This design comes from an exercise in tuning for small area, a short achievable clock period and few clock cycles per item on the open sky130 flow, not from production work. RTL that was checked went through simulation tests only; none was proved equivalent to the original. Some runs may be left out. An edit can pass the tests and still lose a function that they never use. For runs 2 and 8 to 10, only the layout was checked, not whether the RTL still works. Power is estimated from default activity; no workload was simulated.

## flow/constraint.sdc

```tcl
create_clock -name core_clock -period 3.0 [get_ports {clk}]
set_input_delay 0.6000 -clock core_clock [delete_from_list [all_inputs] [get_ports {clk}]]
set_output_delay 0.6000 -clock core_clock [all_outputs]
set_load 0.01 [all_outputs]
```

## flow/run.sh

```bash
#!/bin/bash
# synth_recipe.tcl (not shown) runs the flow's synth.tcl, then flattens the netlist and writes it again
# the make line also repeats each setting of config.mk as NAME=value (left out here)
make -C /OpenROAD-flow-scripts/flow DESIGN_CONFIG=/design/flow/config.mk WORK_HOME=/design/flow/orfs CLKGATE_MAP_FILE= SYNTH_SCRIPT=/design/flow/synth_recipe.tcl finish
```

## flow/design.v

```verilog
module fft_4pt #(
    parameter DATA_WIDTH = 16
) (
    input clk,
    input rst_n,
    input data_valid_in,
    input  signed [DATA_WIDTH-1:0] x0_r,
    input  signed [DATA_WIDTH-1:0] x0_i,
    input  signed [DATA_WIDTH-1:0] x1_r,
    input  signed [DATA_WIDTH-1:0] x1_i,
    input  signed [DATA_WIDTH-1:0] x2_r,
    input  signed [DATA_WIDTH-1:0] x2_i,
    input  signed [DATA_WIDTH-1:0] x3_r,
    input  signed [DATA_WIDTH-1:0] x3_i,
    output data_valid_out,
    output signed [DATA_WIDTH+1:0] X0_r,
    output signed [DATA_WIDTH+1:0] X0_i,
    output signed [DATA_WIDTH+1:0] X1_r,
    output signed [DATA_WIDTH+1:0] X1_i,
    output signed [DATA_WIDTH+1:0] X2_r,
    output signed [DATA_WIDTH+1:0] X2_i,
    output signed [DATA_WIDTH+1:0] X3_r,
    output signed [DATA_WIDTH+1:0] X3_i
);
    localparam S1_WIDTH = DATA_WIDTH + 1;
    localparam S2_WIDTH = DATA_WIDTH + 2;
    reg signed [DATA_WIDTH-1:0] x0_r_reg, x0_i_reg;
    reg signed [DATA_WIDTH-1:0] x2_r_reg, x2_i_reg;
    reg signed [DATA_WIDTH-1:0] x1_r_reg, x1_i_reg;
    reg signed [DATA_WIDTH-1:0] x3_r_reg, x3_i_reg;
    reg valid_s0;
    always @(posedge clk or negedge rst_n) begin
        if (!rst_n) begin
            x0_r_reg <= 0; x0_i_reg <= 0;
            x2_r_reg <= 0; x2_i_reg <= 0;
            x1_r_reg <= 0; x1_i_reg <= 0;
            x3_r_reg <= 0; x3_i_reg <= 0;
            valid_s0 <= 1'b0;
        end else begin
            x0_r_reg <= x0_r; x0_i_reg <= x0_i;
            x2_r_reg <= x2_r; x2_i_reg <= x2_i;
            x1_r_reg <= x1_r; x1_i_reg <= x1_i;
            x3_r_reg <= x3_r; x3_i_reg <= x3_i;
            valid_s0 <= data_valid_in;
        end
    end
    wire signed [S1_WIDTH-1:0] A_r, A_i, B_r, B_i;
    wire signed [S1_WIDTH-1:0] C_r, C_i, D_r, D_i;
    assign A_r = x0_r_reg + x2_r_reg;
    assign A_i = x0_i_reg + x2_i_reg;
    assign B_r = x0_r_reg - x2_r_reg;
    assign B_i = x0_i_reg - x2_i_reg;
    assign C_r = x1_r_reg + x3_r_reg;
    assign C_i = x1_i_reg + x3_i_reg;
    assign D_r = x1_r_reg - x3_r_reg;
    assign D_i = x1_i_reg - x3_i_reg;
    reg signed [S1_WIDTH-1:0] A_r_reg, A_i_reg, B_r_reg, B_i_reg;
    reg signed [S1_WIDTH-1:0] C_r_reg, C_i_reg, D_r_reg, D_i_reg;
    reg valid_s1;
    always @(posedge clk or negedge rst_n) begin
        if (!rst_n) begin
            A_r_reg <= 0; A_i_reg <= 0;
            B_r_reg <= 0; B_i_reg <= 0;
            C_r_reg <= 0; C_i_reg <= 0;
            D_r_reg <= 0; D_i_reg <= 0;
            valid_s1 <= 1'b0;
        end else begin
            A_r_reg <= A_r; A_i_reg <= A_i;
            B_r_reg <= B_r; B_i_reg <= B_i;
            C_r_reg <= C_r; C_i_reg <= C_i;
            D_r_reg <= D_r; D_i_reg <= D_i;
            valid_s1 <= valid_s0;
        end
    end
    wire signed [S2_WIDTH-1:0] X0_r_w, X0_i_w;
    wire signed [S2_WIDTH-1:0] X1_r_w, X1_i_w;
    wire signed [S2_WIDTH-1:0] X2_r_w, X2_i_w;
    wire signed [S2_WIDTH-1:0] X3_r_w, X3_i_w;
    assign X0_r_w = A_r_reg + C_r_reg;
    assign X0_i_w = A_i_reg + C_i_reg;
    assign X1_r_w = B_r_reg + D_i_reg;
    assign X1_i_w = B_i_reg - D_r_reg;
    assign X2_r_w = A_r_reg - C_r_reg;
    assign X2_i_w = A_i_reg - C_i_reg;
    assign X3_r_w = B_r_reg - D_i_reg;
    assign X3_i_w = B_i_reg + D_r_reg;
    reg signed [S2_WIDTH-1:0] X0_r_reg, X0_i_reg;
    reg signed [S2_WIDTH-1:0] X1_r_reg, X1_i_reg;
    reg signed [S2_WIDTH-1:0] X2_r_reg, X2_i_reg;
    reg signed [S2_WIDTH-1:0] X3_r_reg, X3_i_reg;
    reg valid_s2;
    always @(posedge clk or negedge rst_n) begin
        if (!rst_n) begin
            X0_r_reg <= 0; X0_i_reg <= 0;
            X1_r_reg <= 0; X1_i_reg <= 0;
            X2_r_reg <= 0; X2_i_reg <= 0;
            X3_r_reg <= 0; X3_i_reg <= 0;
            valid_s2 <= 1'b0;
        end else begin
            X0_r_reg <= X0_r_w; X0_i_reg <= X0_i_w;
            X1_r_reg <= X1_r_w; X1_i_reg <= X1_i_w;
            X2_r_reg <= X2_r_w; X2_i_reg <= X2_i_w;
            X3_r_reg <= X3_r_w; X3_i_reg <= X3_i_w;
            valid_s2 <= valid_s1;
        end
    end
    assign X0_r = X0_r_reg;
    assign X0_i = X0_i_reg;
    assign X1_r = X1_r_reg;
    assign X1_i = X1_i_reg;
    assign X2_r = X2_r_reg;
    assign X2_i = X2_i_reg;
    assign X3_r = X3_r_reg;
    assign X3_i = X3_i_reg;
    assign data_valid_out = valid_s2;
endmodule
```

## flow/config.mk

```make
export PLATFORM = sky130hd
export DESIGN_NAME = fft_4pt
export DESIGN_NICKNAME = fft_4pt
export VERILOG_FILES = /design/flow/design.v
export SDC_FILE = /design/flow/constraint.sdc
export NUM_CORES = 4
export LEC_CHECK = 0
export CAP_MARGIN = 20
export CORE_MARGIN = 2
export CORE_UTILIZATION = 40
export SLEW_MARGIN = 20
```

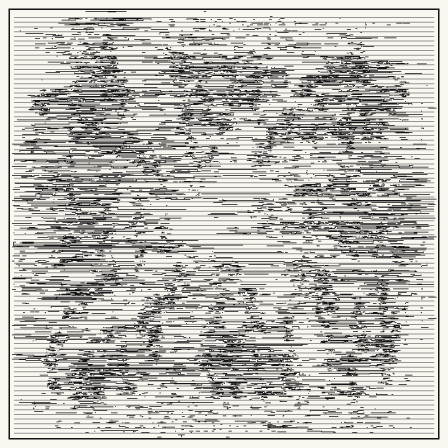
*Metal 1, run 1*
Supply wires on this layer in gray.
main direction: horizontal
nets with wire on the layer: 2728
wire length on this layer: 29.4 mm
longest straight run: 136 microns
share of all routed wire: 46%
M1 GR Usage: 29.2%
WL final: 63.1 mm
via count: 17.7k

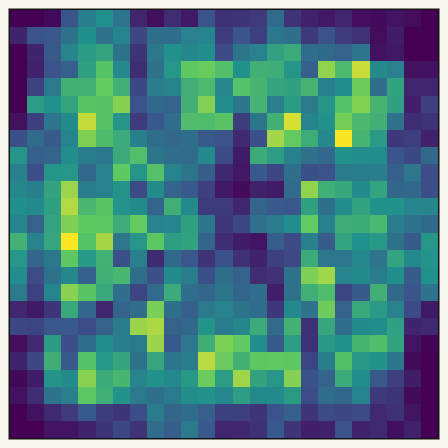
*Wiring heat map, run 1*
25 x 25 tiles, from dark purple (low) to yellow (high), scaled to the fullest tile. Values are wire area over tile area, all layers added.
fullest tile: 0.42
tiles over half the peak: 30%
nearly empty tiles: 3.2%
mean over tiles: 0.17
GR Util All Layers: 21.0%
drt wl/cell: 18.4 microns

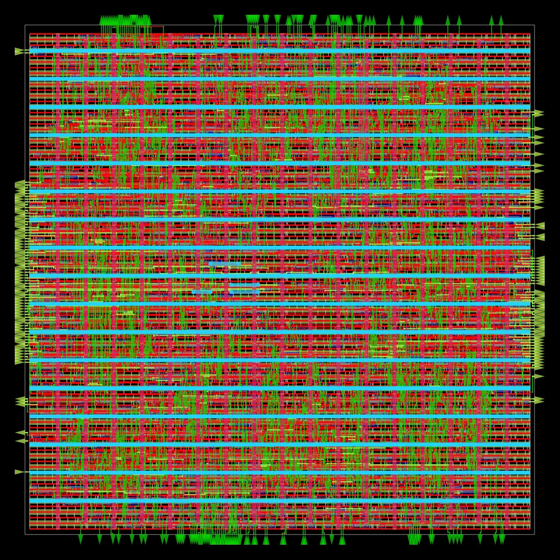
*Top view of the die, run 1*
Die Ht: 246 microns
fin area: 28700 sq um
DIE WIDTH: 246 microns
die area: 60700 sq um

## run 1: stage by stage
stage               cells  cell area, sq um  hold slack (ns)
floorplan            2366             23500            0.304
global placement     3348             27100            0.339
detailed placement   3348             27100            0.337
CTS                  3432             28700            0.350
global route         3433             28700            0.359
finish               3433             28700            0.347
## run 1: logic make-up after synthesis
group,after synthesis
AO/OA/AOI/OAI,586
XOR/XNOR,190
adder cells (fa/ha/maj),280
buffers and inverters,350
flip-flops,403
multiplexers,9
AND/OR/NAND/NOR,548
## run 1: timing repair
item                                    CTS  global route
resized for setup                         0             1
hold buffers                              1             0
endpoints found under the setup margin    0             4
hold endpoints to repair                 11             0
setup buffers                             0             1
## run 1: routing by layer
metal	up-vias	part of all wire, %	GRT usage (%)
met5	-	0.074	0
met4	8	3.0	6.87
li1	8644	-	-
met3	91	4.8	3.49
met2	394	46	33.3
met1	8599	46	29.2
## run 1: worst min-delay path by stage
stage | to | slack [ns] | cells past startpoint
3_3_place_gp | valid_s1 | 0.34 | 0
5_1_grt | valid_s1 | 0.36 | 0
3_5_place_dp | valid_s1 | 0.34 | 0
6_report | valid_s1 | 0.35 | 0
2_1_floorplan | A_i_reg[10] | 0.30 | 0
4_1_cts | valid_s1 | 0.35 | 0
## run 1: Yosys cell counts (5+ instances only)
| library cell | number | area share [%] |
|---|---|---|
| or2_2 | 6 | 0.16 |
| clkbuf_1 | 58 | 0.93 |
| nor2_1 | 184 | 2.9 |
| o21ba_2 | 6 | 0.26 |
| a21oi_1 | 184 | 3.9 |
| nor4_1 | 24 | 0.64 |
| nor3_1 | 68 | 1.4 |
| o211ai_1 | 21 | 0.67 |
| fa_1 | 16 | 1.4 |
| o311ai_1 | 5 | 0.19 |
| a211o_1 | 10 | 0.37 |
| nand2b_1 | 42 | 1.1 |
| o21bai_1 | 34 | 1.1 |
| o21ai_0 | 79 | 1.7 |
| o31a_1 | 13 | 0.48 |
| a221oi_1 | 6 | 0.22 |
| inv_1 | 261 | 4.2 |
| or3_1 | 20 | 0.53 |
| nand3_1 | 29 | 0.62 |
| a21boi_0 | 9 | 0.29 |
| o31ai_1 | 25 | 0.80 |
| nand4_1 | 10 | 0.27 |
| buf_4 | 6 | 0.19 |
| a31oi_1 | 24 | 0.64 |
| o21a_1 | 28 | 0.89 |
| and3_1 | 12 | 0.32 |
| mux2i_1 | 8 | 0.34 |
| o21ai_1 | 10 | 0.21 |
| a211oi_1 | 25 | 0.80 |
| dfrtp_1 | 403 | 43 |
| xnor2_1 | 145 | 5.4 |
| nand2_1 | 78 | 1.2 |
| nor2b_1 | 42 | 1.1 |
| a21o_1 | 40 | 1.3 |
| xor2_1 | 45 | 1.7 |
| buf_2 | 17 | 0.36 |
| nor3b_1 | 5 | 0.16 |
| a2111oi_0 | 8 | 0.30 |
| ha_1 | 264 | 14 |
| nand3b_1 | 5 | 0.16 |
| o311ai_0 | 5 | 0.19 |
| o2111ai_1 | 5 | 0.19 |
## run 1: final cells by class
cell class	instances	area (sq um)	share of cell area (%)
multi-input combinational	1613	12100	42.0
sequential	403	10100	35.2
timing repair buffer	306	3060	10.7
clock buffer	66	1390	4.85
inverter	263	987	3.44
tap	765	957	3.34
clock inverter	17	146	0.510
## run 1: power groups by stage
stage	sequential (mW)	combinational, mW	clock [mW]
floorplan	7.95	5.81	0
global placement	7.77	10.3	0
detailed placement	7.77	10.3	0
CTS	7.71	10.4	5.81
global route	7.81	11.4	6.02
finish	7.67	10.4	5.60
## run 1: worst register-to-register path, delay by kind of cell, from the launching register on
kind / cells / cell delay [ns]
buf+inv: 2 / 0.16
xor+xnor: 1 / 0.15
fa+ha+maj: 2 / 0.58
flops: 1 / 0.40
compound gates: 6 / 1.34
==> flow_summary.toml, run 1 <==
[cts]
clockBufferDepth = 3
htree_levels = 2
cts_tree = "yes"
cts_sinks = 403
ctsRootBufferMaster = "clkbuf_16"
cts_buffers = 47
path_clk_slew_ns = 0.06
clock_latency_ns = 0.58

[layout]
final_nets = 3045
syn_to_final_growth_pct = 22.0
post-route-util_pct = 49.5
drive_above_1_share_pct = 5.25
layout_common_cells = "dfrtp_1 (403), clkdlybuf4s50_1 (274), ha_1 (264)"
mostFrequentLayoutCell = "dfrtp_1"
antenna_cells = 0
nFillCells = 5354

[route]
drc = 0
dr.pass1.iters = 5
antenna_left = 0
drt_first_iter_violations = 974
vias_per_cell = 5.17

[synth]
synth.ff_latch_count = 403
synth_compound_area_share_pct = 16.8
yosysWarnings = 1
async_flop_share_pct = 100
syn_area_sq_um = 23500
synth_top_family_by_area = "compound AO/OA/AOI/OAI gates"
avgSynthCellArea_sq_um = 9.93
synthXorXnorAreaFrac_pct = 7.08
synth-simple-area-share_pct = 11.6
synth_fp_nets = 2777
synth_seq_area_share_pct = 42.9
synth_ff_type = "dfrtp_1"
ys_types = 87
synthCells = 2366
synth_edf_count = 0
synthAdderAreaFrac_pct = 15.4
muxShareOfSynthArea_pct = 0.389

[critical_path]
cp.required_ns = 3.44
worst-path-stages = 11
crit_chain = "inv_1, ha_1, inv_1, fa_1, a21o_1, a21oi_1, o21ai_0, a41oi_2, o21ba_2, o21ai_0, xnor2_1"
endpoint_kind = "flip-flop"
path_class = "reg2reg"
r2r-start = "B_i_reg[0]"
r2r.worst_path.cells = 11
crit_family = "compound AO/OA/AOI/OAI gates"
start_kind = "flip-flop"
worst-path-buf-inv = 2
startpoint = "B_i_reg[0]"
cpPeakStageDelay_ns = 0.40
cp_slowest_cell = "dfrtp_1"
reg2reg_slack_ns = 0.23
crit_fanout = 3
arrival_ns = 3.21
crit_end = "X1_i_reg[14]"
r2r-end = "X1_i_reg[14]"

[timing]
layout_worst_path_cycle_share_pct = 92.3
setup_tns_ns = 0
worst_pin_slew_ns = 0.658
slew_headroom_pct = 55.5
final_hold_viol_count = 0
setup_ws_ns = 0.232
setup-violations-final = 0
max_freq_mhz = 361
maxSlewViolCount = 0
min_period_ns = 2.77
fin_worst_skew_ns = 0.0172
rsz0062_at_grt = "no"

[global_routing]
grt_max_degree = 74
grt_pass1_wl_mm = 99.4
antenna_found_initial = 5
grt_pass1_vias = 18055
grt_overflow_total = 0

[placement]
routabilityCongestion = 0.899
hpwl_mm = 49.2
portBuffers = 275
place_ws_ns = 0.166

[power]
swShare_pct = 36.5
power.leakage_nw = 13.0
p_seq_share_pct = 32.4
clkPwrFrac_pct = 23.7
p_per_area_nw_per_um2 = 825
comb_power_share_pct = 43.9
ir_worst_vdd_uv = 510
internal-power_mw = 15.0
power_mw = 23.7
netSwitchingPower_mw = 8.62

[floorplan]
core_sq_um = 57900
start_util_pct = 40.6
pin_count = 276
rows = 88

[min_path]
hold_start = "valid_s0"
hp-class = "reg2reg"

[job]
cap_violations = 0

[status]
status = "finished clean"
Testbench counts for the RTL of run 1, summed over its fixed seeds: cycles 8,024, items 8,000.
### IR drop over the die, run 1

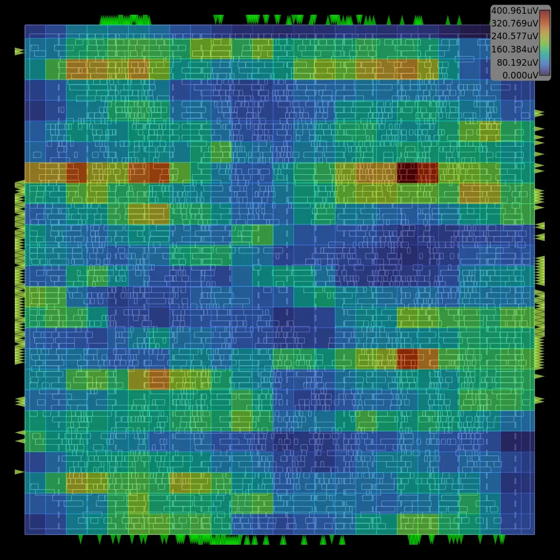

--- run 2 (diff from run 1) ---
--- a/flow/design.v
+++ b/flow/design.v
@@ -30,18 +30,15 @@
     reg signed [DATA_WIDTH-1:0] x3_r_reg, x3_i_reg;
     reg valid_s0;
     always @(posedge clk or negedge rst_n) begin
-        if (!rst_n) begin
-            x0_r_reg <= 0; x0_i_reg <= 0;
-            x2_r_reg <= 0; x2_i_reg <= 0;
-            x1_r_reg <= 0; x1_i_reg <= 0;
-            x3_r_reg <= 0; x3_i_reg <= 0;
-            valid_s0 <= 1'b0;
-        end else begin
+        if (!rst_n) valid_s0 <= 1'b0;
+        else        valid_s0 <= data_valid_in;
+    end
+    always @(posedge clk) begin
+        begin
             x0_r_reg <= x0_r; x0_i_reg <= x0_i;
             x2_r_reg <= x2_r; x2_i_reg <= x2_i;
             x1_r_reg <= x1_r; x1_i_reg <= x1_i;
             x3_r_reg <= x3_r; x3_i_reg <= x3_i;
-            valid_s0 <= data_valid_in;
         end
     end
     wire signed [S1_WIDTH-1:0] A_r, A_i, B_r, B_i;
@@ -58,18 +55,15 @@
     reg signed [S1_WIDTH-1:0] C_r_reg, C_i_reg, D_r_reg, D_i_reg;
     reg valid_s1;
     always @(posedge clk or negedge rst_n) begin
-        if (!rst_n) begin
-            A_r_reg <= 0; A_i_reg <= 0;
-            B_r_reg <= 0; B_i_reg <= 0;
-            C_r_reg <= 0; C_i_reg <= 0;
-            D_r_reg <= 0; D_i_reg <= 0;
-            valid_s1 <= 1'b0;
-        end else begin
+        if (!rst_n) valid_s1 <= 1'b0;
+        else        valid_s1 <= valid_s0;
+    end
+    always @(posedge clk) begin
+        begin
             A_r_reg <= A_r; A_i_reg <= A_i;
             B_r_reg <= B_r; B_i_reg <= B_i;
             C_r_reg <= C_r; C_i_reg <= C_i;
             D_r_reg <= D_r; D_i_reg <= D_i;
-            valid_s1 <= valid_s0;
         end
     end
     wire signed [S2_WIDTH-1:0] X0_r_w, X0_i_w;
@@ -90,18 +84,15 @@
     reg signed [S2_WIDTH-1:0] X3_r_reg, X3_i_reg;
     reg valid_s2;
     always @(posedge clk or negedge rst_n) begin
-        if (!rst_n) begin
-            X0_r_reg <= 0; X0_i_reg <= 0;
-            X1_r_reg <= 0; X1_i_reg <= 0;
-            X2_r_reg <= 0; X2_i_reg <= 0;
-            X3_r_reg <= 0; X3_i_reg <= 0;
-            valid_s2 <= 1'b0;
-        end else begin
+        if (!rst_n) valid_s2 <= 1'b0;
+        else        valid_s2 <= valid_s1;
+    end
+    always @(posedge clk) begin
+        begin
             X0_r_reg <= X0_r_w; X0_i_reg <= X0_i_w;
             X1_r_reg <= X1_r_w; X1_i_reg <= X1_i_w;
             X2_r_reg <= X2_r_w; X2_i_reg <= X2_i_w;
             X3_r_reg <= X3_r_w; X3_i_reg <= X3_i_w;
-            valid_s2 <= valid_s1;
         end
     end
     assign X0_r = X0_r_reg;
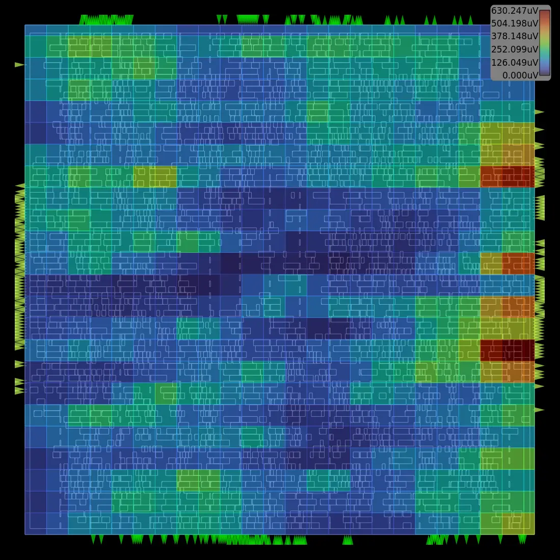
*IR drop over the die, run 2*
P_int: 14.9 mW
pwr dens: 889 nW/um^2
Tot Pwr: 23.2 mW

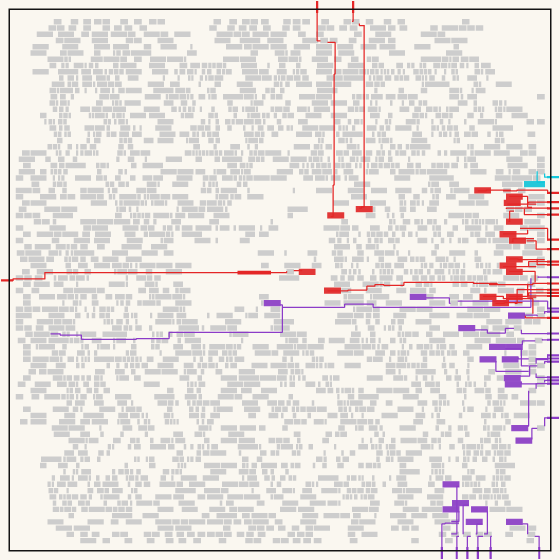
*I/O nets highlighted, run 2*
| color | port | bits | direction | end cells | buffers | wire |
|---|---|---|---|---|---|---|
| purple | X2_i | 18 | output | 18 | 18 | 603 microns |
| cyan | data_valid_out | 1 | output | 1 | 1 | 11.1 microns |
| red | x1_i | 16 | input | 16 | 16 | 752 microns |
I/O pin count: 276
port bufs: 275

==> flow_summary.toml, run 2 <==
[cts]
ctsRootBufferMaster = "clkbuf_16"
clockBufferDepth = 3
post_cts_resized = 0
htree_levels = 2
cts_sinks = 403
cts_buffers = 45
hold_buffers = 0
path_clk_slew_ns = 0.06
cts_setup_buffers = 0
cts_tree = "yes"

[critical_path]
startpoint = "D_i_reg[0]"
path_class = "reg2reg"
worst-path-buf-inv = 1
cp.required_ns = 3.46
crit_chain = "ha_1, inv_1, fa_1, a21o_1, a21oi_2, o211ai_1, a221oi_2, o21ai_1, a211o_1"
endpoint_kind = "flip-flop"
crit_end = "X3_r_reg[16]"
reg2reg_slack_ns = 0.27
r2r.worst_path.cells = 9
r2r-start = "D_i_reg[0]"
cpPeakStageDelay_ns = 0.45
worst-path-stages = 9
r2r-end = "X3_r_reg[16]"
cp_slowest_cell = "a221oi_2"
crit_fanout = 4
start_kind = "flip-flop"
arrival_ns = 3.19

[placement]
routabilityCongestion = 0.883
hpwl_mm = 44.5

[synth]
synth_seq_area_share_pct = 37.9
yosysMostFrequentCell = "dfxtp_1"
syn_area_sq_um = 21300
async_flop_share_pct = 0.744
yosysWarnings = 1
yosys.area.top_type = "dfxtp_1"
synth_commonest_cells = "dfxtp_1 (400), ha_1 (264), inv_1 (262)"
synth.ff_latch_count = 403
synth_fp_nets = 2717
synth_ff_type = "dfxtp_1"
synthCells = 2306
synthTopCellsByArea = "dfxtp_1 (38%), ha_1 (15%), xnor2_1 (6.1%)"
ys_types = 90
avgSynthCellArea_sq_um = 9.25
synth_top_cell_area_share_pct = 37.5

[route]
antenna_left = 0
vias_per_cell = 5.03
drc = 0
drt_first_iter_violations = 962

[timing]
worst_pin_slew_ns = 0.786
layout_worst_path_cycle_share_pct = 91.1
slew_headroom_pct = 47.0
max_freq_mhz = 366
setup-violations-final = 0
final_hold_viol_count = 0
maxSlewViolCount = 0
rsz0062_at_grt = "no"
holdWs_ns = 0.215
fin_worst_skew_ns = 0.0230
min_period_ns = 2.73

[global_routing]
grt_pass1_wl_mm = 87.3
grt_overflow_total = 0
grt_pass1_vias = 16294

[power]
ir_worst_vdd_uv = 538

[layout]
multi_input_area_sq_um = 11900
syn_to_final_growth_pct = 22.4
final_nets = 2970
layout_common_cells = "dfxtp_1 (400), clkdlybuf4s50_1 (275), ha_1 (264)"
drive_above_1_share_pct = 4.78
seq_area_sq_um = 8080

[min_path]
hp-class = "in2async"

[floorplan]
rows = 84
die_area_sq_um = 55200
die_w_microns = 235
die_h_microns = 235
start_util_pct = 40.5

[status]
status = "finished clean"

[job]
cap_violations = 0
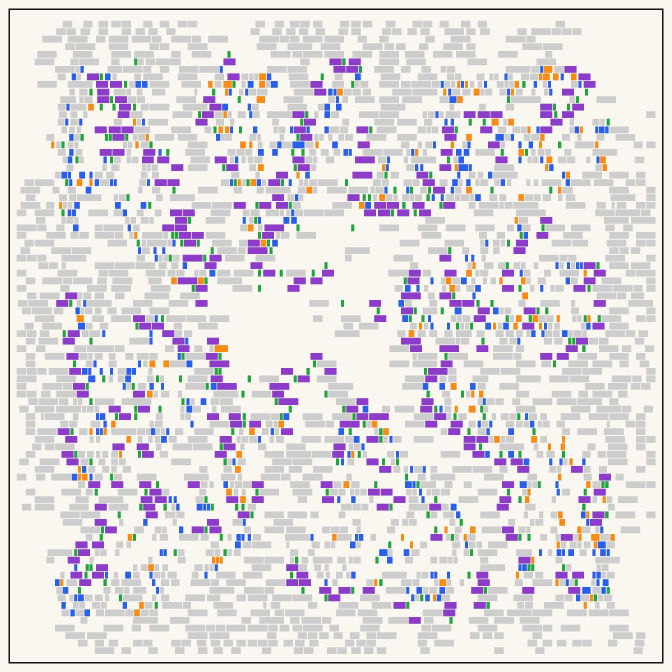
*Selected gate families, run 2*
| color | family | cells | where |
|---|---|---|---|
| purple | fa/ha/maj cells | 280 | widely spread |
| blue | nor cells | 321 | widely spread |
| green | inv cells | 263 | widely spread |
| orange | nand cells | 154 | widely spread |
Non-Filler Instances: 3281
commonest non-fill, non-tap cell in the layout: dfxtp_1
multi-input gate share of the layout cell area: 45.4%

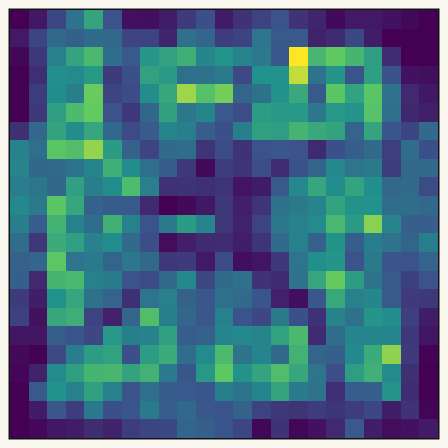
*Wiring heat map, run 2*
23 x 23 tiles, from dark purple (low) to yellow (high), scaled to the fullest tile. Values are wire area over tile area, all layers added.
tiles over half the peak: 22%
emptiest ninth of the die: center
nearly empty tiles: 4.3%
fullest tile: 0.48
mean over tiles: 0.16
drt wl/cell: 17.0 microns
GR Util All Layers: 19.7%
via count: 16.5k
WL final: 55.8 mm

-- run 2: kinds of logic (layout without fill, tap and decap cells) --
family          count (synthesis)  count (layout)  share of synthesized area [%]
flops                         403             403                           37.9
other cells                     0               1                              0
xor+xnor                      192             192                           7.88
simple gates                  528             528                           12.5
mux                             6               6                          0.282
buf+inv                       340             626                           6.51
fa+ha+maj                     280             280                           17.0
compound gates                557             557                           18.0
-- run 2: metal layers --
layer  part of all wire [%]  track usage (%)  wire, microns  vias to the layer above
li1                       -                -              -                     8380
met1                     47             26.3          26000                     7685
met2                     46             32.4          25700                      371
met3                    4.9             3.45           2730                       75
met4                    2.3             5.79           1300                        4
met5                  0.047                0             26                        -
-- run 2: through the flow --
step | area (sq um) | std cells | setup slack (ns) | utilization, %
detailed placement | 24600 | 3200 | 0.307 | 46.7
global route | 26100 | 3280 | 0.0399 | 49.6
global placement | 24600 | 3200 | 0.350 | 46.7
CTS | 26100 | 3280 | 0.280 | 49.6
finish | 26100 | 3281 | 0.268 | 49.6
floorplan | 21300 | 2306 | 0.676 | -
-- run 2: report_power, final --
| group | switching, mW | internal [mW] |
|---|---|---|
| Clock | 2.25 | 3.29 |
| Combinational | 5.27 | 4.76 |
| Sequential | 0.747 | 6.88 |
-- run 2: final cells by class --
class / instances / share of cell area (%)
repair buffers: 283 / 10.8
well taps: 688 / 3.30
clock buffers: 63 / 5.00
diodes: 1 / 0.00959
clock inverters: 17 / 0.719
multi-input cells: 1563 / 45.4
inverters: 263 / 3.78
flip-flops and latches: 403 / 31.0
-- run 2: worst min path at each step --
stage | startpoint | end | slack [ns] | depth (start not counted)
finish | rst_n | valid_s0 | 0.22 | 1
detailed placement | valid_s1 | valid_s2 | 0.34 | 0
floorplan | rst_n | valid_s0 | 0.30 | 0
CTS | rst_n | valid_s0 | 0.18 | 1
global placement | valid_s1 | valid_s2 | 0.34 | 0
global route | rst_n | valid_s1 | 0.20 | 1
### Top view of the die, run 2

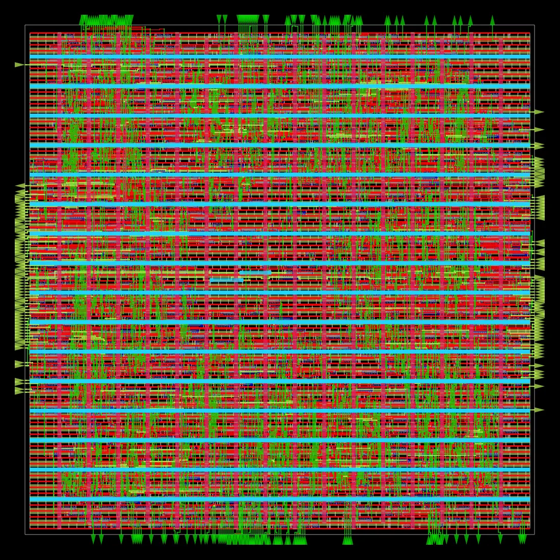

--- run 3 (diff from run 2) ---
==> flow/design.v (replaced) <==
module fft_4pt #(
    parameter DATA_WIDTH = 16
) (
    input clk,
    input rst_n,
    input data_valid_in,
    input  signed [DATA_WIDTH-1:0] x0_r,
    input  signed [DATA_WIDTH-1:0] x0_i,
    input  signed [DATA_WIDTH-1:0] x1_r,
    input  signed [DATA_WIDTH-1:0] x1_i,
    input  signed [DATA_WIDTH-1:0] x2_r,
    input  signed [DATA_WIDTH-1:0] x2_i,
    input  signed [DATA_WIDTH-1:0] x3_r,
    input  signed [DATA_WIDTH-1:0] x3_i,
    output data_valid_out,
    output signed [DATA_WIDTH+1:0] X0_r,
    output signed [DATA_WIDTH+1:0] X0_i,
    output signed [DATA_WIDTH+1:0] X1_r,
    output signed [DATA_WIDTH+1:0] X1_i,
    output signed [DATA_WIDTH+1:0] X2_r,
    output signed [DATA_WIDTH+1:0] X2_i,
    output signed [DATA_WIDTH+1:0] X3_r,
    output signed [DATA_WIDTH+1:0] X3_i
);
    localparam S1 = DATA_WIDTH + 1;
    reg signed [S1-1:0] A_r, A_i, B_r, B_i, C_r, C_i, D_r, D_i;
    always @(posedge clk) begin
        A_r <= x0_r + x2_r;  A_i <= x0_i + x2_i;
        B_r <= x0_r - x2_r;  B_i <= x0_i - x2_i;
        C_r <= x1_r + x3_r;  C_i <= x1_i + x3_i;
        D_r <= x1_r - x3_r;  D_i <= x1_i - x3_i;
    end
    reg valid_s1;
    always @(posedge clk or negedge rst_n) begin
        if (!rst_n) valid_s1 <= 1'b0;
        else        valid_s1 <= data_valid_in;
    end
    reg signed [S1:0] Y0_r, Y0_i, Y1_r, Y1_i, Y2_r, Y2_i, Y3_r, Y3_i;
    always @(posedge clk) begin
        Y0_r <= A_r + C_r;  Y0_i <= A_i + C_i;
        Y1_r <= B_r + D_i;  Y1_i <= B_i - D_r;
        Y2_r <= A_r - C_r;  Y2_i <= A_i - C_i;
        Y3_r <= B_r - D_i;  Y3_i <= B_i + D_r;
    end
    reg valid_s2;
    always @(posedge clk or negedge rst_n) begin
        if (!rst_n) valid_s2 <= 1'b0;
        else        valid_s2 <= valid_s1;
    end
    assign X0_r = Y0_r;  assign X0_i = Y0_i;
    assign X1_r = Y1_r;  assign X1_i = Y1_i;
    assign X2_r = Y2_r;  assign X2_i = Y2_i;
    assign X3_r = Y3_r;  assign X3_i = Y3_i;
    assign data_valid_out = valid_s2;
endmodule
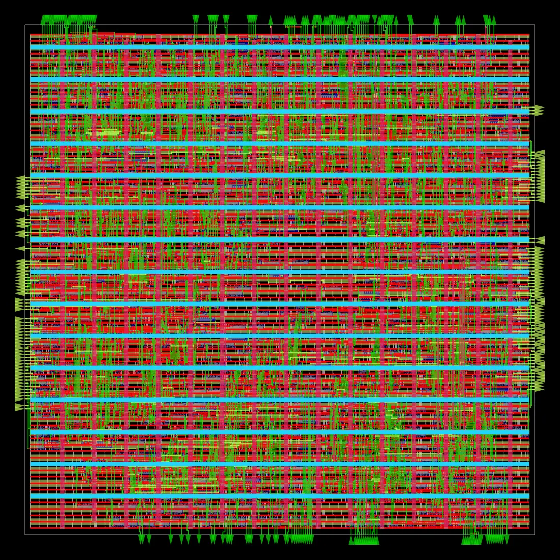
*Top view of the die, run 3*
WL final: 53.3 mm
die area: 46700 sq um
DIE WIDTH: 216 microns
std cell rows: 77

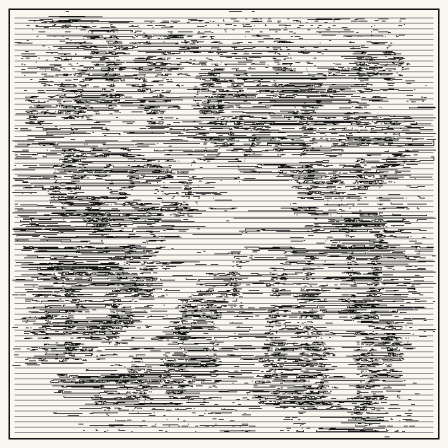
*Metal 1, run 3*
Supply wires on this layer in gray.
share of all routed wire: 47%
main direction: horizontal
longest straight run: 128 microns
nets with wire on the layer: 2607
via count: 15.7k
M1 GR Usage: 30.4%

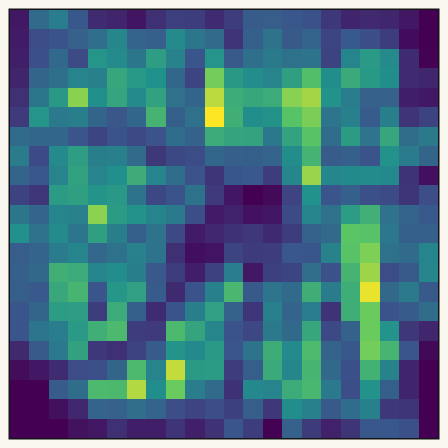
*Wiring heat map, run 3*
22 x 22 tiles, from dark purple (low) to yellow (high), scaled to the fullest tile. Values are wire area over tile area, all layers added.
nearly empty tiles: 3.3%
tiles over half the peak: 22%
emptiest ninth of the die: center
fullest tile: 0.51
GR Util All Layers: 22.4%
drt wl/cell: 17.3 microns

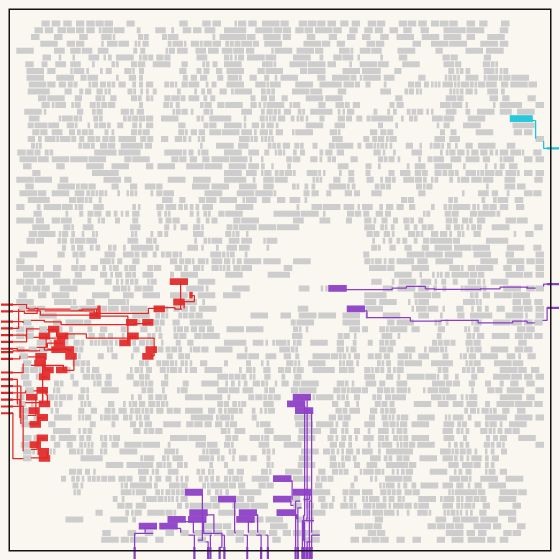
*I/O nets highlighted, run 3*
| color | port | bits | direction | end cells | buffers | wire |
|---|---|---|---|---|---|---|
| cyan | data_valid_out | 1 | output | 1 | 1 | 13.5 microns |
| purple | X2_i | 18 | output | 18 | 18 | 590 microns |
| red | x1_i | 16 | input | 34 | 17 | 623 microns |

==> flow_summary.toml, run 3 <==
[layout]
syn_to_final_growth_pct = 29.7
antenna_cells = 0
mostFrequentLayoutCell = "clkdlybuf4s50_1"
post-route-util_pct = 52.7
final_nets = 2879
postLayoutCellArea_sq_um = 23400
layout_common_cells = "clkdlybuf4s50_1 (275), dfxtp_1 (271), ha_1 (264)"
drive_above_1_share_pct = 8.87

[synth]
synth_commonest_cells = "dfxtp_1 (272), ha_1 (264), inv_1 (244)"
avgSynthCellArea_sq_um = 8.53
synth.ff_latch_count = 274
async_flop_share_pct = 0.730
ys_types = 78
synth_ff_type = "dfxtp_1"
synth_seq_area_share_pct = 30.5
synthTopCellsByArea = "dfxtp_1 (30%), ha_1 (18%), xnor2_1 (7.5%)"
yosysWarnings = 1
synthCells = 2111
yosysMostFrequentCell = "dfxtp_1"
syn_area_sq_um = 18000
yosys.area.top_type = "dfxtp_1"
synth_fp_nets = 2522
synth_top_cell_area_share_pct = 30.2

[power]
internal-power_mw = 12.6
p_seq_share_pct = 28.6
comb_power_share_pct = 49.5
ir_worst_vdd_uv = 608
swShare_pct = 37.3
clkPwrFrac_pct = 21.9
p_per_area_nw_per_um2 = 864
netSwitchingPower_mw = 7.52

[route]
vias_per_cell = 5.10
drc = 0
drt_first_iter_violations = 935
antenna_left = 0

[timing]
layout_worst_path_cycle_share_pct = 94.9
maxSlewViolCount = 0
rsz0062_at_grt = "yes"
slew_headroom_pct = 61.8
final_hold_viol_count = 0
worst_pin_slew_ns = 0.558
fin_worst_skew_ns = 0.0131
setup-violations-final = 0
max_freq_mhz = 351
min_period_ns = 2.85

[placement]
placedInstanceArea_sq_um = 22100
portBuffers = 275
hpwl_mm = 43.5
routabilityCongestion = 0.955

[critical_path]
endpoint_kind = "flip-flop"
crit_fanout = 3
worst-path-buf-inv = 3
cp_slowest_cell = "o41ai_1"
cpPeakStageDelay_ns = 0.46
worst-path-stages = 11
start_kind = "flip-flop"
reg2reg_slack_ns = 0.15
arrival_ns = 3.32
r2r.worst_path.cells = 11
cp.required_ns = 3.47
crit_chain = "inv_1, ha_1, inv_1, fa_1, a21oi_1, o21ai_0, o41ai_1, buf_4, nor4_1, o41ai_1, xnor2_1"
path_class = "reg2reg"

[global_routing]
grt_pass1_wl_mm = 83.3
grt_overflow_total = 0
grt_pass1_vias = 15619

[cts]
htree_levels = 2
ctsRootBufferMaster = "clkbuf_16"
cts_buffers = 34
clockBufferDepth = 3
path_clk_slew_ns = 0.06
cts_tree = "yes"
cts_sinks = 274
cts_setup_buffers = 0
hold_buffers = 0

[floorplan]
start_util_pct = 40.6
pin_count = 276

[status]
status = "finished clean"

[min_path]
hp-class = "in2async"

[job]
cap_violations = 0
Testbench counts for the RTL of run 3, summed over its fixed seeds: cycles 8,016, items 8,000.
## run 3: changes by cell type in the layout (fill, tap and decap cells not counted), sizes merged, moves of 14 or more
cell,before,now
buf,8,137
dfxtp,400,272
inv,266,246
clkbuf,63,45
xor2,43,59
o21a,26,11
nor3,57,43
## run 3: metal layers
| metal | routed length (microns) | share of wire, % | track usage (%) | up-vias |
|---|---|---|---|---|
| met3 | 2410 | 4.5 | 3.59 | 74 |
| met1 | 25200 | 47 | 30.4 | 7445 |
| met5 | 0 | 0 | 0 | - |
| met2 | 24100 | 45 | 36.5 | 364 |
| li1 | - | - | - | 7847 |
| met4 | 1520 | 2.8 | 7.01 | 0 |
## run 3: what timing repair did
action / CTS / global route
gates resized for setup: 0 / 3
setup endpoints to repair: 0 / 4
endpoints found under the hold margin: 0 / 0
## run 3: final timing paths
kind	start	end
min in group core_clock	valid_s1	valid_s2
max in group asynchronous	rst_n	valid_s2
hold reg to reg	valid_s1	valid_s2
setup reg to reg	B_i[0]	Y1_i[16]
hold / removal	rst_n	valid_s1
setup / recovery	B_i[0]	Y1_i[16]
## run 3: cells by family after synthesis
group                      share of synthesized area, %
AOI/OAI and AO/OA                                  18.9
xor gates and xnor gates                           10.4
adders and majority gates                          20.1
buffers and inverters                              7.34
DFF                                                30.5
muxes                                             0.167
and+or+nand+nor                                    12.6
## run 3: area by class of cell
type	count	area [sq um]	area share [%]
inverters	249	935	4.00
flip-flops and latches	274	5500	23.5
repair buffers	412	3780	16.2
well taps	592	741	3.17
clock buffers	45	993	4.25
clock inverters	15	214	0.916
multi-input cells	1497	11200	47.9
## run 3: per-stage QoR
stage / power (mW) / cells / setup slack, ns / hold slack [ns] / TNS, ns
floorplan: 11.4 / 2111 / 0.484 / 0.304 / 0
global placement: 15.8 / 3024 / -0.215 / 0.341 / -1.73
detailed placement: 15.8 / 3024 / -0.267 / 0.336 / -2.86
CTS: 20.4 / 3084 / 0.127 / 0.193 / 0
global route: 21.5 / 3084 / -0.0124 / 0.209 / -0.0124
finish: 20.2 / 3084 / 0.152 / 0.231 / 0
## run 3: power by group through the flow
stage / clock, mW / sequential, mW / combinational, mW
final: 4.41 / 5.77 / 9.99
after global routing: 4.66 / 5.90 / 10.9
after CTS: 4.54 / 5.80 / 10.0
after detailed placement: 0 / 5.85 / 9.92
after global placement: 0 / 5.84 / 9.93
after floorplan: 0 / 6.08 / 5.37
### IR drop over the die, run 3

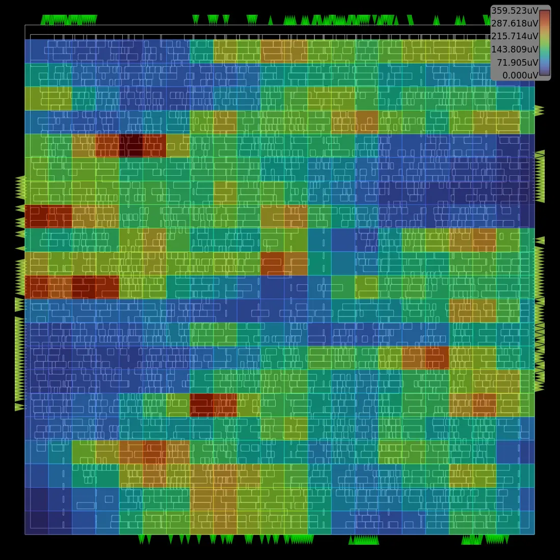

--- run 4 (diff from run 3) ---
--- a/flow/config.mk
+++ b/flow/config.mk
@@ -7,5 +7,6 @@
 export LEC_CHECK = 0
 export CAP_MARGIN = 20
 export CORE_MARGIN = 2
-export CORE_UTILIZATION = 40
+export CORE_UTILIZATION = 65
+export CTS_BUF_LIST = sky130_fd_sc_hd__clkbuf_4 sky130_fd_sc_hd__clkbuf_8
 export SLEW_MARGIN = 20
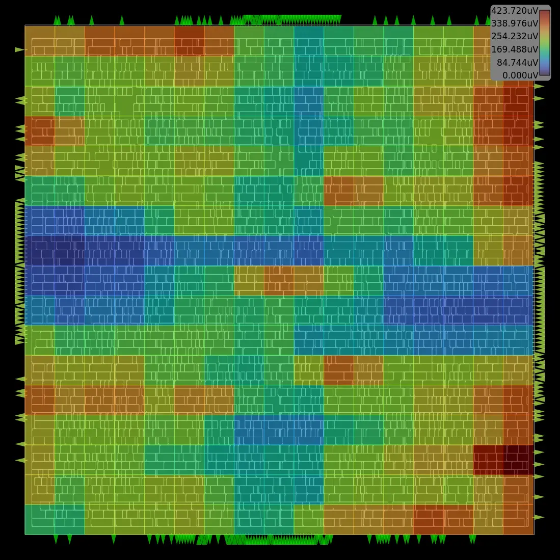
*IR drop over the die, run 4*
pwr dens: 852 nW/um^2
P_int: 12.0 mW
switching pwr: 7.30 mW
Tot Pwr: 19.3 mW

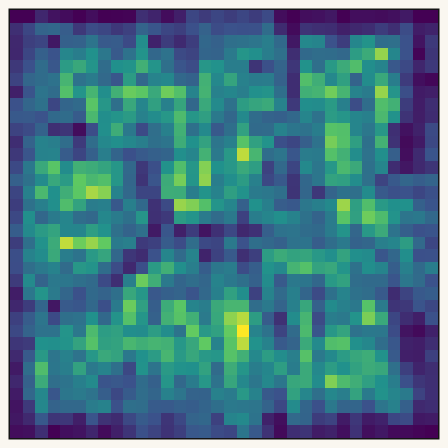
*Wiring heat map, run 4*
34 x 34 tiles, from dark purple (low) to yellow (high), scaled to the fullest tile. Values are wire area over tile area, all layers added.
mean over tiles: 0.30
nearly empty tiles: 1.3%
fullest tile: 0.78
tiles over half the peak: 25%
WL final: 51.6 mm
drt wl/cell: 18.1 microns

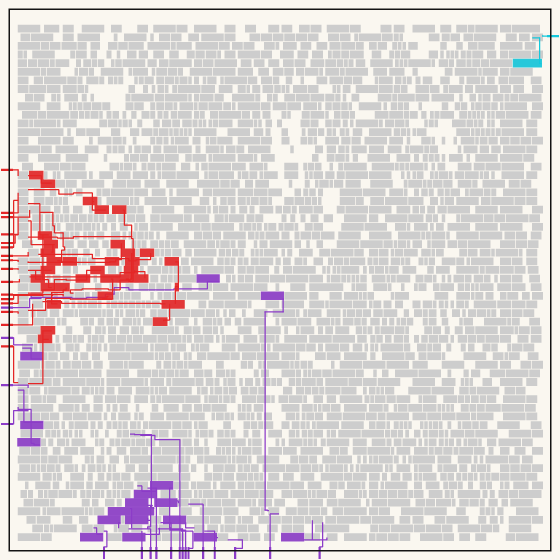
*I/O nets highlighted, run 4*
| color | port | bits | direction | end cells | buffers | wire |
|---|---|---|---|---|---|---|
| purple | X2_i | 18 | output | 18 | 18 | 534 microns |
| cyan | data_valid_out | 1 | output | 1 | 1 | 12.7 microns |
| red | x1_i | 16 | input | 34 | 16 | 646 microns |

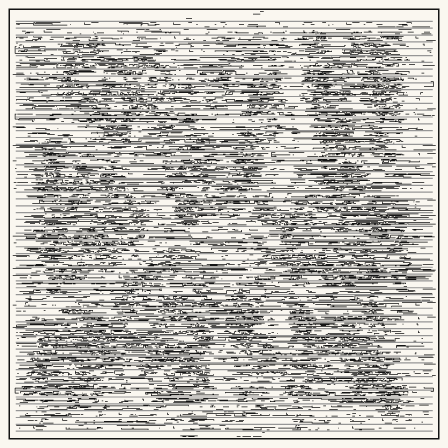
*Metal 1, run 4*
Supply wires on this layer in gray.
main direction: horizontal
longest straight run: 51.5 microns
nets with wire on the layer: 2587
share of all routed wire: 40%
wire length on this layer: 20.5 mm
M1 GR Usage: 41.8%
via count: 16.7k

==> flow_summary.toml, run 4 <==
[status]
status = "finished clean"

[synth]
synth_fp_nets = 2522
yosys.area.top_type = "dfxtp_1"
synth.ff_latch_count = 274
synth_commonest_cells = "dfxtp_1 (272), ha_1 (264), inv_1 (244)"
synthCells = 2111
synth_ff_type = "dfxtp_1"
yosysMostFrequentCell = "dfxtp_1"
avgSynthCellArea_sq_um = 8.53
synth_top_cell_area_share_pct = 30.2
synthTopCellsByArea = "dfxtp_1 (30%), ha_1 (18%), xnor2_1 (7.5%)"
ys_types = 78
yosysWarnings = 1
async_flop_share_pct = 0.730
syn_area_sq_um = 18000
synth_seq_area_share_pct = 30.5

[min_path]
hp-class = "in2async"

[timing]
max_freq_mhz = 349
maxSlewViolCount = 0
worst_pin_slew_ns = 0.679
fin_worst_skew_ns = 0.0146
min_period_ns = 2.87
final_hold_viol_count = 0
layout_worst_path_cycle_share_pct = 95.5
setup_ws_ns = 0.134
setup-violations-final = 0
slew_headroom_pct = 54.5
rsz0062_at_grt = "no"

[power]
clkPwrFrac_pct = 19.1
comb_power_share_pct = 51.2
swShare_pct = 37.8
ir_worst_vdd_uv = 662
p_seq_share_pct = 29.7

[cts]
htree_levels = 2
ctsRootBufferMaster = "clkbuf_8"
hold_buffers = 0
cts_setup_buffers = 0
post_cts_resized = 0
cts_buffers = 46
path_clk_slew_ns = 0.06
clockBufferDepth = 3
cts_sinks = 274
cts_tree = "yes"

[layout]
layout_common_cells = "clkdlybuf4s50_1 (275), dfxtp_1 (272), ha_1 (264)"
fin_cells = 2851
mostFrequentLayoutCell = "clkdlybuf4s50_1"
seq_area_sq_um = 5500
multi_input_area_sq_um = 11200
post-route-util_pct = 83.7
final_nets = 2858
syn_to_final_growth_pct = 25.9
antenna_cells = 0
drive_above_1_share_pct = 8.43

[critical_path]
r2r-start = "D_r[0]"
path_class = "in2reg"
crit_chain = "clkdlybuf4s50_1, inv_1, ha_1, fa_1, nand2b_1, a21oi_1, o211a_1, o211ai_1, a21boi_0, o21ai_0, a31o_2"
cp_slowest_cell = "clkdlybuf4s50_1"
arrival_ns = 3.32
startpoint = "x0_r[0]"
crit_fanout = 2
start_kind = "input port"
endpoint_kind = "flip-flop"
cpPeakStageDelay_ns = 0.47
cp.required_ns = 3.45

[floorplan]
die_w_microns = 170
pin_count = 276
start_util_pct = 66.5
die_area_sq_um = 29100
rows = 60

[route]
antenna_left = 0
drc = 0
vias_per_cell = 5.85
drt_first_iter_violations = 1477

[placement]
hpwl_mm = 40.3
routabilityCongestion = 1.01
place_ws_ns = -0.215

[global_routing]
grt_pass1_wl_mm = 81.3
grt_pass1_vias = 16283
grt_max_degree = 16

[job]
cap_violations = 0
-- run 4: cell counts after synthesis --
Identical to the previous run, type by type.
-- run 4: power by group through the flow --
| stage | Sequential, mW | Combinational, mW | Clock [mW] |
|---|---|---|---|
| after floorplan | 6.08 | 5.37 | 0 |
| final | 5.73 | 9.88 | 3.70 |
| after detailed placement | 5.78 | 9.61 | 0 |
| after CTS | 5.73 | 9.75 | 3.73 |
| after global placement | 5.73 | 9.38 | 0 |
| after global routing | 5.83 | 10.6 | 3.90 |
-- run 4: layout make-up --
type                    count  area share (%)
multi-input cells        1497            49.4
flip-flops and latches    274            24.2
repair buffers            379            15.6
clock buffers              74            4.27
inverters                 249            4.12
well taps                 372            2.05
clock inverters             6           0.364
-- run 4: cells by family after synthesis --
group / share of synthesized area (%)
adders and majority gates: 20.1
AOI/OAI and AO/OA: 18.9
muxes: 0.167
DFF: 30.5
and+or+nand+nor: 12.6
xor gates and xnor gates: 10.4
buffers and inverters: 7.34
-- run 4: worst max-delay path: cells and delay by family --
family	cells	cell delay, ns
fa+ha+maj	2	0.64
buf+inv	2	0.53
compound gates	6	1.36
simple gates	1	0.19
-- run 4: path summary, 6_finish.rpt --
check                      endpoint  slack, ns  cells after the start
min in group core_clock    valid_s2       0.37                      0
min                        valid_s1       0.20                      1
max                         B_r[16]       0.13                     11
min reg2reg                valid_s2       0.37                      0
max reg2reg                Y0_r[14]       0.16                      9
max in group asynchronous  valid_s2       2.67                      1
-- run 4: metal layers --
metal / up-vias / GRT usage (%) / wire length (microns)
met5: - / 0 / 0
met4: 0 / 15.3 / 2180
met3: 178 / 5.58 / 3840
met2: 863 / 61.3 / 25100
met1: 7812 / 41.8 / 20500
li1: 7829 / - / -
-- run 4: metrics by stage --
stage | TNS (ns) | instance area, sq um | power, mW | hold WS, ns
after floorplan | 0 | 18000 | 11.4 | 0.304
after global placement | -0.503 | 21600 | 15.1 | 0.342
after detailed placement | -1.97 | 21600 | 15.4 | 0.351
after CTS | 0 | 22700 | 19.2 | 0.194
after global routing | 0 | 22700 | 20.4 | 0.203
final | 0 | 22700 | 19.3 | 0.202
### Top view of the die, run 4

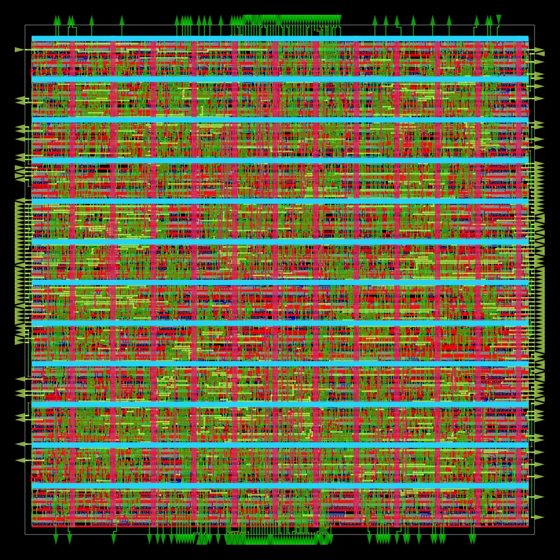

--- run 5 (diff from run 4) ---
==> flow/flow/run.sh (new file) <==
#!/bin/bash
# The standard layout (standard.sh), with the port buffers that buffer_ports
# inserts made of plain buf_2 cells instead of its default delay buffer.
set -euo pipefail
cd "$(dirname "$0")/.."
echo "export BUFFER_PORTS_ARGS = -buffer_cell sky130_fd_sc_hd__buf_2" >> config.mk
bash standard.sh > standard.log 2>&1
==> flow/standard.sh (new file) <==
#!/bin/bash
# synth_recipe.tcl (not shown) runs the flow's synth.tcl, then flattens the netlist and writes it again
# the make line also repeats each setting of config.mk as NAME=value (left out here)
make -C /OpenROAD-flow-scripts/flow DESIGN_CONFIG=/design/flow/config.mk WORK_HOME=/design/flow/orfs CLKGATE_MAP_FILE= SYNTH_SCRIPT=/design/flow/synth_recipe.tcl "${@:-finish}"
--- a/flow/config.mk
+++ b/flow/config.mk
@@ -10,3 +10,4 @@
 export CORE_UTILIZATION = 65
 export CTS_BUF_LIST = sky130_fd_sc_hd__clkbuf_4 sky130_fd_sc_hd__clkbuf_8
 export SLEW_MARGIN = 20
+export BUFFER_PORTS_ARGS = -buffer_cell sky130_fd_sc_hd__buf_2
removed: flow/run.sh
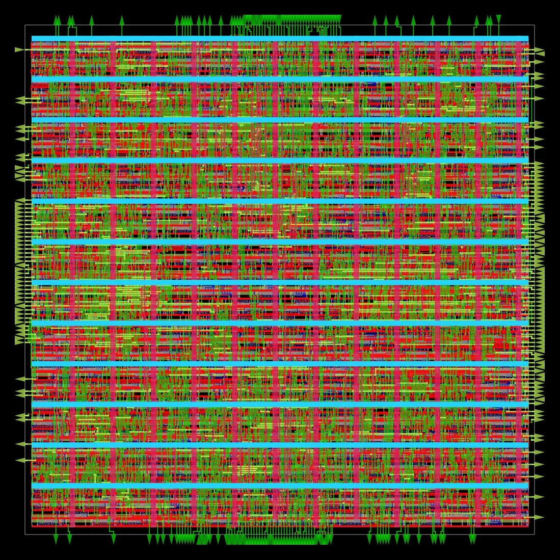
*Top view of the die, run 5*
std cell rows: 60
share of the core filled with cells: 76.0%
DIE WIDTH: 170 microns
die area: 29100 sq um
fin area: 20600 sq um

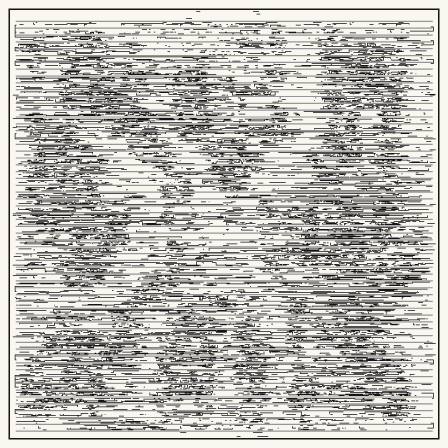
*Metal 1, run 5*
Supply wires on this layer in gray.
nets with wire on the layer: 2479
share of all routed wire: 42%
longest straight run: 55.7 microns
main direction: horizontal
wire length on this layer: 20.5 mm
via count: 16.0k
M1 GR Usage: 41.2%
WL final: 49.2 mm

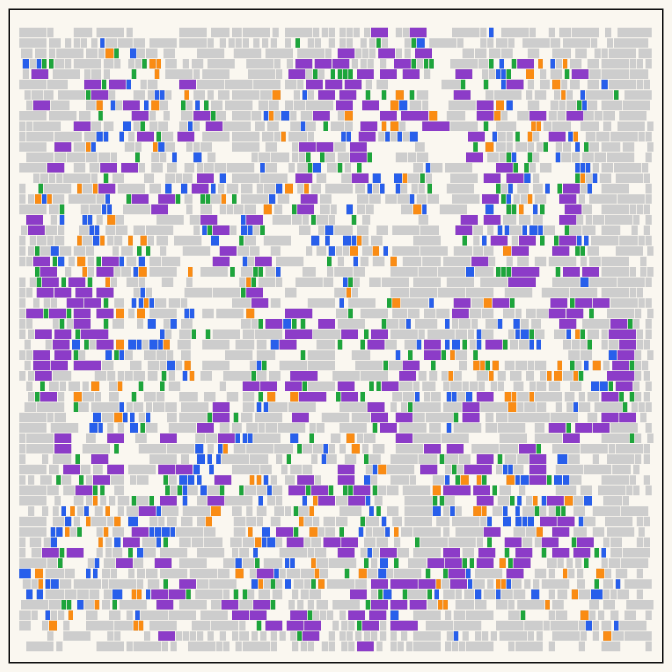
*Selected gate families, run 5*
| color | family | cells | where |
|---|---|---|---|
| orange | nand cells | 151 | widely spread |
| green | inv cells | 249 | widely spread |
| purple | fa/ha/maj cells | 280 | widely spread |
| blue | nor cells | 279 | widely spread |
multi-input gate share of the layout cell area: 54.3%
Non-Filler Instances: 2773
commonest non-fill, non-tap cell in the layout: buf_2

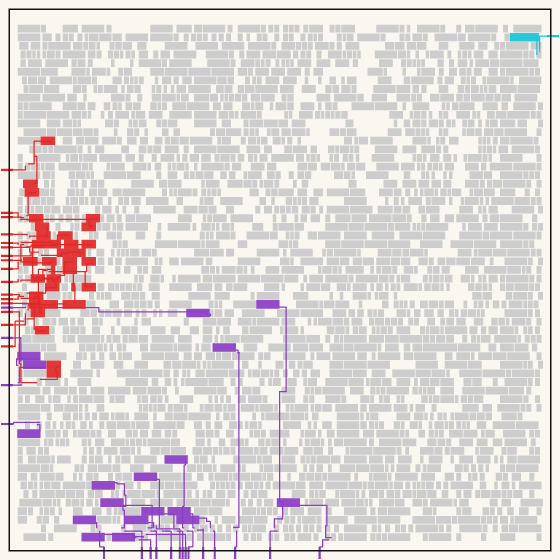
*I/O nets highlighted, run 5*
| color | port | bits | direction | end cells | buffers | wire |
|---|---|---|---|---|---|---|
| purple | X2_i | 18 | output | 18 | 18 | 515 microns |
| cyan | data_valid_out | 1 | output | 1 | 1 | 12.7 microns |
| red | x1_i | 16 | input | 34 | 16 | 431 microns |

==> flow_summary.toml, run 5 <==
[global_routing]
antenna_found_initial = 0
grt_pass1_vias = 15385
grtUsageTotal_pct = 32.8
grt_pass1_wl_mm = 76.5
grt_max_degree = 16
grt_overflow_total = 0

[synth]
synth.ff_latch_count = 274
ys_types = 78
synth_commonest_cells = "dfxtp_1 (272), ha_1 (264), inv_1 (244)"
async_flop_share_pct = 0.730
yosys.area.top_type = "dfxtp_1"
synth_edf_count = 0
syn_area_sq_um = 18000
yosysMostFrequentCell = "dfxtp_1"
synth_top_cell_area_share_pct = 30.2
yosysWarnings = 1
avgSynthCellArea_sq_um = 8.53
synthTopCellsByArea = "dfxtp_1 (30%), ha_1 (18%), xnor2_1 (7.5%)"
synth_ff_type = "dfxtp_1"
synth_fp_nets = 2522
synthCells = 2111
synth_seq_area_share_pct = 30.5

[status]
status = "finished clean"

[layout]
layout_common_cells = "buf_2 (275), dfxtp_1 (272), ha_1 (264)"
antenna_cells = 0
drive_above_1_share_pct = 16.9
syn_to_final_growth_pct = 14.4
final_nets = 2779

[timing]
rsz0062_at_grt = "no"
max_freq_mhz = 367
maxSlewViolCount = 0
slew_headroom_pct = 56.8
worst_pin_slew_ns = 0.631
holdWs_ns = 0.177
final_hold_viol_count = 0
layout_worst_path_cycle_share_pct = 90.8
setup-violations-final = 0
setup_tns_ns = 0
min_period_ns = 2.72
fin_worst_skew_ns = 0.0303

[route]
vias_per_cell = 5.79
wl_per_cell_microns = 17.7
antenna_left = 0
dr.pass1.iters = 6
drc = 0
drt_first_iter_violations = 1235

[critical_path]
crit_chain = "inv_1, ha_1, nor2b_1, o31ai_1, a21oi_1, and3_1, o22ai_1, o21ai_0, a221oi_1"
cp_slowest_cell = "o31ai_1"
endpoint_kind = "flip-flop"
cp.required_ns = 3.44
cpPeakStageDelay_ns = 0.44
start_kind = "flip-flop"
path_class = "reg2reg"
crit_fanout = 3
arrival_ns = 3.17

[cts]
cts_tree = "yes"
clock_latency_ns = 0.56
htree_levels = 2
ctsRootBufferMaster = "clkbuf_8"
path_clk_slew_ns = 0.07
clockBufferDepth = 3
cts_sinks = 274
post_cts_resized = 0
cts_buffers = 44

[job]
cap_violations = 0

[placement]
hpwl_mm = 39.1
routabilityCongestion = 0.967
portBuffers = 275
post-place-cells = 2693

[floorplan]
start_util_pct = 66.5
pin_count = 276
core_sq_um = 27100

[power]
power_mw = 17.7
ir_worst_vdd_uv = 585
p_per_area_nw_per_um2 = 860
power.leakage_nw = 9.94

[min_path]
hp-class = "in2reg"
-- run 5: layout make-up --
cell class                      instances  area [sq um]
Multi-Input combinational cell       1497         11200
Fill cell                            2042          6490
Sequential cell                       274          5500
Timing Repair Buffer                  302          1580
Inverter                              249           935
Clock buffer                           65           838
Tap cell                              372           465
Clock inverter                         14          98.8
-- run 5: timing repair --
| action | 4_1_cts | 5_1_grt |
|---|---|---|
| endpoints found under the setup margin | 0 | 0 |
| hold endpoints to repair | 2 | 0 |
| buffers inserted | 0 | 0 |
| hold buffers | 1 | 0 |
-- run 5: kinds of logic (layout without fill, tap and decap cells) --
kind of cell	count (synthesis)	in the layout	share of synthesized area (%)
AO/OA/AOI/OAI	527	527	18.9
XOR/XNOR	213	213	10.4
adder cells (fa/ha/maj)	280	280	20.1
buffers and inverters	340	630	7.34
flip-flops	274	274	30.5
multiplexers	3	3	0.167
AND/OR/NAND/NOR	474	474	12.6
-- run 5: report_power, final --
group / total [mW] / internal, mW / leakage [nW] / switching, mW
sequential: 5.68 / 5.07 / 2.32 / 0.611
clock: 3.38 / 1.88 / 0.509 / 1.50
combinational: 8.66 / 3.61 / 7.11 / 5.05
total: 17.7 / 10.6 / 9.94 / 7.15
-- run 5: through the flow --
stage,cell area (sq um),worst slack (ns)
floorplan,18000,0.484
global placement,19700,0.228
detailed placement,19700,0.155
CTS,20600,0.306
global route,20600,0.0588
finish,20600,0.275
-- run 5: worst paths after layout --
| kind | depth (start not counted) | start | slack (ns) | endpoint |
|---|---|---|---|---|
| max reg2reg | 9 | C_r[1] | 0.28 | Y2_r[17] |
| min | 1 | data_valid_in | 0.18 | valid_s1 |
| min in group asynchronous | 2 | rst_n | 0.38 | valid_s1 |
| min reg2reg | 0 | valid_s1 | 0.36 | valid_s2 |
| max | 9 | C_r[1] | 0.28 | Y2_r[17] |
| max in group asynchronous | 2 | rst_n | 2.53 | valid_s2 |
-- run 5: layer usage --
| layer | vias to the layer above | GRT usage (%) | part of all wire [%] |
|---|---|---|---|
| met1 | 7553 | 41.2 | 42 |
| met3 | 144 | 5.12 | 7.1 |
| met5 | - | 0 | 0 |
| li1 | 7657 | - | - |
| met2 | 692 | 56.5 | 47 |
| met4 | 0 | 12.9 | 4.0 |
-- run 5: critical path: cells and delay by family (launching register included) --
kind	cells	cell delay, ns
AO/OA/AOI/OAI	5	1.43
flip-flops	1	0.42
AND/OR/NAND/NOR	2	0.37
adder cells (fa/ha/maj)	1	0.29
buffers and inverters	1	0.11
### IR drop over the die, run 5

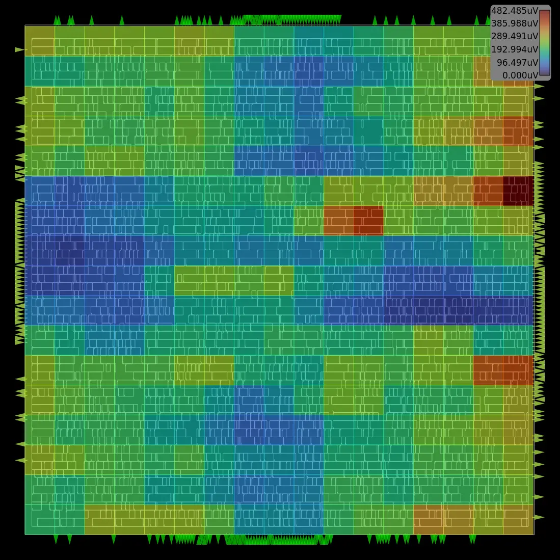

--- run 6 (diff from run 5) ---
==> flow/flow/run.sh (replaced) <==
#!/bin/bash
# The standard layout (standard.sh), with the port buffers that buffer_ports
# inserts made of plain buf_1 cells instead of its default delay buffer.
set -euo pipefail
cd "$(dirname "$0")/.."
echo "export BUFFER_PORTS_ARGS = -buffer_cell sky130_fd_sc_hd__buf_1" >> config.mk
bash standard.sh > standard.log 2>&1
--- a/flow/config.mk
+++ b/flow/config.mk
@@ -7,7 +7,9 @@
 export LEC_CHECK = 0
 export CAP_MARGIN = 20
 export CORE_MARGIN = 2
-export CORE_UTILIZATION = 65
+export CORE_UTILIZATION = 62
 export CTS_BUF_LIST = sky130_fd_sc_hd__clkbuf_4 sky130_fd_sc_hd__clkbuf_8
+export CTS_CLUSTER_DIAMETER = 60
+export CTS_CLUSTER_SIZE = 16
 export SLEW_MARGIN = 20
-export BUFFER_PORTS_ARGS = -buffer_cell sky130_fd_sc_hd__buf_2
+export BUFFER_PORTS_ARGS = -buffer_cell sky130_fd_sc_hd__buf_1
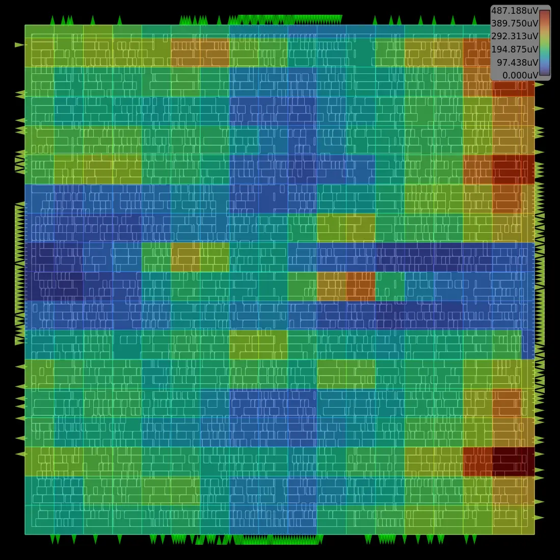
*IR drop over the die, run 6*
P_int: 9.34 mW
Tot Pwr: 16.2 mW
pwr dens: 816 nW/um^2
switching pwr: 6.86 mW

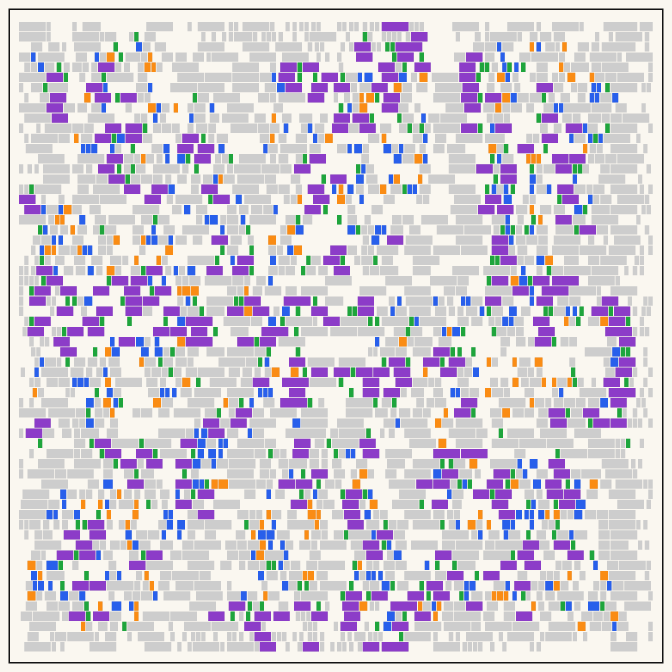
*Selected gate families, run 6*
| color | family | cells | where |
|---|---|---|---|
| blue | nor cells | 279 | widely spread |
| orange | nand cells | 151 | widely spread |
| purple | fa/ha/maj cells | 280 | widely spread |
| green | inv cells | 249 | widely spread |
Non-Filler Instances: 2747
commonest non-fill, non-tap cell in the layout: buf_1
multi-input gate share of the layout cell area: 56.4%

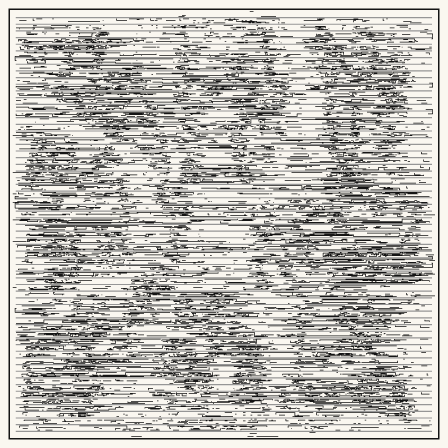
*Metal 1, run 6*
Supply wires on this layer in gray.
longest straight run: 53.4 microns
wire length on this layer: 20.5 mm
share of all routed wire: 44%
nets with wire on the layer: 2471
main direction: horizontal
via count: 15.4k
WL final: 47.1 mm
M1 GR Usage: 39.8%

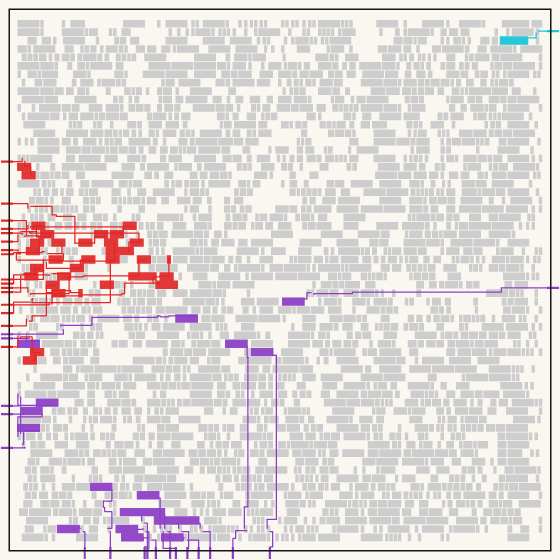
*I/O nets highlighted, run 6*
| color | port | bits | direction | end cells | buffers | wire |
|---|---|---|---|---|---|---|
| red | x1_i | 16 | input | 34 | 16 | 570 microns |
| purple | X2_i | 18 | output | 18 | 18 | 481 microns |
| cyan | data_valid_out | 1 | output | 1 | 1 | 7.80 microns |

==> flow_summary.toml, run 6 <==
[timing]
setup_tns_ns = 0
final_hold_viol_count = 0
fin_worst_skew_ns = 0.0289
setup-violations-final = 0
slew_headroom_pct = 61.0
rsz0062_at_grt = "no"
worst_pin_slew_ns = 0.571
min_period_ns = 2.75
max_freq_mhz = 364
layout_worst_path_cycle_share_pct = 91.6
maxSlewViolCount = 0

[layout]
nFillCells = 2409
antenna_cells = 0
drive_above_1_share_pct = 3.89
layout_common_cells = "buf_1 (275), dfxtp_1 (272), ha_1 (264)"
syn_to_final_growth_pct = 10.2
final_nets = 2763

[floorplan]
die_area_sq_um = 30400
die_h_microns = 174
rows = 62
pin_count = 276
start_util_pct = 62.9
die_w_microns = 174
core_sq_um = 28600

[synth]
synth_edf_count = 0
synth_commonest_cells = "dfxtp_1 (272), ha_1 (264), inv_1 (244)"
synth_fp_nets = 2522
avgSynthCellArea_sq_um = 8.53
synthTopCellsByArea = "dfxtp_1 (30%), ha_1 (18%), xnor2_1 (7.5%)"
async_flop_share_pct = 0.730
synth.ff_latch_count = 274
synth_seq_area_share_pct = 30.5
ys_types = 78
yosys.area.top_type = "dfxtp_1"
yosysWarnings = 1
yosysMostFrequentCell = "dfxtp_1"
synthCells = 2111
synth_top_cell_area_share_pct = 30.2
synth_ff_type = "dfxtp_1"
syn_area_sq_um = 18000

[cts]
cts_tree = "yes"
clockBufferDepth = 3
ctsRootBufferMaster = "clkbuf_8"
path_clk_slew_ns = 0.09
cts_buffers = 24
cts_setup_buffers = 0
clock_latency_ns = 0.58
htree_levels = 1
cts_sinks = 274

[critical_path]
start_kind = "flip-flop"
cp_slowest_cell = "o41ai_1"
cp.required_ns = 3.51
crit_family = "compound AO/OA/AOI/OAI gates"
endpoint_kind = "flip-flop"
path_class = "reg2reg"
crit_fanout = 3
crit_chain = "inv_1, ha_1, nand2b_1, a221oi_1, nor2_1, o41ai_1, a21oi_1, a21oi_1, xnor2_1"
crit_top_cell = "a21oi_1"
arrival_ns = 3.26
cpPeakStageDelay_ns = 0.53
worst-path-buf-inv = 1

[power]
ir_worst_vdd_uv = 571
power.leakage_nw = 8.94

[route]
met1Wirelength_mm = 20.5
drc = 0
dr.pass1.iters = 6
dr_wl_met3_mm = 2.98
antenna_left = 0
vias_per_cell = 5.62
drt_first_iter_violations = 952
routed.top_layer = "met4"
wl_met2_mm = 22.1
wl_per_cell_microns = 17.1

[global_routing]
antenna_found_initial = 0
grt_pass1_wl_mm = 75.3
grt_max_degree = 17
grt_overflow_total = 0
grt_pass1_vias = 14844
grtUsageTotal_pct = 30.2

[job]
cap_violations = 0

[min_path]
hp-class = "in2reg"

[placement]
routabilityCongestion = 0.973
hpwl_mm = 38.3
post-place-cells = 2709
portBuffers = 275

[status]
status = "finished clean"
run 6: cell counts after synthesis:
Identical to the previous run, type by type.
run 6: logic make-up (layout without fill, tap and decap cells):
kind of cell / count (synthesis) / in the layout / share of synthesized area [%]
multiplexers: 3 / 3 / 0.167
adder cells (fa/ha/maj): 280 / 280 / 20.1
XOR/XNOR: 213 / 213 / 10.4
flip-flops: 274 / 274 / 30.5
AND/OR/NAND/NOR: 474 / 474 / 12.6
buffers and inverters: 340 / 592 / 7.34
AO/OA/AOI/OAI: 527 / 527 / 18.9
run 6: layer usage:
| layer | vias to the layer above | global-route usage, % |
|---|---|---|
| met1 | 7194 | 39.8 |
| met2 | 550 | 51.6 |
| li1 | 7610 | - |
| met3 | 83 | 3.85 |
| met5 | - | 0 |
| met4 | 0 | 9.42 |
run 6: stage by stage:
step / total power, mW / cell area [sq um] / utilization [%] / setup slack [ns] / hold slack [ns]
after global placement: 13.8 / 19400 / 67.6 / 0.227 / 0.343
after global routing: 17.3 / 19800 / 69.3 / 0.0423 / 0.106
after CTS: 16.2 / 19800 / 69.3 / 0.267 / 0.106
after floorplan: 11.4 / 18000 / - / 0.484 / 0.304
after detailed placement: 13.9 / 19400 / 67.6 / 0.0981 / 0.342
final: 16.2 / 19800 / 69.3 / 0.253 / 0.140
run 6: layout make-up:
| cell class | instances | area [sq um] | area share (%) |
|---|---|---|---|
| Multi-Input combinational cell | 1497 | 11200 | 56.4 |
| Sequential cell | 274 | 5500 | 27.7 |
| Timing Repair Buffer | 306 | 1270 | 6.39 |
| Tap cell | 384 | 480 | 2.42 |
| Clock buffer | 29 | 380 | 1.92 |
| Inverter | 249 | 935 | 4.71 |
| Clock inverter | 8 | 98.8 | 0.498 |
run 6: timing repair:
item | 4_1_cts | 5_1_grt
hold buffers | 1 | 0
gates resized for setup | 0 | 0
hold endpoints to repair | 2 | 0
run 6: worst reg2reg max path, stage by stage (launching register included):
cell and delay [ns]:
dfxtp_1 0.39, inv_1 0.10, ha_1 0.29, nand2b_1 0.17
a221oi_1 0.46, nor2_1 0.18, o41ai_1 0.53, a21oi_1 0.22
a21oi_1 0.23, xnor2_1 0.13
run 6: final timing paths:
check	startpoint	to	slack [ns]	cells past startpoint
max	C_i[1]	Y0_i[15]	0.25	9
min	data_valid_in	valid_s1	0.14	1
max reg2reg	C_i[1]	Y0_i[15]	0.25	9
min reg2reg	valid_s1	valid_s2	0.37	0
max in group asynchronous	rst_n	valid_s1	2.51	2
min in group asynchronous	rst_n	valid_s2	0.35	2
run 6: power by group:
group,internal [mW],total [mW],switching (mW)
combinational,3.33,8.27,4.94
sequential,5.06,5.70,0.639
clock,0.951,2.23,1.28
total,9.34,16.2,6.86
### Wiring heat map, run 6

35 x 35 tiles, from dark purple (low) to yellow (high), scaled to the fullest tile. Values are wire area over tile area, all layers added.
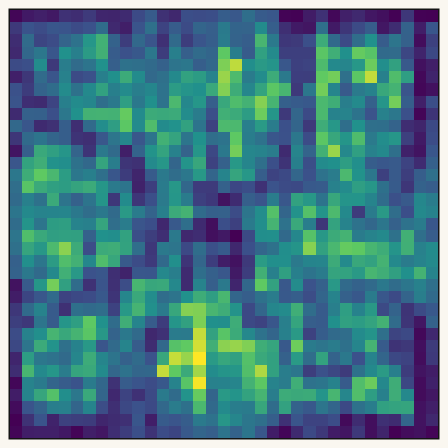

--- run 7 (diff from run 6) ---
--- a/flow/config.mk
+++ b/flow/config.mk
@@ -5,11 +5,12 @@
 export SDC_FILE = /design/flow/constraint.sdc
 export NUM_CORES = 4
 export LEC_CHECK = 0
-export CAP_MARGIN = 20
+export CAP_MARGIN = 0
 export CORE_MARGIN = 2
 export CORE_UTILIZATION = 62
 export CTS_BUF_LIST = sky130_fd_sc_hd__clkbuf_4 sky130_fd_sc_hd__clkbuf_8
 export CTS_CLUSTER_DIAMETER = 60
 export CTS_CLUSTER_SIZE = 16
-export SLEW_MARGIN = 20
+export GPL_TIMING_DRIVEN = 0
+export SLEW_MARGIN = 0
 export BUFFER_PORTS_ARGS = -buffer_cell sky130_fd_sc_hd__buf_1
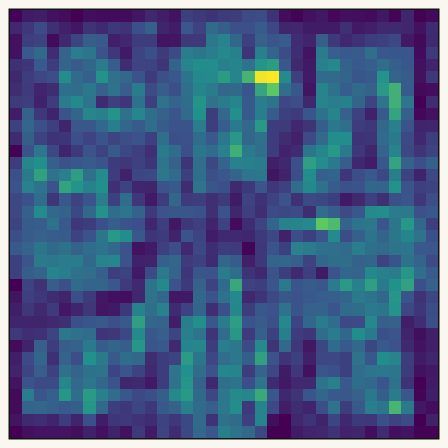
*Wiring heat map, run 7*
35 x 35 tiles, from dark purple (low) to yellow (high), scaled to the fullest tile. Values are wire area over tile area, all layers added.
nearly empty tiles: 1.5%
mean over tiles: 0.25
fullest tile: 0.93
drt wl/cell: 16.4 microns
WL final: 46.0 mm
via count: 15.6k

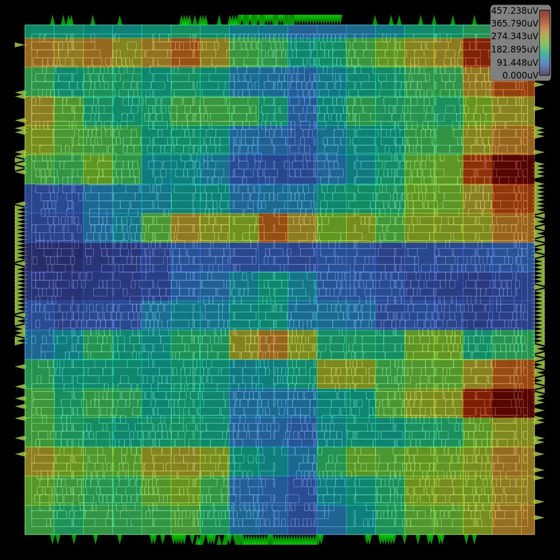
*IR drop over the die, run 7*
P_int: 9.46 mW
switching pwr: 6.84 mW

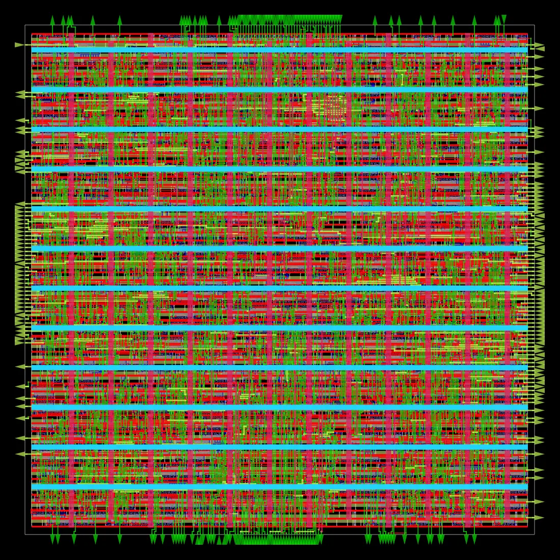
*Top view of the die, run 7*
std cell rows: 62
die area: 30400 sq um
DIE WIDTH: 174 microns
Non-Filler Instances: 2815

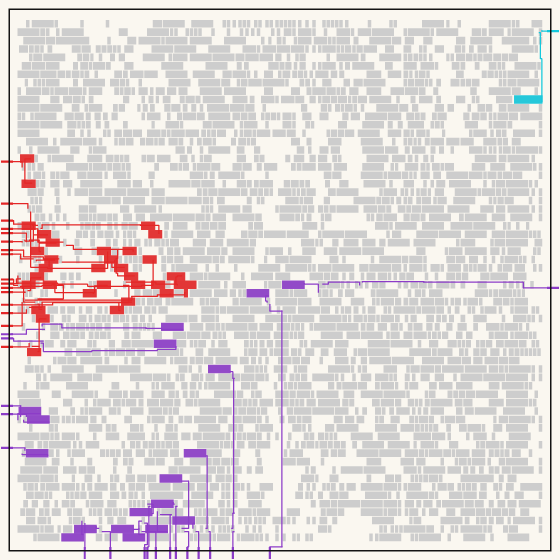
*I/O nets highlighted, run 7*
| color | port | bits | direction | end cells | buffers | wire |
|---|---|---|---|---|---|---|
| red | x1_i | 16 | input | 34 | 16 | 626 microns |
| purple | X2_i | 18 | output | 18 | 19 | 577 microns |
| cyan | data_valid_out | 1 | output | 1 | 1 | 25.8 microns |

==> flow_summary.toml, run 7 <==
[status]
status = "finished clean"

[synth]
synth.ff_latch_count = 274
syn_area_sq_um = 18000
yosysWarnings = 1
synth_seq_area_share_pct = 30.5
synth_ff_type = "dfxtp_1"
avgSynthCellArea_sq_um = 8.53
ys_types = 78
synth_edf_count = 0
synthCells = 2111
synth_top_cell_area_share_pct = 30.2
yosys.area.top_type = "dfxtp_1"
yosysMostFrequentCell = "dfxtp_1"
synthTopCellsByArea = "dfxtp_1 (30%), ha_1 (18%), xnor2_1 (7.5%)"
synth_commonest_cells = "dfxtp_1 (272), ha_1 (264), inv_1 (244)"
async_flop_share_pct = 0.730
synth_fp_nets = 2522

[critical_path]
crit_fanout = 8
path_class = "reg2reg"
arrival_ns = 3.33
reg2reg_slack_ns = 0.17
endpoint_kind = "flip-flop"
r2r.worst_path.cells = 10
start_kind = "flip-flop"
r2r-start = "D_r[2]"
cp.required_ns = 3.49
r2r-end = "Y1_i[13]"

[global_routing]
antenna_found_initial = 3
use_met2_pct = 51.5
gr-usage-met1_pct = 37.1
grt_max_degree = 17
grt_pass1_wl_mm = 73.1
grtUsageTotal_pct = 29.5
grtUsageMet3_pct = 3.46
grt_overflow_total = 0
top_usage_layer = "met2"
grt_pass1_vias = 14980

[power]
comb_power_share_pct = 50.2
ir_worst_vdd_uv = 651
p_per_area_nw_per_um2 = 811
clkPwrFrac_pct = 14.8
power.leakage_nw = 9.02
power_mw = 16.3
p_seq_share_pct = 35.0
swShare_pct = 41.9

[timing]
layout_worst_path_cycle_share_pct = 94.5
worst_pin_slew_ns = 0.921
setup-violations-final = 0
final_hold_viol_count = 0
holdWs_ns = 0.126
fin_worst_skew_ns = 0.0424
max_freq_mhz = 353
setup_ws_ns = 0.166
rsz0062_at_grt = "yes"
min_period_ns = 2.83
slew_headroom_pct = 37.8
setup_tns_ns = 0
maxSlewViolCount = 0

[layout]
multi_input_area_sq_um = 11200
drive_above_1_share_pct = 3.75
final_nets = 2824
mostFrequentLayoutCell = "buf_1"
nFillCells = 2374
syn_to_final_growth_pct = 11.7
postLayoutCellArea_sq_um = 20100
post-route-util_pct = 70.2
layout_common_cells = "buf_1 (285), dfxtp_1 (272), ha_1 (264)"
seq_area_sq_um = 5500

[job]
cap_violations = 0

[route]
drc = 0
vias_per_cell = 5.54
drt_first_iter_violations = 907
antenna_left = 0
dr.pass1.iters = 7

[placement]
post-place-cells = 2770
portBuffers = 275
place_ws_ns = -0.186
hpwl_mm = 37.3
routabilityCongestion = 0.951
placedInstanceArea_sq_um = 19500

[cts]
htree_levels = 1
path_clk_slew_ns = 0.11
clock_latency_ns = 0.59
cts_sinks = 274
clockBufferDepth = 3
ctsRootBufferMaster = "clkbuf_8"
cts_setup_buffers = 0
cts_buffers = 24
cts_tree = "yes"

[min_path]
hold_start = "data_valid_in"
worstHoldPathCells = 1
hp-class = "in2reg"
hold_end = "valid_s1"

[floorplan]
start_util_pct = 62.9
core_sq_um = 28600
pin_count = 276
-- run 7: cell count changes in the layout (fill, tap and decap cells not counted), moves of 3 or more --
| cell | before | now |
|---|---|---|
| buf_2 | 0 | 15 |
| diode_2 | 0 | 3 |
| clkbuf_1 | 0 | 59 |
| clkbuf_4 | 3 | 0 |
| buf_4 | 30 | 5 |
| buf_1 | 275 | 285 |
| clkbuf_8 | 26 | 29 |
| clkinv_2 | 1 | 5 |
-- run 7: how the worst max path moves through the flow --
stage                  from  endpoint  slack [ns]  cells past startpoint
floorplan           x0_r[0]   B_r[16]        0.48                     10
global placement    x3_i[1]   D_i[11]       -0.07                     10
detailed placement  x3_i[1]   D_i[11]       -0.19                     10
CTS                  D_r[0]  Y1_i[16]        0.02                      9
global route         D_r[0]  Y1_i[16]      -0.005                      9
finish               D_r[2]  Y1_i[13]        0.17                     10
-- run 7: final cells by class --
cell class                 instances  share of cell area [%]
multi-input combinational       1497                    55.8
inverter                         249                    4.65
timing repair buffer             276                    5.18
clock inverter                    12                   0.740
sequential                       274                    27.3
antenna                            3                  0.0373
tap                              384                    2.39
clock buffer                      29                    1.98
buffer                            91                    1.93
-- run 7: repair_timing --
item                       in CTS  in global routing
setup endpoints to repair       0                  5
hold endpoints to repair        2                  0
hold buffers                    1                  0
gates resized for setup         0                  3
-- run 7: layer usage --
layer,vias up,part of all wire (%)
met3,96,5.8
met2,505,48
met4,0,3.7
met1,7256,43
li1,7751,-
met5,-,0
-- run 7: cells by family (layout without fill, tap and decap cells) --
kind of cell / after synthesis / count (layout) / share of synthesized area (%)
AO/OA/AOI/OAI: 527 / 527 / 18.9
AND/OR/NAND/NOR: 474 / 474 / 12.6
buffers and inverters: 340 / 657 / 7.34
adder cells (fa/ha/maj): 280 / 280 / 20.1
flip-flops: 274 / 274 / 30.5
XOR/XNOR: 213 / 213 / 10.4
multiplexers: 3 / 3 / 0.167
other: 0 / 3 / 0
-- run 7: critical path: stages, from the launching register on --
cell	delay, ns
dfxtp_1	0.36
inv_1	0.05
ha_1	0.26
buf_2	0.19
o21a_1	0.13
o31a_2	0.17
nor4_1	0.07
o41ai_1	0.87
a21boi_1	0.21
o21ai_0	0.27
xnor2_1	0.15
-- run 7: power by group through the flow --
stage | clock network [mW] | registers [mW] | logic, mW
floorplan | 0 | 6.08 | 5.37
global placement | 0 | 5.75 | 7.92
detailed placement | 0 | 5.78 | 8.04
CTS | 2.46 | 5.71 | 8.13
global route | 2.60 | 5.82 | 9.11
finish | 2.41 | 5.71 | 8.18
### Metal 1, run 7

Supply wires on this layer in gray.
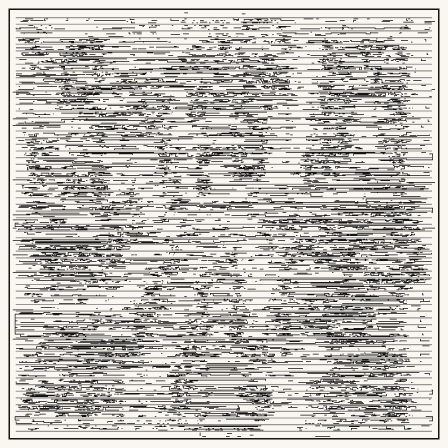

--- run 8 (diff from run 7) ---
==> flow/design.v (replaced) <==
module fft_4pt #(
    parameter DATA_WIDTH = 16
) (
    input clk,
    input rst_n,
    input data_valid_in,
    input  signed [DATA_WIDTH-1:0] x0_r,
    input  signed [DATA_WIDTH-1:0] x0_i,
    input  signed [DATA_WIDTH-1:0] x1_r,
    input  signed [DATA_WIDTH-1:0] x1_i,
    input  signed [DATA_WIDTH-1:0] x2_r,
    input  signed [DATA_WIDTH-1:0] x2_i,
    input  signed [DATA_WIDTH-1:0] x3_r,
    input  signed [DATA_WIDTH-1:0] x3_i,
    output data_valid_out,
    output signed [DATA_WIDTH+1:0] X0_r,
    output signed [DATA_WIDTH+1:0] X0_i,
    output signed [DATA_WIDTH+1:0] X1_r,
    output signed [DATA_WIDTH+1:0] X1_i,
    output signed [DATA_WIDTH+1:0] X2_r,
    output signed [DATA_WIDTH+1:0] X2_i,
    output signed [DATA_WIDTH+1:0] X3_r,
    output signed [DATA_WIDTH+1:0] X3_i
);
    localparam S1 = DATA_WIDTH + 1;    
    localparam S2 = DATA_WIDTH + 2;    
    localparam K  = 9;                 
    localparam HW = S2 - K;            
    reg signed [S1-1:0] A_r, A_i, B_r, B_i, C_r, C_i, D_r, D_i;
    always @(posedge clk) begin
        A_r <= x0_r + x2_r;  A_i <= x0_i + x2_i;
        B_r <= x0_r - x2_r;  B_i <= x0_i - x2_i;
        C_r <= x1_r + x3_r;  C_i <= x1_i + x3_i;
        D_r <= x1_r - x3_r;  D_i <= x1_i - x3_i;
    end
    function automatic [S2:0] bfly(input [S1-1:0] p, input [S1-1:0] q, input sub);
        reg [S1-1:0] qq;
        reg [K:0]    lo;
        reg [HW-1:0] hi;
        begin
            qq = sub ? ~q : q;
            lo = {1'b0, p[K-1:0]} + {1'b0, qq[K-1:0]} + {{K{1'b0}}, sub};
            hi = {p[S1-1], p[S1-1:K]} + {qq[S1-1], qq[S1-1:K]};
            bfly = {hi, lo};
        end
    endfunction
    reg [S2:0] Y0_r, Y0_i, Y1_r, Y1_i, Y2_r, Y2_i, Y3_r, Y3_i;
    always @(posedge clk) begin
        Y0_r <= bfly(A_r, C_r, 1'b0);  Y0_i <= bfly(A_i, C_i, 1'b0);
        Y1_r <= bfly(B_r, D_i, 1'b0);  Y1_i <= bfly(B_i, D_r, 1'b1);
        Y2_r <= bfly(A_r, C_r, 1'b1);  Y2_i <= bfly(A_i, C_i, 1'b1);
        Y3_r <= bfly(B_r, D_i, 1'b1);  Y3_i <= bfly(B_i, D_r, 1'b0);
    end
    reg valid_s1, valid_s2;
    always @(posedge clk or negedge rst_n) begin
        if (!rst_n) begin
            valid_s1 <= 1'b0;
            valid_s2 <= 1'b0;
        end else begin
            valid_s1 <= data_valid_in;
            valid_s2 <= valid_s1;
        end
    end
    function automatic [S2-1:0] fin(input [S2:0] y);
        fin = {y[S2:K+1] + {{(HW-1){1'b0}}, y[K]}, y[K-1:0]};
    endfunction
    assign X0_r = fin(Y0_r);  assign X0_i = fin(Y0_i);
    assign X1_r = fin(Y1_r);  assign X1_i = fin(Y1_i);
    assign X2_r = fin(Y2_r);  assign X2_i = fin(Y2_i);
    assign X3_r = fin(Y3_r);  assign X3_i = fin(Y3_i);
    assign data_valid_out = valid_s2;
endmodule
--- a/flow/config.mk
+++ b/flow/config.mk
@@ -12,5 +12,6 @@
 export CTS_CLUSTER_DIAMETER = 60
 export CTS_CLUSTER_SIZE = 16
 export GPL_TIMING_DRIVEN = 0
+export SETUP_SLACK_MARGIN = 0.4
 export SLEW_MARGIN = 0
 export BUFFER_PORTS_ARGS = -buffer_cell sky130_fd_sc_hd__buf_1
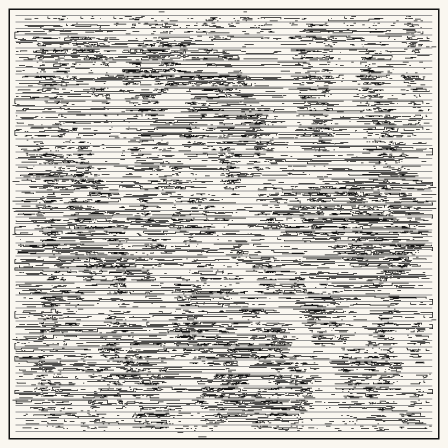
*Metal 1, run 8*
Supply wires on this layer in gray.
wire length on this layer: 19500 microns
share of all routed wire: 44%
nets with wire on the layer: 2566
WL final: 44.0 mm
via count: 15.5k
M1 GR Usage: 34.3%

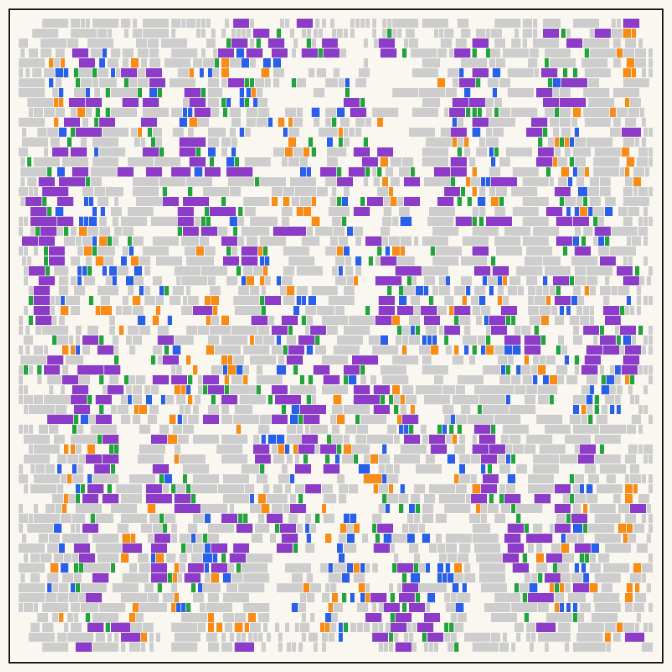
*Selected gate families, run 8*
| color | family | cells | where |
|---|---|---|---|
| green | inv cells | 272 | widely spread |
| purple | fa/ha/maj cells | 304 | widely spread |
| blue | nor cells | 243 | widely spread |
| orange | nand cells | 199 | widely spread |
multi-input gate share of the layout cell area: 54.9%
Non-Filler Instances: 2894

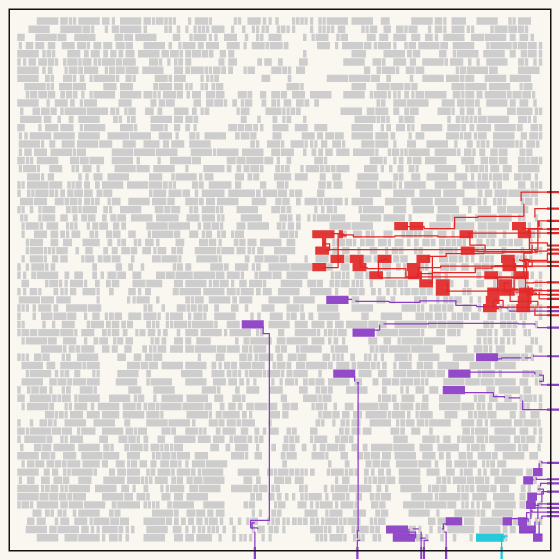
*I/O nets highlighted, run 8*
| color | port | bits | direction | end cells | buffers | wire |
|---|---|---|---|---|---|---|
| cyan | data_valid_out | 1 | output | 1 | 1 | 6.90 microns |
| red | x1_i | 16 | input | 34 | 16 | 754 microns |
| purple | X2_i | 18 | output | 18 | 27 | 461 microns |

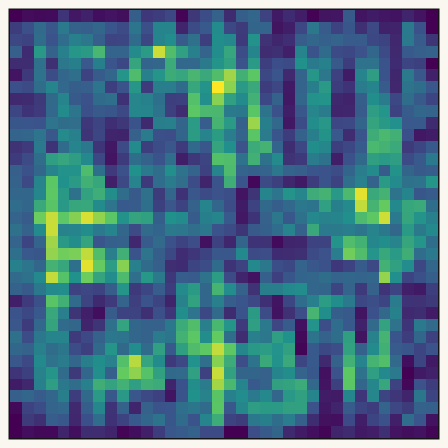
*Wiring heat map, run 8*
36 x 36 tiles, from dark purple (low) to yellow (high), scaled to the fullest tile. Values are wire area over tile area, all layers added.
fullest tile: 0.64
densest ninth of the die: middle left
tiles over half the peak: 20%
GR Util All Layers: 26.6%
drt wl/cell: 15.2 microns

==> flow_summary.toml, run 8 <==
[timing]
final_hold_viol_count = 0
layout_worst_path_cycle_share_pct = 83.4
setup-violations-final = 0
fin_worst_skew_ns = 0.0160
max_freq_mhz = 400
rsz0062_at_grt = "no"
maxSlewViolCount = 0
setup_tns_ns = 0
worst_pin_slew_ns = 0.584
slew_headroom_pct = 60.7
holdWs_ns = 0.118
min_period_ns = 2.50

[synth]
synth_fp_nets = 2616
syn_area_sq_um = 19000
synth_top_cell_area_share_pct = 29.5
synthCells = 2181
synth_edf_count = 0
yosys.area.top_type = "dfxtp_1"
synth_seq_area_share_pct = 29.8
ys_types = 75
async_flop_share_pct = 0.709
synth_ff_type = "dfxtp_1"
synth_commonest_cells = "dfxtp_1 (280), ha_1 (280), inv_1 (270)"
synthTopCellsByArea = "dfxtp_1 (29%), ha_1 (18%), xnor2_1 (8.5%)"
yosysWarnings = 1
avgSynthCellArea_sq_um = 8.71
synth.ff_latch_count = 282

[route]
dr.pass1.iters = 5
vias_per_cell = 5.35
drc = 0
antenna_left = 0
drt_first_iter_violations = 830

[cts]
ctsRootBufferMaster = "clkbuf_8"
path_clk_slew_ns = 0.10
cts_setup_buffers = 0
cts_tree = "yes"
cts_buffers = 25
htree_levels = 1
clock_latency_ns = 0.57
cts_sinks = 282
clockBufferDepth = 3

[layout]
syn_to_final_growth_pct = 11.2
mostFrequentLayoutCell = "buf_1"
nFillCells = 2596
postLayoutCellArea_sq_um = 21100
multi_input_area_sq_um = 11600
drive_above_1_share_pct = 6.89
layout_common_cells = "buf_1 (283), dfxtp_1 (276), inv_1 (270), ha_1 (270), xnor2_1 (180)"
post-route-util_pct = 69.6
seq_area_sq_um = 5660
final_nets = 2919

[placement]
hpwl_mm = 35.8
post-place-cells = 2852
placedInstanceArea_sq_um = 20500
portBuffers = 275
routabilityCongestion = 0.931

[critical_path]
cp_slowest_cell = "dfxtp_1"
startpoint = "Y2_r[9]"
arrival_ns = 1.90
endpoint_kind = "primary output"
path_class = "reg2out"
cpPeakStageDelay_ns = 0.32
start_kind = "flip-flop"
crit_chain = "ha_1, ha_4, nand3_1, xnor2_1, buf_1"
crit_fanout = 4
r2r-start = "B_r[0]"
cp.required_ns = 2.40

[global_routing]
grt_pass1_wl_mm = 68.9
grt_max_degree = 18
grt_pass1_vias = 14388
antenna_found_initial = 1
grt_overflow_total = 0

[floorplan]
die_h_microns = 179
die_w_microns = 179
rows = 64
die_area_sq_um = 32100
pin_count = 276
core_sq_um = 30300
start_util_pct = 62.6

[status]
status = "finished clean"

[min_path]
hp-class = "in2reg"
hold_start = "data_valid_in"

[power]
p_per_area_nw_per_um2 = 793
power.leakage_nw = 9.65
ir_worst_vdd_uv = 807

[job]
cap_violations = 0
-- run 8: cell count changes after synthesis, sizes merged, moves of 11 or more --
cell    before  now
buf         31   99
nand4        6   25
xnor2      154  185
nand3       19   35
ha         264  280
and2         1   12
nor2       180  141
clkbuf      60   35
inv        245  270
a21oi      179  140
a31oi       27   14
o21bai      34   22
-- run 8: power breakdown --
group,switching [mW],total [mW],internal [mW]
sequential,0.886,6.10,5.21
clock,1.31,2.30,0.989
combinational,4.55,8.37,3.81
-- run 8: routing by layer --
metal	vias to the layer above	global-route usage, %	routed length (microns)
met2	431	46.0	20600
met5	-	0	0
li1	7839	-	-
met1	7131	34.3	19500
met4	0	8.50	1320
met3	72	3.48	2610
-- run 8: cells by family after synthesis --
| kind of cell | after synthesis | share of synthesized area [%] |
|---|---|---|
| AOI/OAI and AO/OA | 458 | 15.8 |
| xor gates and xnor gates | 238 | 11.0 |
| adders and majority gates | 304 | 21.0 |
| buffers and inverters | 406 | 9.60 |
| DFF | 282 | 29.8 |
| muxes | 2 | 0.105 |
| and+or+nand+nor | 491 | 12.8 |
-- run 8: layout make-up --
cell class              instances  share of cell area [%]
repair buffers                276                    4.96
clock inverters                10                   0.521
multi-input cells            1493                    54.9
plain buffers                 134                    3.81
inverters                     272                    4.83
well taps                     396                    2.34
diodes                          1                  0.0118
flip-flops and latches        282                    26.8
clock buffers                  30                    1.86
-- run 8: critical path: cells and delay by family, from the launching register on --
kind                       cells  cell delay, ns
buffers and inverters          1            0.19
and+or+nand+nor                1            0.10
adders and majority gates      2            0.48
DFF                            1            0.32
xor gates and xnor gates       1            0.25
-- run 8: per-stage QoR --
step | power, mW | setup WS, ns
2_1_floorplan | 12.1 | 0.481
3_3_place_gp | 14.2 | 0.0262
4_1_cts | 16.8 | 0.418
6_report | 16.8 | 0.498
3_5_place_dp | 14.4 | -0.0478
5_1_grt | 18.2 | 0.401
-- run 8: path summary, 6_finish.rpt --
kind / endpoint / slack (ns) / cells after the start
max: X2_r[13] / 0.50 / 5
max reg2reg: Y3_r[8] / 0.58 / 10
min reg2reg: valid_s2 / 0.36 / 0
min in group asynchronous: valid_s1 / 0.33 / 2
min: valid_s1 / 0.12 / 1
max in group asynchronous: valid_s2 / 2.55 / 2
-- run 8: what timing repair did --
item,4_1_cts,5_1_grt
hold buffers,1,0
resized for setup,2,21
pin swaps,0,1
setup endpoints to repair,2,14
endpoints found under the hold margin,2,0
### IR drop over the die, run 8

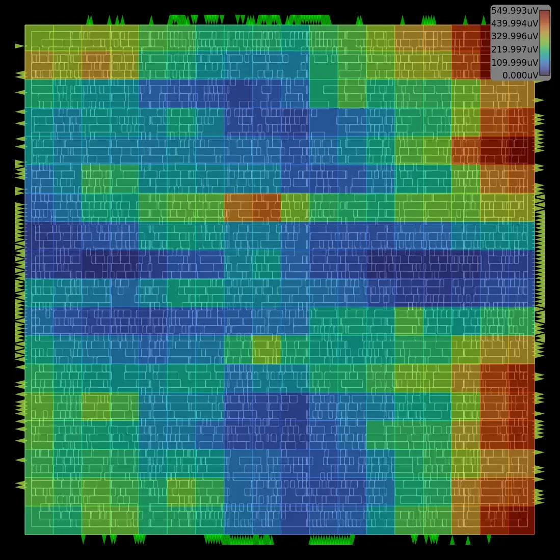

--- run 9 (diff from run 8) ---
--- a/flow/config.mk
+++ b/flow/config.mk
@@ -12,6 +12,5 @@
 export CTS_CLUSTER_DIAMETER = 60
 export CTS_CLUSTER_SIZE = 16
 export GPL_TIMING_DRIVEN = 0
-export SETUP_SLACK_MARGIN = 0.4
 export SLEW_MARGIN = 0
 export BUFFER_PORTS_ARGS = -buffer_cell sky130_fd_sc_hd__buf_1
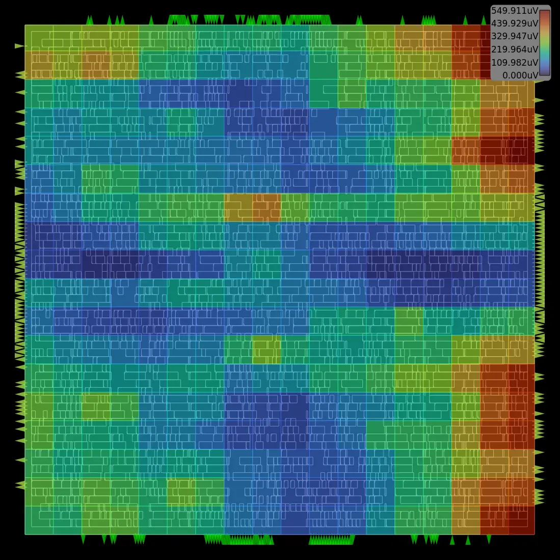
*IR drop over the die, run 9*
pwr dens: 792 nW/um^2
P_int: 9.95 mW
Tot Pwr: 16.7 mW
switching pwr: 6.73 mW

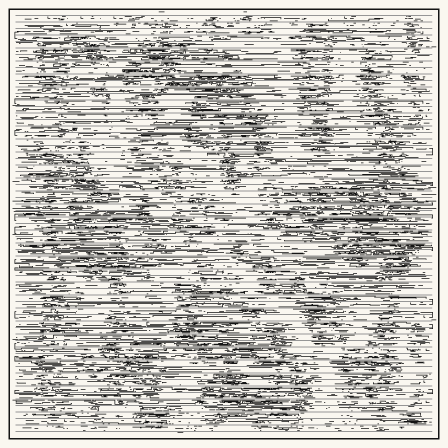
*Metal 1, run 9*
Supply wires on this layer in gray.
nets with wire on the layer: 2564
main direction: horizontal
share of all routed wire: 44%
wire length on this layer: 19500 microns
WL final: 44.0 mm
via count: 15.5k

==> flow_summary.toml, run 9 <==
[synth]
synth_ff_type = "dfxtp_1"
synth_edf_count = 0
async_flop_share_pct = 0.709
synthTopCellsByArea = "dfxtp_1 (29%), ha_1 (18%), xnor2_1 (8.5%)"
yosysWarnings = 1
synth.ff_latch_count = 282
synthCells = 2181
avgSynthCellArea_sq_um = 8.71
syn_area_sq_um = 19000
synth_top_cell_area_share_pct = 29.5
ys_types = 75
synth_seq_area_share_pct = 29.8
yosys.area.top_type = "dfxtp_1"
synth_fp_nets = 2616
synth_commonest_cells = "dfxtp_1 (280), ha_1 (280), inv_1 (270)"

[critical_path]
reg2reg_slack_ns = 0.58
cp.required_ns = 2.40
r2r-start = "B_r[0]"
path_class = "reg2out"
crit_fanout = 4
endpoint_kind = "primary output"
r2r.worst_path.cells = 10
arrival_ns = 2.00
r2r-end = "Y3_r[8]"
start_kind = "flip-flop"

[route]
antenna_left = 0
drc = 0
dr.pass1.iters = 5
vias_per_cell = 5.35
drt_first_iter_violations = 855

[cts]
post_cts_resized = 0
clock_latency_ns = 0.57
cts_sinks = 282
htree_levels = 1
clockBufferDepth = 3
ctsRootBufferMaster = "clkbuf_8"
cts_setup_buffers = 0
cts_buffers = 25
hold_buffers = 1
cts_tree = "yes"
path_clk_slew_ns = 0.10

[job]
cap_violations = 0

[timing]
setup-violations-final = 0
max_freq_mhz = 385
setup_tns_ns = 0
final_hold_viol_count = 0
fin_worst_skew_ns = 0.0162
holdWs_ns = 0.117
setup_ws_ns = 0.402
slew_headroom_pct = 60.5
layout_worst_path_cycle_share_pct = 86.6
maxSlewViolCount = 0
rsz0062_at_grt = "no"
min_period_ns = 2.60
worst_pin_slew_ns = 0.587

[global_routing]
grt_overflow_total = 0
grt_pass1_vias = 14394
antenna_found_initial = 1
grt_pass1_wl_mm = 68.9
grt_max_degree = 18

[layout]
drive_above_1_share_pct = 6.05
final_nets = 2919
mostFrequentLayoutCell = "buf_1"
postLayoutCellArea_sq_um = 21100
layout_common_cells = "buf_1 (285), dfxtp_1 (280), ha_1 (280)"
syn_to_final_growth_pct = 10.8

[min_path]
hp-class = "in2reg"
hold_end = "valid_s1"
worstHoldPathCells = 1
hold_start = "data_valid_in"

[power]
power.leakage_nw = 9.63
p_seq_share_pct = 36.4
ir_worst_vdd_uv = 804
swShare_pct = 40.3
clkPwrFrac_pct = 13.8
comb_power_share_pct = 49.8

[status]
status = "finished clean"

[placement]
place_ws_ns = -0.0478
hpwl_mm = 35.8
portBuffers = 275
placedInstanceArea_sq_um = 20500
routabilityCongestion = 0.931

[floorplan]
start_util_pct = 62.6
core_sq_um = 30300
die_w_microns = 179
pin_count = 276
die_area_sq_um = 32100
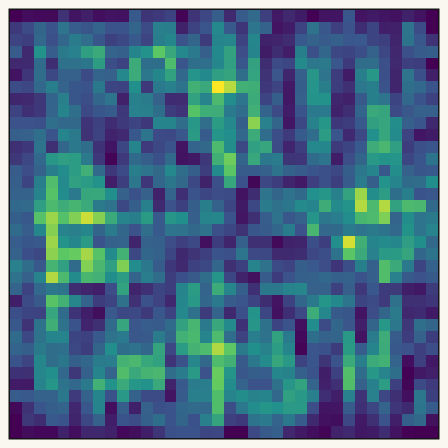
*Wiring heat map, run 9*
36 x 36 tiles, from dark purple (low) to yellow (high), scaled to the fullest tile. Values are wire area over tile area, all layers added.
nearly empty tiles: 1.5%
mean over tiles: 0.22
tiles over half the peak: 17%
fullest tile: 0.68
drt wl/cell: 15.2 microns
GR Util All Layers: 26.6%

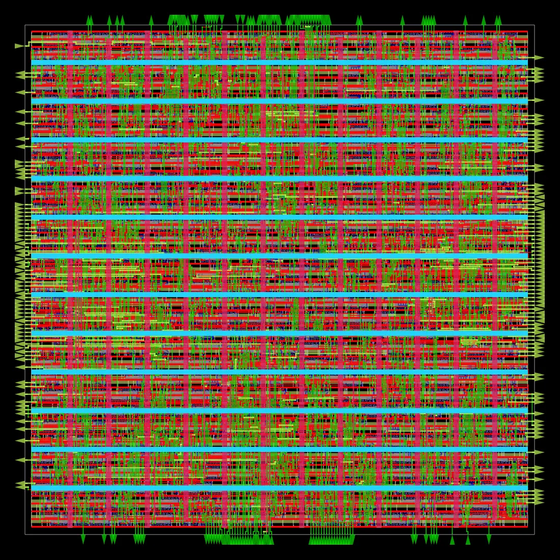
*Top view of the die, run 9*
Die Ht: 179 microns
std cell rows: 64

[run 9: cell types whose count changed in the layout (fill, tap and decap cells not counted), sizes merged]
| cell | before | now |
|---|---|---|
| buf | 373 | 374 |
| clkbuf | 66 | 65 |
[run 9: final cells by class]
type / instances / area (sq um)
inverter: 272 / 1020
sequential: 282 / 5660
multi-input combinational: 1493 / 11500
timing repair buffer: 276 / 1040
clock inverter: 10 / 110
buffer: 134 / 805
clock buffer: 30 / 394
antenna: 1 / 2.50
fill: 2612 / 9300
tap: 396 / 495
[run 9: through the flow]
step                      cells  utilization (%)
after global placement     2852             67.7
final                      2894             69.4
after CTS                  2893             69.4
after detailed placement   2852             67.7
after floorplan            2181                -
after global routing       2893             69.4
[run 9: worst max-delay path by stage]
stage | startpoint | endpoint | slack [ns] | cells after the start
after CTS | Y0_r[9] | X0_r[17] | 0.36 | 5
final | Y0_r[9] | X0_r[17] | 0.40 | 5
after detailed placement | x1_i[0] | C_i[14] | -0.05 | 9
after floorplan | x1_i[0] | C_i[14] | 0.48 | 8
after global routing | Y0_r[10] | X0_r[17] | 0.22 | 5
after global placement | x1_i[0] | C_i[14] | 0.03 | 9
[run 9: logic make-up (layout without fill, tap and decap cells)]
logic type      after synthesis  after routing  synth area share (%)
mux                           2              2                 0.105
flops                       282            282                  29.8
buf+inv                     406            722                  9.60
other cells                   0              1                     0
compound gates              458            458                  15.8
xor+xnor                    238            238                  11.0
fa+ha+maj                   304            304                  21.0
simple gates                491            491                  12.8
[run 9: worst max-delay path, stage by stage, from the launching register on]
cell and delay (ns):
dfxtp_1 0.32, ha_1 0.24, ha_1 0.26, nand4_1 0.17, xnor2_1 0.17, buf_1 0.27
[run 9: power by group through the flow]
| stage | clock [mW] | sequential, mW | combinational, mW |
|---|---|---|---|
| detailed placement | 0 | 6.16 | 8.24 |
| floorplan | 0 | 5.86 | 6.20 |
| global placement | 0 | 6.11 | 8.12 |
| global route | 2.50 | 6.24 | 9.33 |
| finish | 2.30 | 6.07 | 8.31 |
| CTS | 2.37 | 6.08 | 8.33 |
[run 9: routing by layer]
layer  global-route usage, %  up-vias  routed length, microns
met1                    34.3     7126                   19500
met4                    8.50        0                    1320
li1                        -     7846                       -
met5                       0        -                       0
met2                    46.0      431                   20600
met3                    3.48       72                    2600
### Selected gate families, run 9

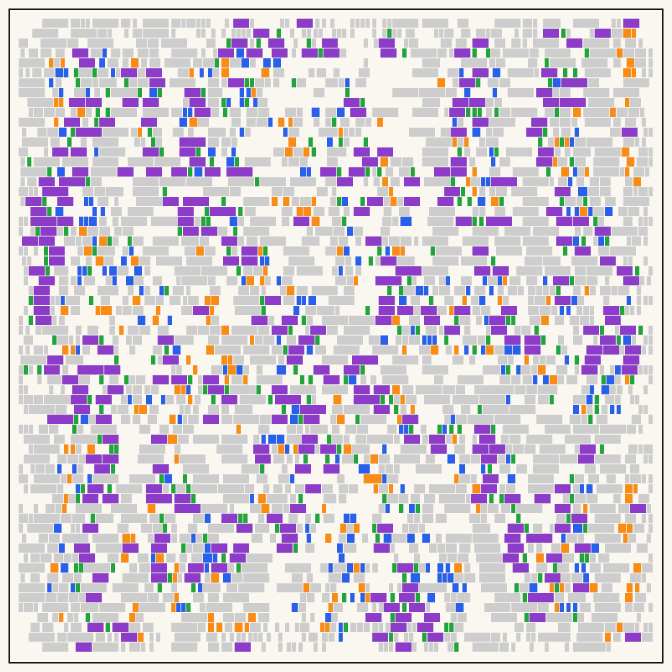

--- run 10 (diff from run 9) ---
--- a/flow/config.mk
+++ b/flow/config.mk
@@ -12,5 +12,6 @@
 export CTS_CLUSTER_DIAMETER = 60
 export CTS_CLUSTER_SIZE = 16
 export GPL_TIMING_DRIVEN = 0
+export SETUP_SLACK_MARGIN = 0.7
 export SLEW_MARGIN = 0
 export BUFFER_PORTS_ARGS = -buffer_cell sky130_fd_sc_hd__buf_1
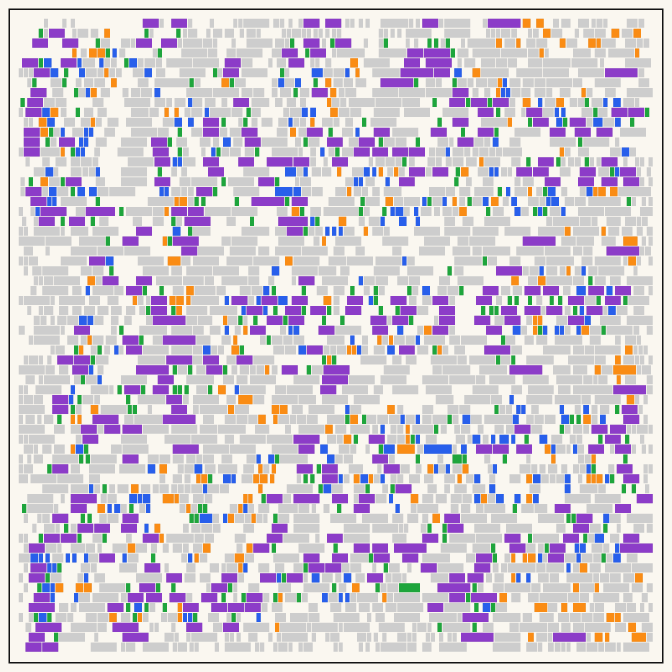
*Selected gate families, run 10*
| color | family | cells | where |
|---|---|---|---|
| orange | nand cells | 199 | widely spread |
| purple | fa/ha/maj cells | 304 | widely spread |
| blue | nor cells | 243 | widely spread |
| green | inv cells | 272 | widely spread |
multi-input gate share of the layout cell area: 54.9%
commonest non-fill, non-tap cell in the layout: inv_1
Non-Filler Instances: 2933

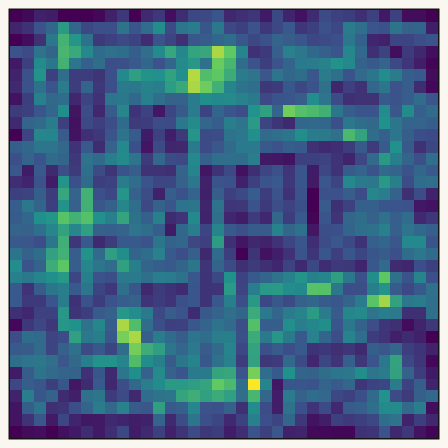
*Wiring heat map, run 10*
36 x 36 tiles, from dark purple (low) to yellow (high), scaled to the fullest tile. Values are wire area over tile area, all layers added.
fullest tile: 0.75
tiles over half the peak: 9.3%
mean over tiles: 0.22
nearly empty tiles: 1.5%
GR Util All Layers: 26.5%
drt wl/cell: 15.2 microns
WL final: 44.5 mm

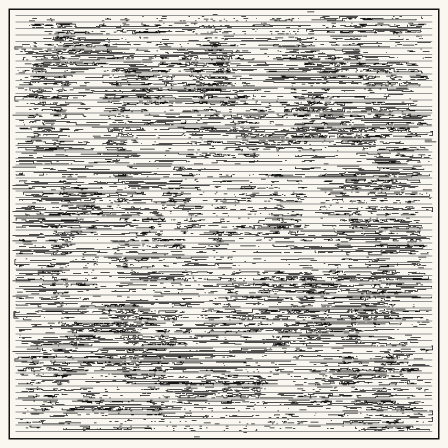
*Metal 1, run 10*
Supply wires on this layer in gray.
longest straight run: 63.0 microns
share of all routed wire: 44%
wire length on this layer: 19500 microns
nets with wire on the layer: 2609
main direction: horizontal
M1 GR Usage: 34.5%
via count: 15.8k

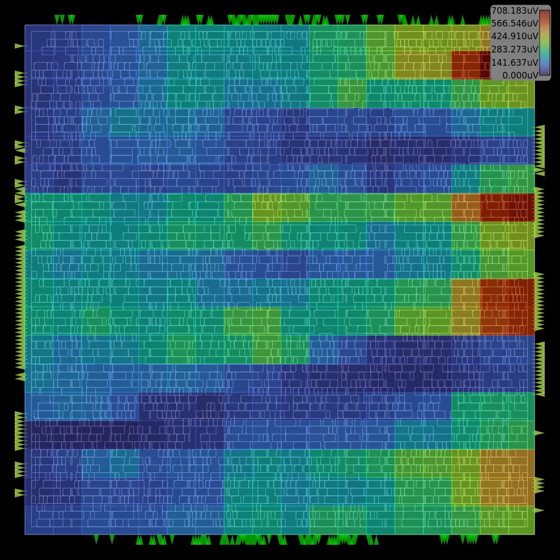
*IR drop over the die, run 10*
Tot Pwr: 17.9 mW
pwr dens: 810 nW/um^2
P_int: 10.7 mW
switching pwr: 7.17 mW

==> flow_summary.toml, run 10 <==
[layout]
layout_common_cells = "inv_1 (268), ha_1 (261), buf_1 (249)"
seq_area_sq_um = 5700
final_nets = 2958
post-route-util_pct = 72.7
syn_to_final_growth_pct = 16.1
multi_input_area_sq_um = 12100
postLayoutCellArea_sq_um = 22100
antenna_cells = 0
nFillCells = 2447
drive_above_1_share_pct = 13.6

[timing]
slew_headroom_pct = 62.5
worst_pin_slew_ns = 0.556
setup-violations-final = 0
min_period_ns = 2.40
setup_tns_ns = 0
setup_ws_ns = 0.602
rsz0062_at_grt = "yes"
layout_worst_path_cycle_share_pct = 79.9
fin_worst_skew_ns = 0.0291
max_freq_mhz = 417
maxSlewViolCount = 0
final_hold_viol_count = 0

[cts]
cts_tree = "yes"
cts_sinks = 282
cts_buffers = 26
htree_levels = 1
ctsRootBufferMaster = "clkbuf_8"
path_clk_slew_ns = 0.10
clockBufferDepth = 3
clock_latency_ns = 0.59

[global_routing]
grt_max_degree = 18
grt_pass1_wl_mm = 69.0
antenna_found_initial = 0
grt_pass1_vias = 14689
grt_overflow_total = 0

[floorplan]
die_h_microns = 179
die_area_sq_um = 32100
die_w_microns = 179
start_util_pct = 62.6
pin_count = 276
core_sq_um = 30300
rows = 64

[min_path]
hp-class = "in2reg"

[critical_path]
cp_slowest_cell = "dfxtp_2"
path_class = "reg2out"
start_kind = "flip-flop"
cpPeakStageDelay_ns = 0.34
endpoint_kind = "primary output"
crit_chain = "and3_4, and2_4, nand4_1, xnor2_2, buf_2"
crit_fanout = 3
arrival_ns = 1.80
cp.required_ns = 2.40

[synth]
synth_seq_area_share_pct = 29.8
synth_top_cell_area_share_pct = 29.5
synthCells = 2181
ys_types = 75
async_flop_share_pct = 0.709
syn_area_sq_um = 19000
avgSynthCellArea_sq_um = 8.71
synth_ff_type = "dfxtp_1"
synth_fp_nets = 2616
synth_commonest_cells = "dfxtp_1 (280), ha_1 (280), inv_1 (270)"
yosys.area.top_type = "dfxtp_1"
synthTopCellsByArea = "dfxtp_1 (29%), ha_1 (18%), xnor2_1 (8.5%)"
synth_edf_count = 0
yosysWarnings = 1
synth.ff_latch_count = 282

[route]
drt_first_iter_violations = 1023
antenna_left = 0
vias_per_cell = 5.38
drc = 0
dr.pass1.iters = 5

[placement]
hpwl_mm = 35.2
place_ws_ns = 0.105
post-place-cells = 2852
portBuffers = 275
placedInstanceArea_sq_um = 20600
routabilityCongestion = 0.897

[power]
ir_worst_vdd_uv = 593
power.leakage_nw = 10.0

[status]
status = "finished clean"

[job]
cap_violations = 0
==> run 10: cell counts after synthesis <==
No cell type changed its count.
==> run 10: repair_timing <==
item                                   CTS  global route
endpoints found under the hold margin    2             0
hold buffers                             1             0
setup endpoints to repair               46            51
buffers inserted                        22            16
gates resized for setup                116            69
pin swaps                               22            45
==> run 10: where the power goes <==
part	internal (mW)	switching (mW)
clock network	0.971	1.34
logic	4.47	4.91
registers	5.26	0.926
==> run 10: logic make-up (layout without fill, tap and decap cells) <==
group                    Yosys count  count (layout)  share of synthesized area, %
multiplexers                       2               2                         0.105
flip-flops                       282             282                          29.8
AO/OA/AOI/OAI                    458             458                          15.8
adder cells (fa/ha/maj)          304             304                          21.0
XOR/XNOR                         238             238                          11.0
buffers and inverters            406             762                          9.60
AND/OR/NAND/NOR                  491             491                          12.8
==> run 10: worst paths after layout <==
check                              startpoint        to  slack (ns)  cells past startpoint
worst max-delay path                 Y2_r[12]  X2_r[16]        0.60                      5
worst max register to register         B_r[0]   Y2_r[8]        0.81                     10
worst min register to register       valid_s1  valid_s2        0.36                      0
max in group asynchronous               rst_n  valid_s2        2.55                      2
worst min-delay path            data_valid_in  valid_s1        0.13                      1
min in group asynchronous               rst_n  valid_s1        0.33                      2
==> run 10: per-stage QoR <==
step | total power [mW] | hold slack, ns
after floorplan | 12.1 | 0.304
after global placement | 14.3 | 0.344
after detailed placement | 14.4 | 0.337
after CTS | 17.5 | 0.0979
after global routing | 19.2 | 0.0984
final | 17.9 | 0.131
==> run 10: metal layers <==
metal  track usage (%)  share of wire (%)  up-vias
li1                  -                  -     7924
met1              34.5                 44     7270
met2              45.8                 47      487
met3              3.48                5.9       86
met4              7.69                2.8        0
met5                 0                  0        -
==> run 10: final cells by class <==
class	instances	area share, %
Timing Repair Buffer	314	6.35
Inverter	272	4.70
Multi-Input combinational cell	1493	54.9
Clock buffer	29	1.72
Tap cell	396	2.25
Buffer	134	3.65
Clock inverter	13	0.607
Sequential cell	282	25.8
==> run 10: critical path: cells and delay by family (launching register included) <==
kind | cells | cell delay [ns]
simple gates | 3 | 0.47
flops | 1 | 0.34
xor+xnor | 1 | 0.24
buf+inv | 1 | 0.18

==> gallery <==
Selected gate families.
picture 1
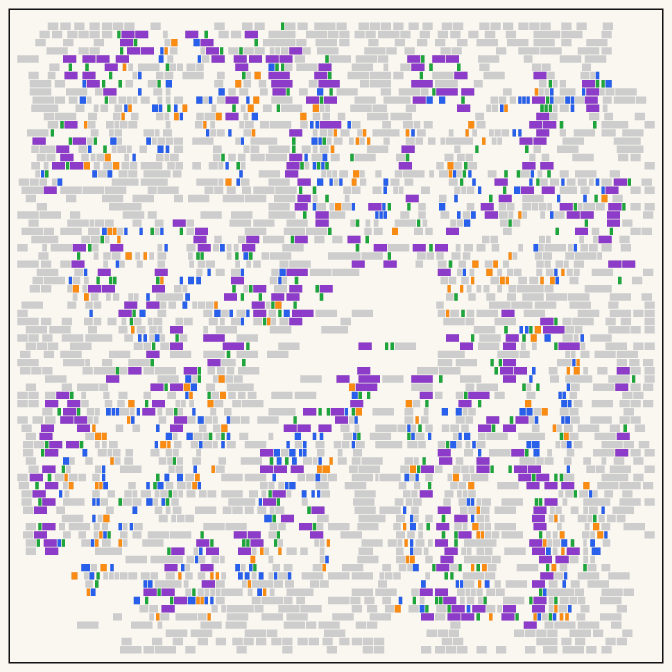
picture 2
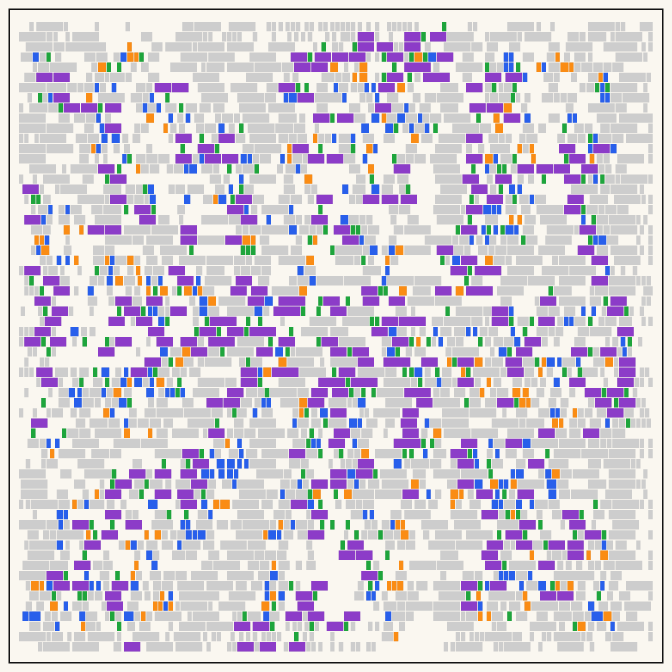
picture 3
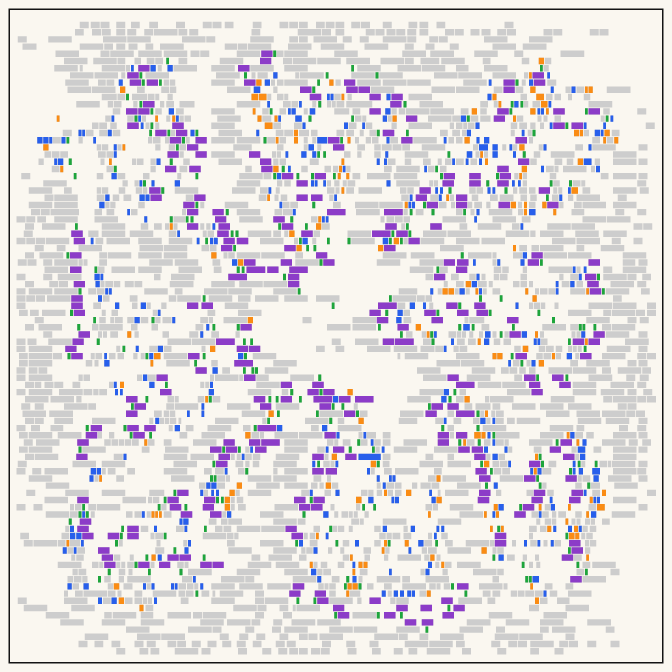
picture 4
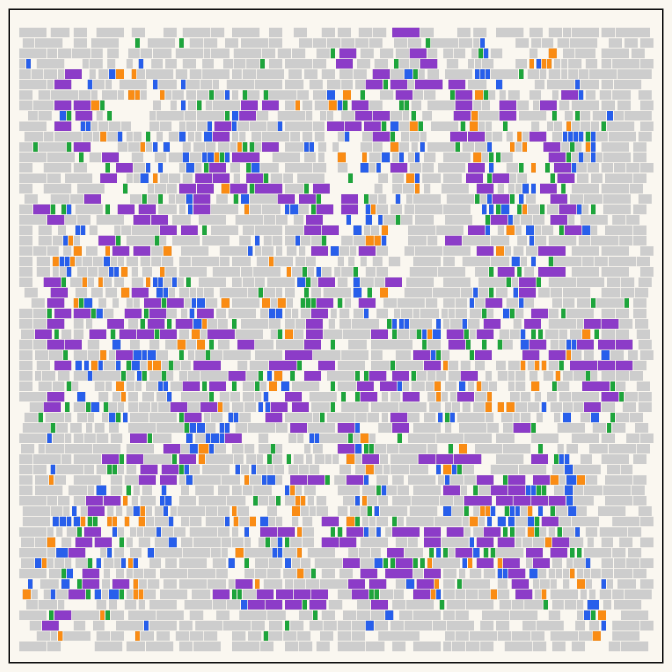
- run 3 = picture 1
- run 4 = picture 4
- run 7 = picture 2
- run 1 = picture 3

Key to picture 2:
| color | family | cells | where |
|---|---|---|---|
| green | inv cells | 249 | widely spread |
| blue | nor cells | 279 | widely spread |
| orange | nand cells | 151 | widely spread |
| purple | fa/ha/maj cells | 280 | widely spread |

port drivers added, routing unchanged:
The flow's constraints put no driver on any port. The routed layouts listed below were extracted and timed again, unchanged, in two steps. Step 1 (the two cells are an assumption about what drives the block):
set clk [get_ports {clk}]
set_driving_cell -lib_cell sky130_fd_sc_hd__clkbuf_16 $clk
set_driving_cell -lib_cell sky130_fd_sc_hd__buf_2 [delete_from_list [all_inputs] $clk]
Step 2 moves the port delays by t, midway between the first and last clock arrival at a register: inputs arrive t later, outputs are due t later. That takes back most of the time a late clock gives input paths. Three values: no drivers, after step 1, after step 2; two values: the first two.
| run | t (ns) | slack for setup (ns) | slew at the worst register clock pin (ns) | worst slew at a driven data input, ns |
|---|---|---|---|---|
| run 1 | 0.625 | 0.232 / 0.232 / 0.232 | 0.06 / 0.06 | 0.14 |
| run 2 | 0.621 | 0.268 / 0.268 / 0.268 | 0.06 / 0.06 | 0.13 |
| run 3 | 0.591 | 0.152 / 0.152 / -0.259 | 0.07 / 0.07 | 0.07 |
| run 4 | 0.605 | 0.134 / 0.155 / -0.450 | 0.07 / 0.07 | 0.08 |
| run 5 | 0.589 | 0.275 / 0.275 / 0.013 | 0.07 / 0.07 | 0.04 |
| run 6 | 0.613 | 0.253 / 0.253 / 0.065 | 0.10 / 0.10 | 0.05 |
| run 7 | 0.613 | 0.166 / 0.166 / -0.250 | 0.11 / 0.11 | 0.09 |
| run 8 | 0.612 | 0.498 / 0.451 / -0.078 | 0.10 / 0.10 | 0.09 |
| run 9 | 0.613 | 0.402 / 0.355 / -0.092 | 0.10 / 0.10 | 0.09 |
| run 10 | 0.621 | 0.602 / 0.551 / 0.089 | 0.10 / 0.10 | 0.07 |
With both steps, setup timing fails in 5 of these runs, where it was met with ideal ports. For run 4, which loses most, drivers alone change the setup slack by +0.021 ns; drivers and shift together by -0.584 ns.
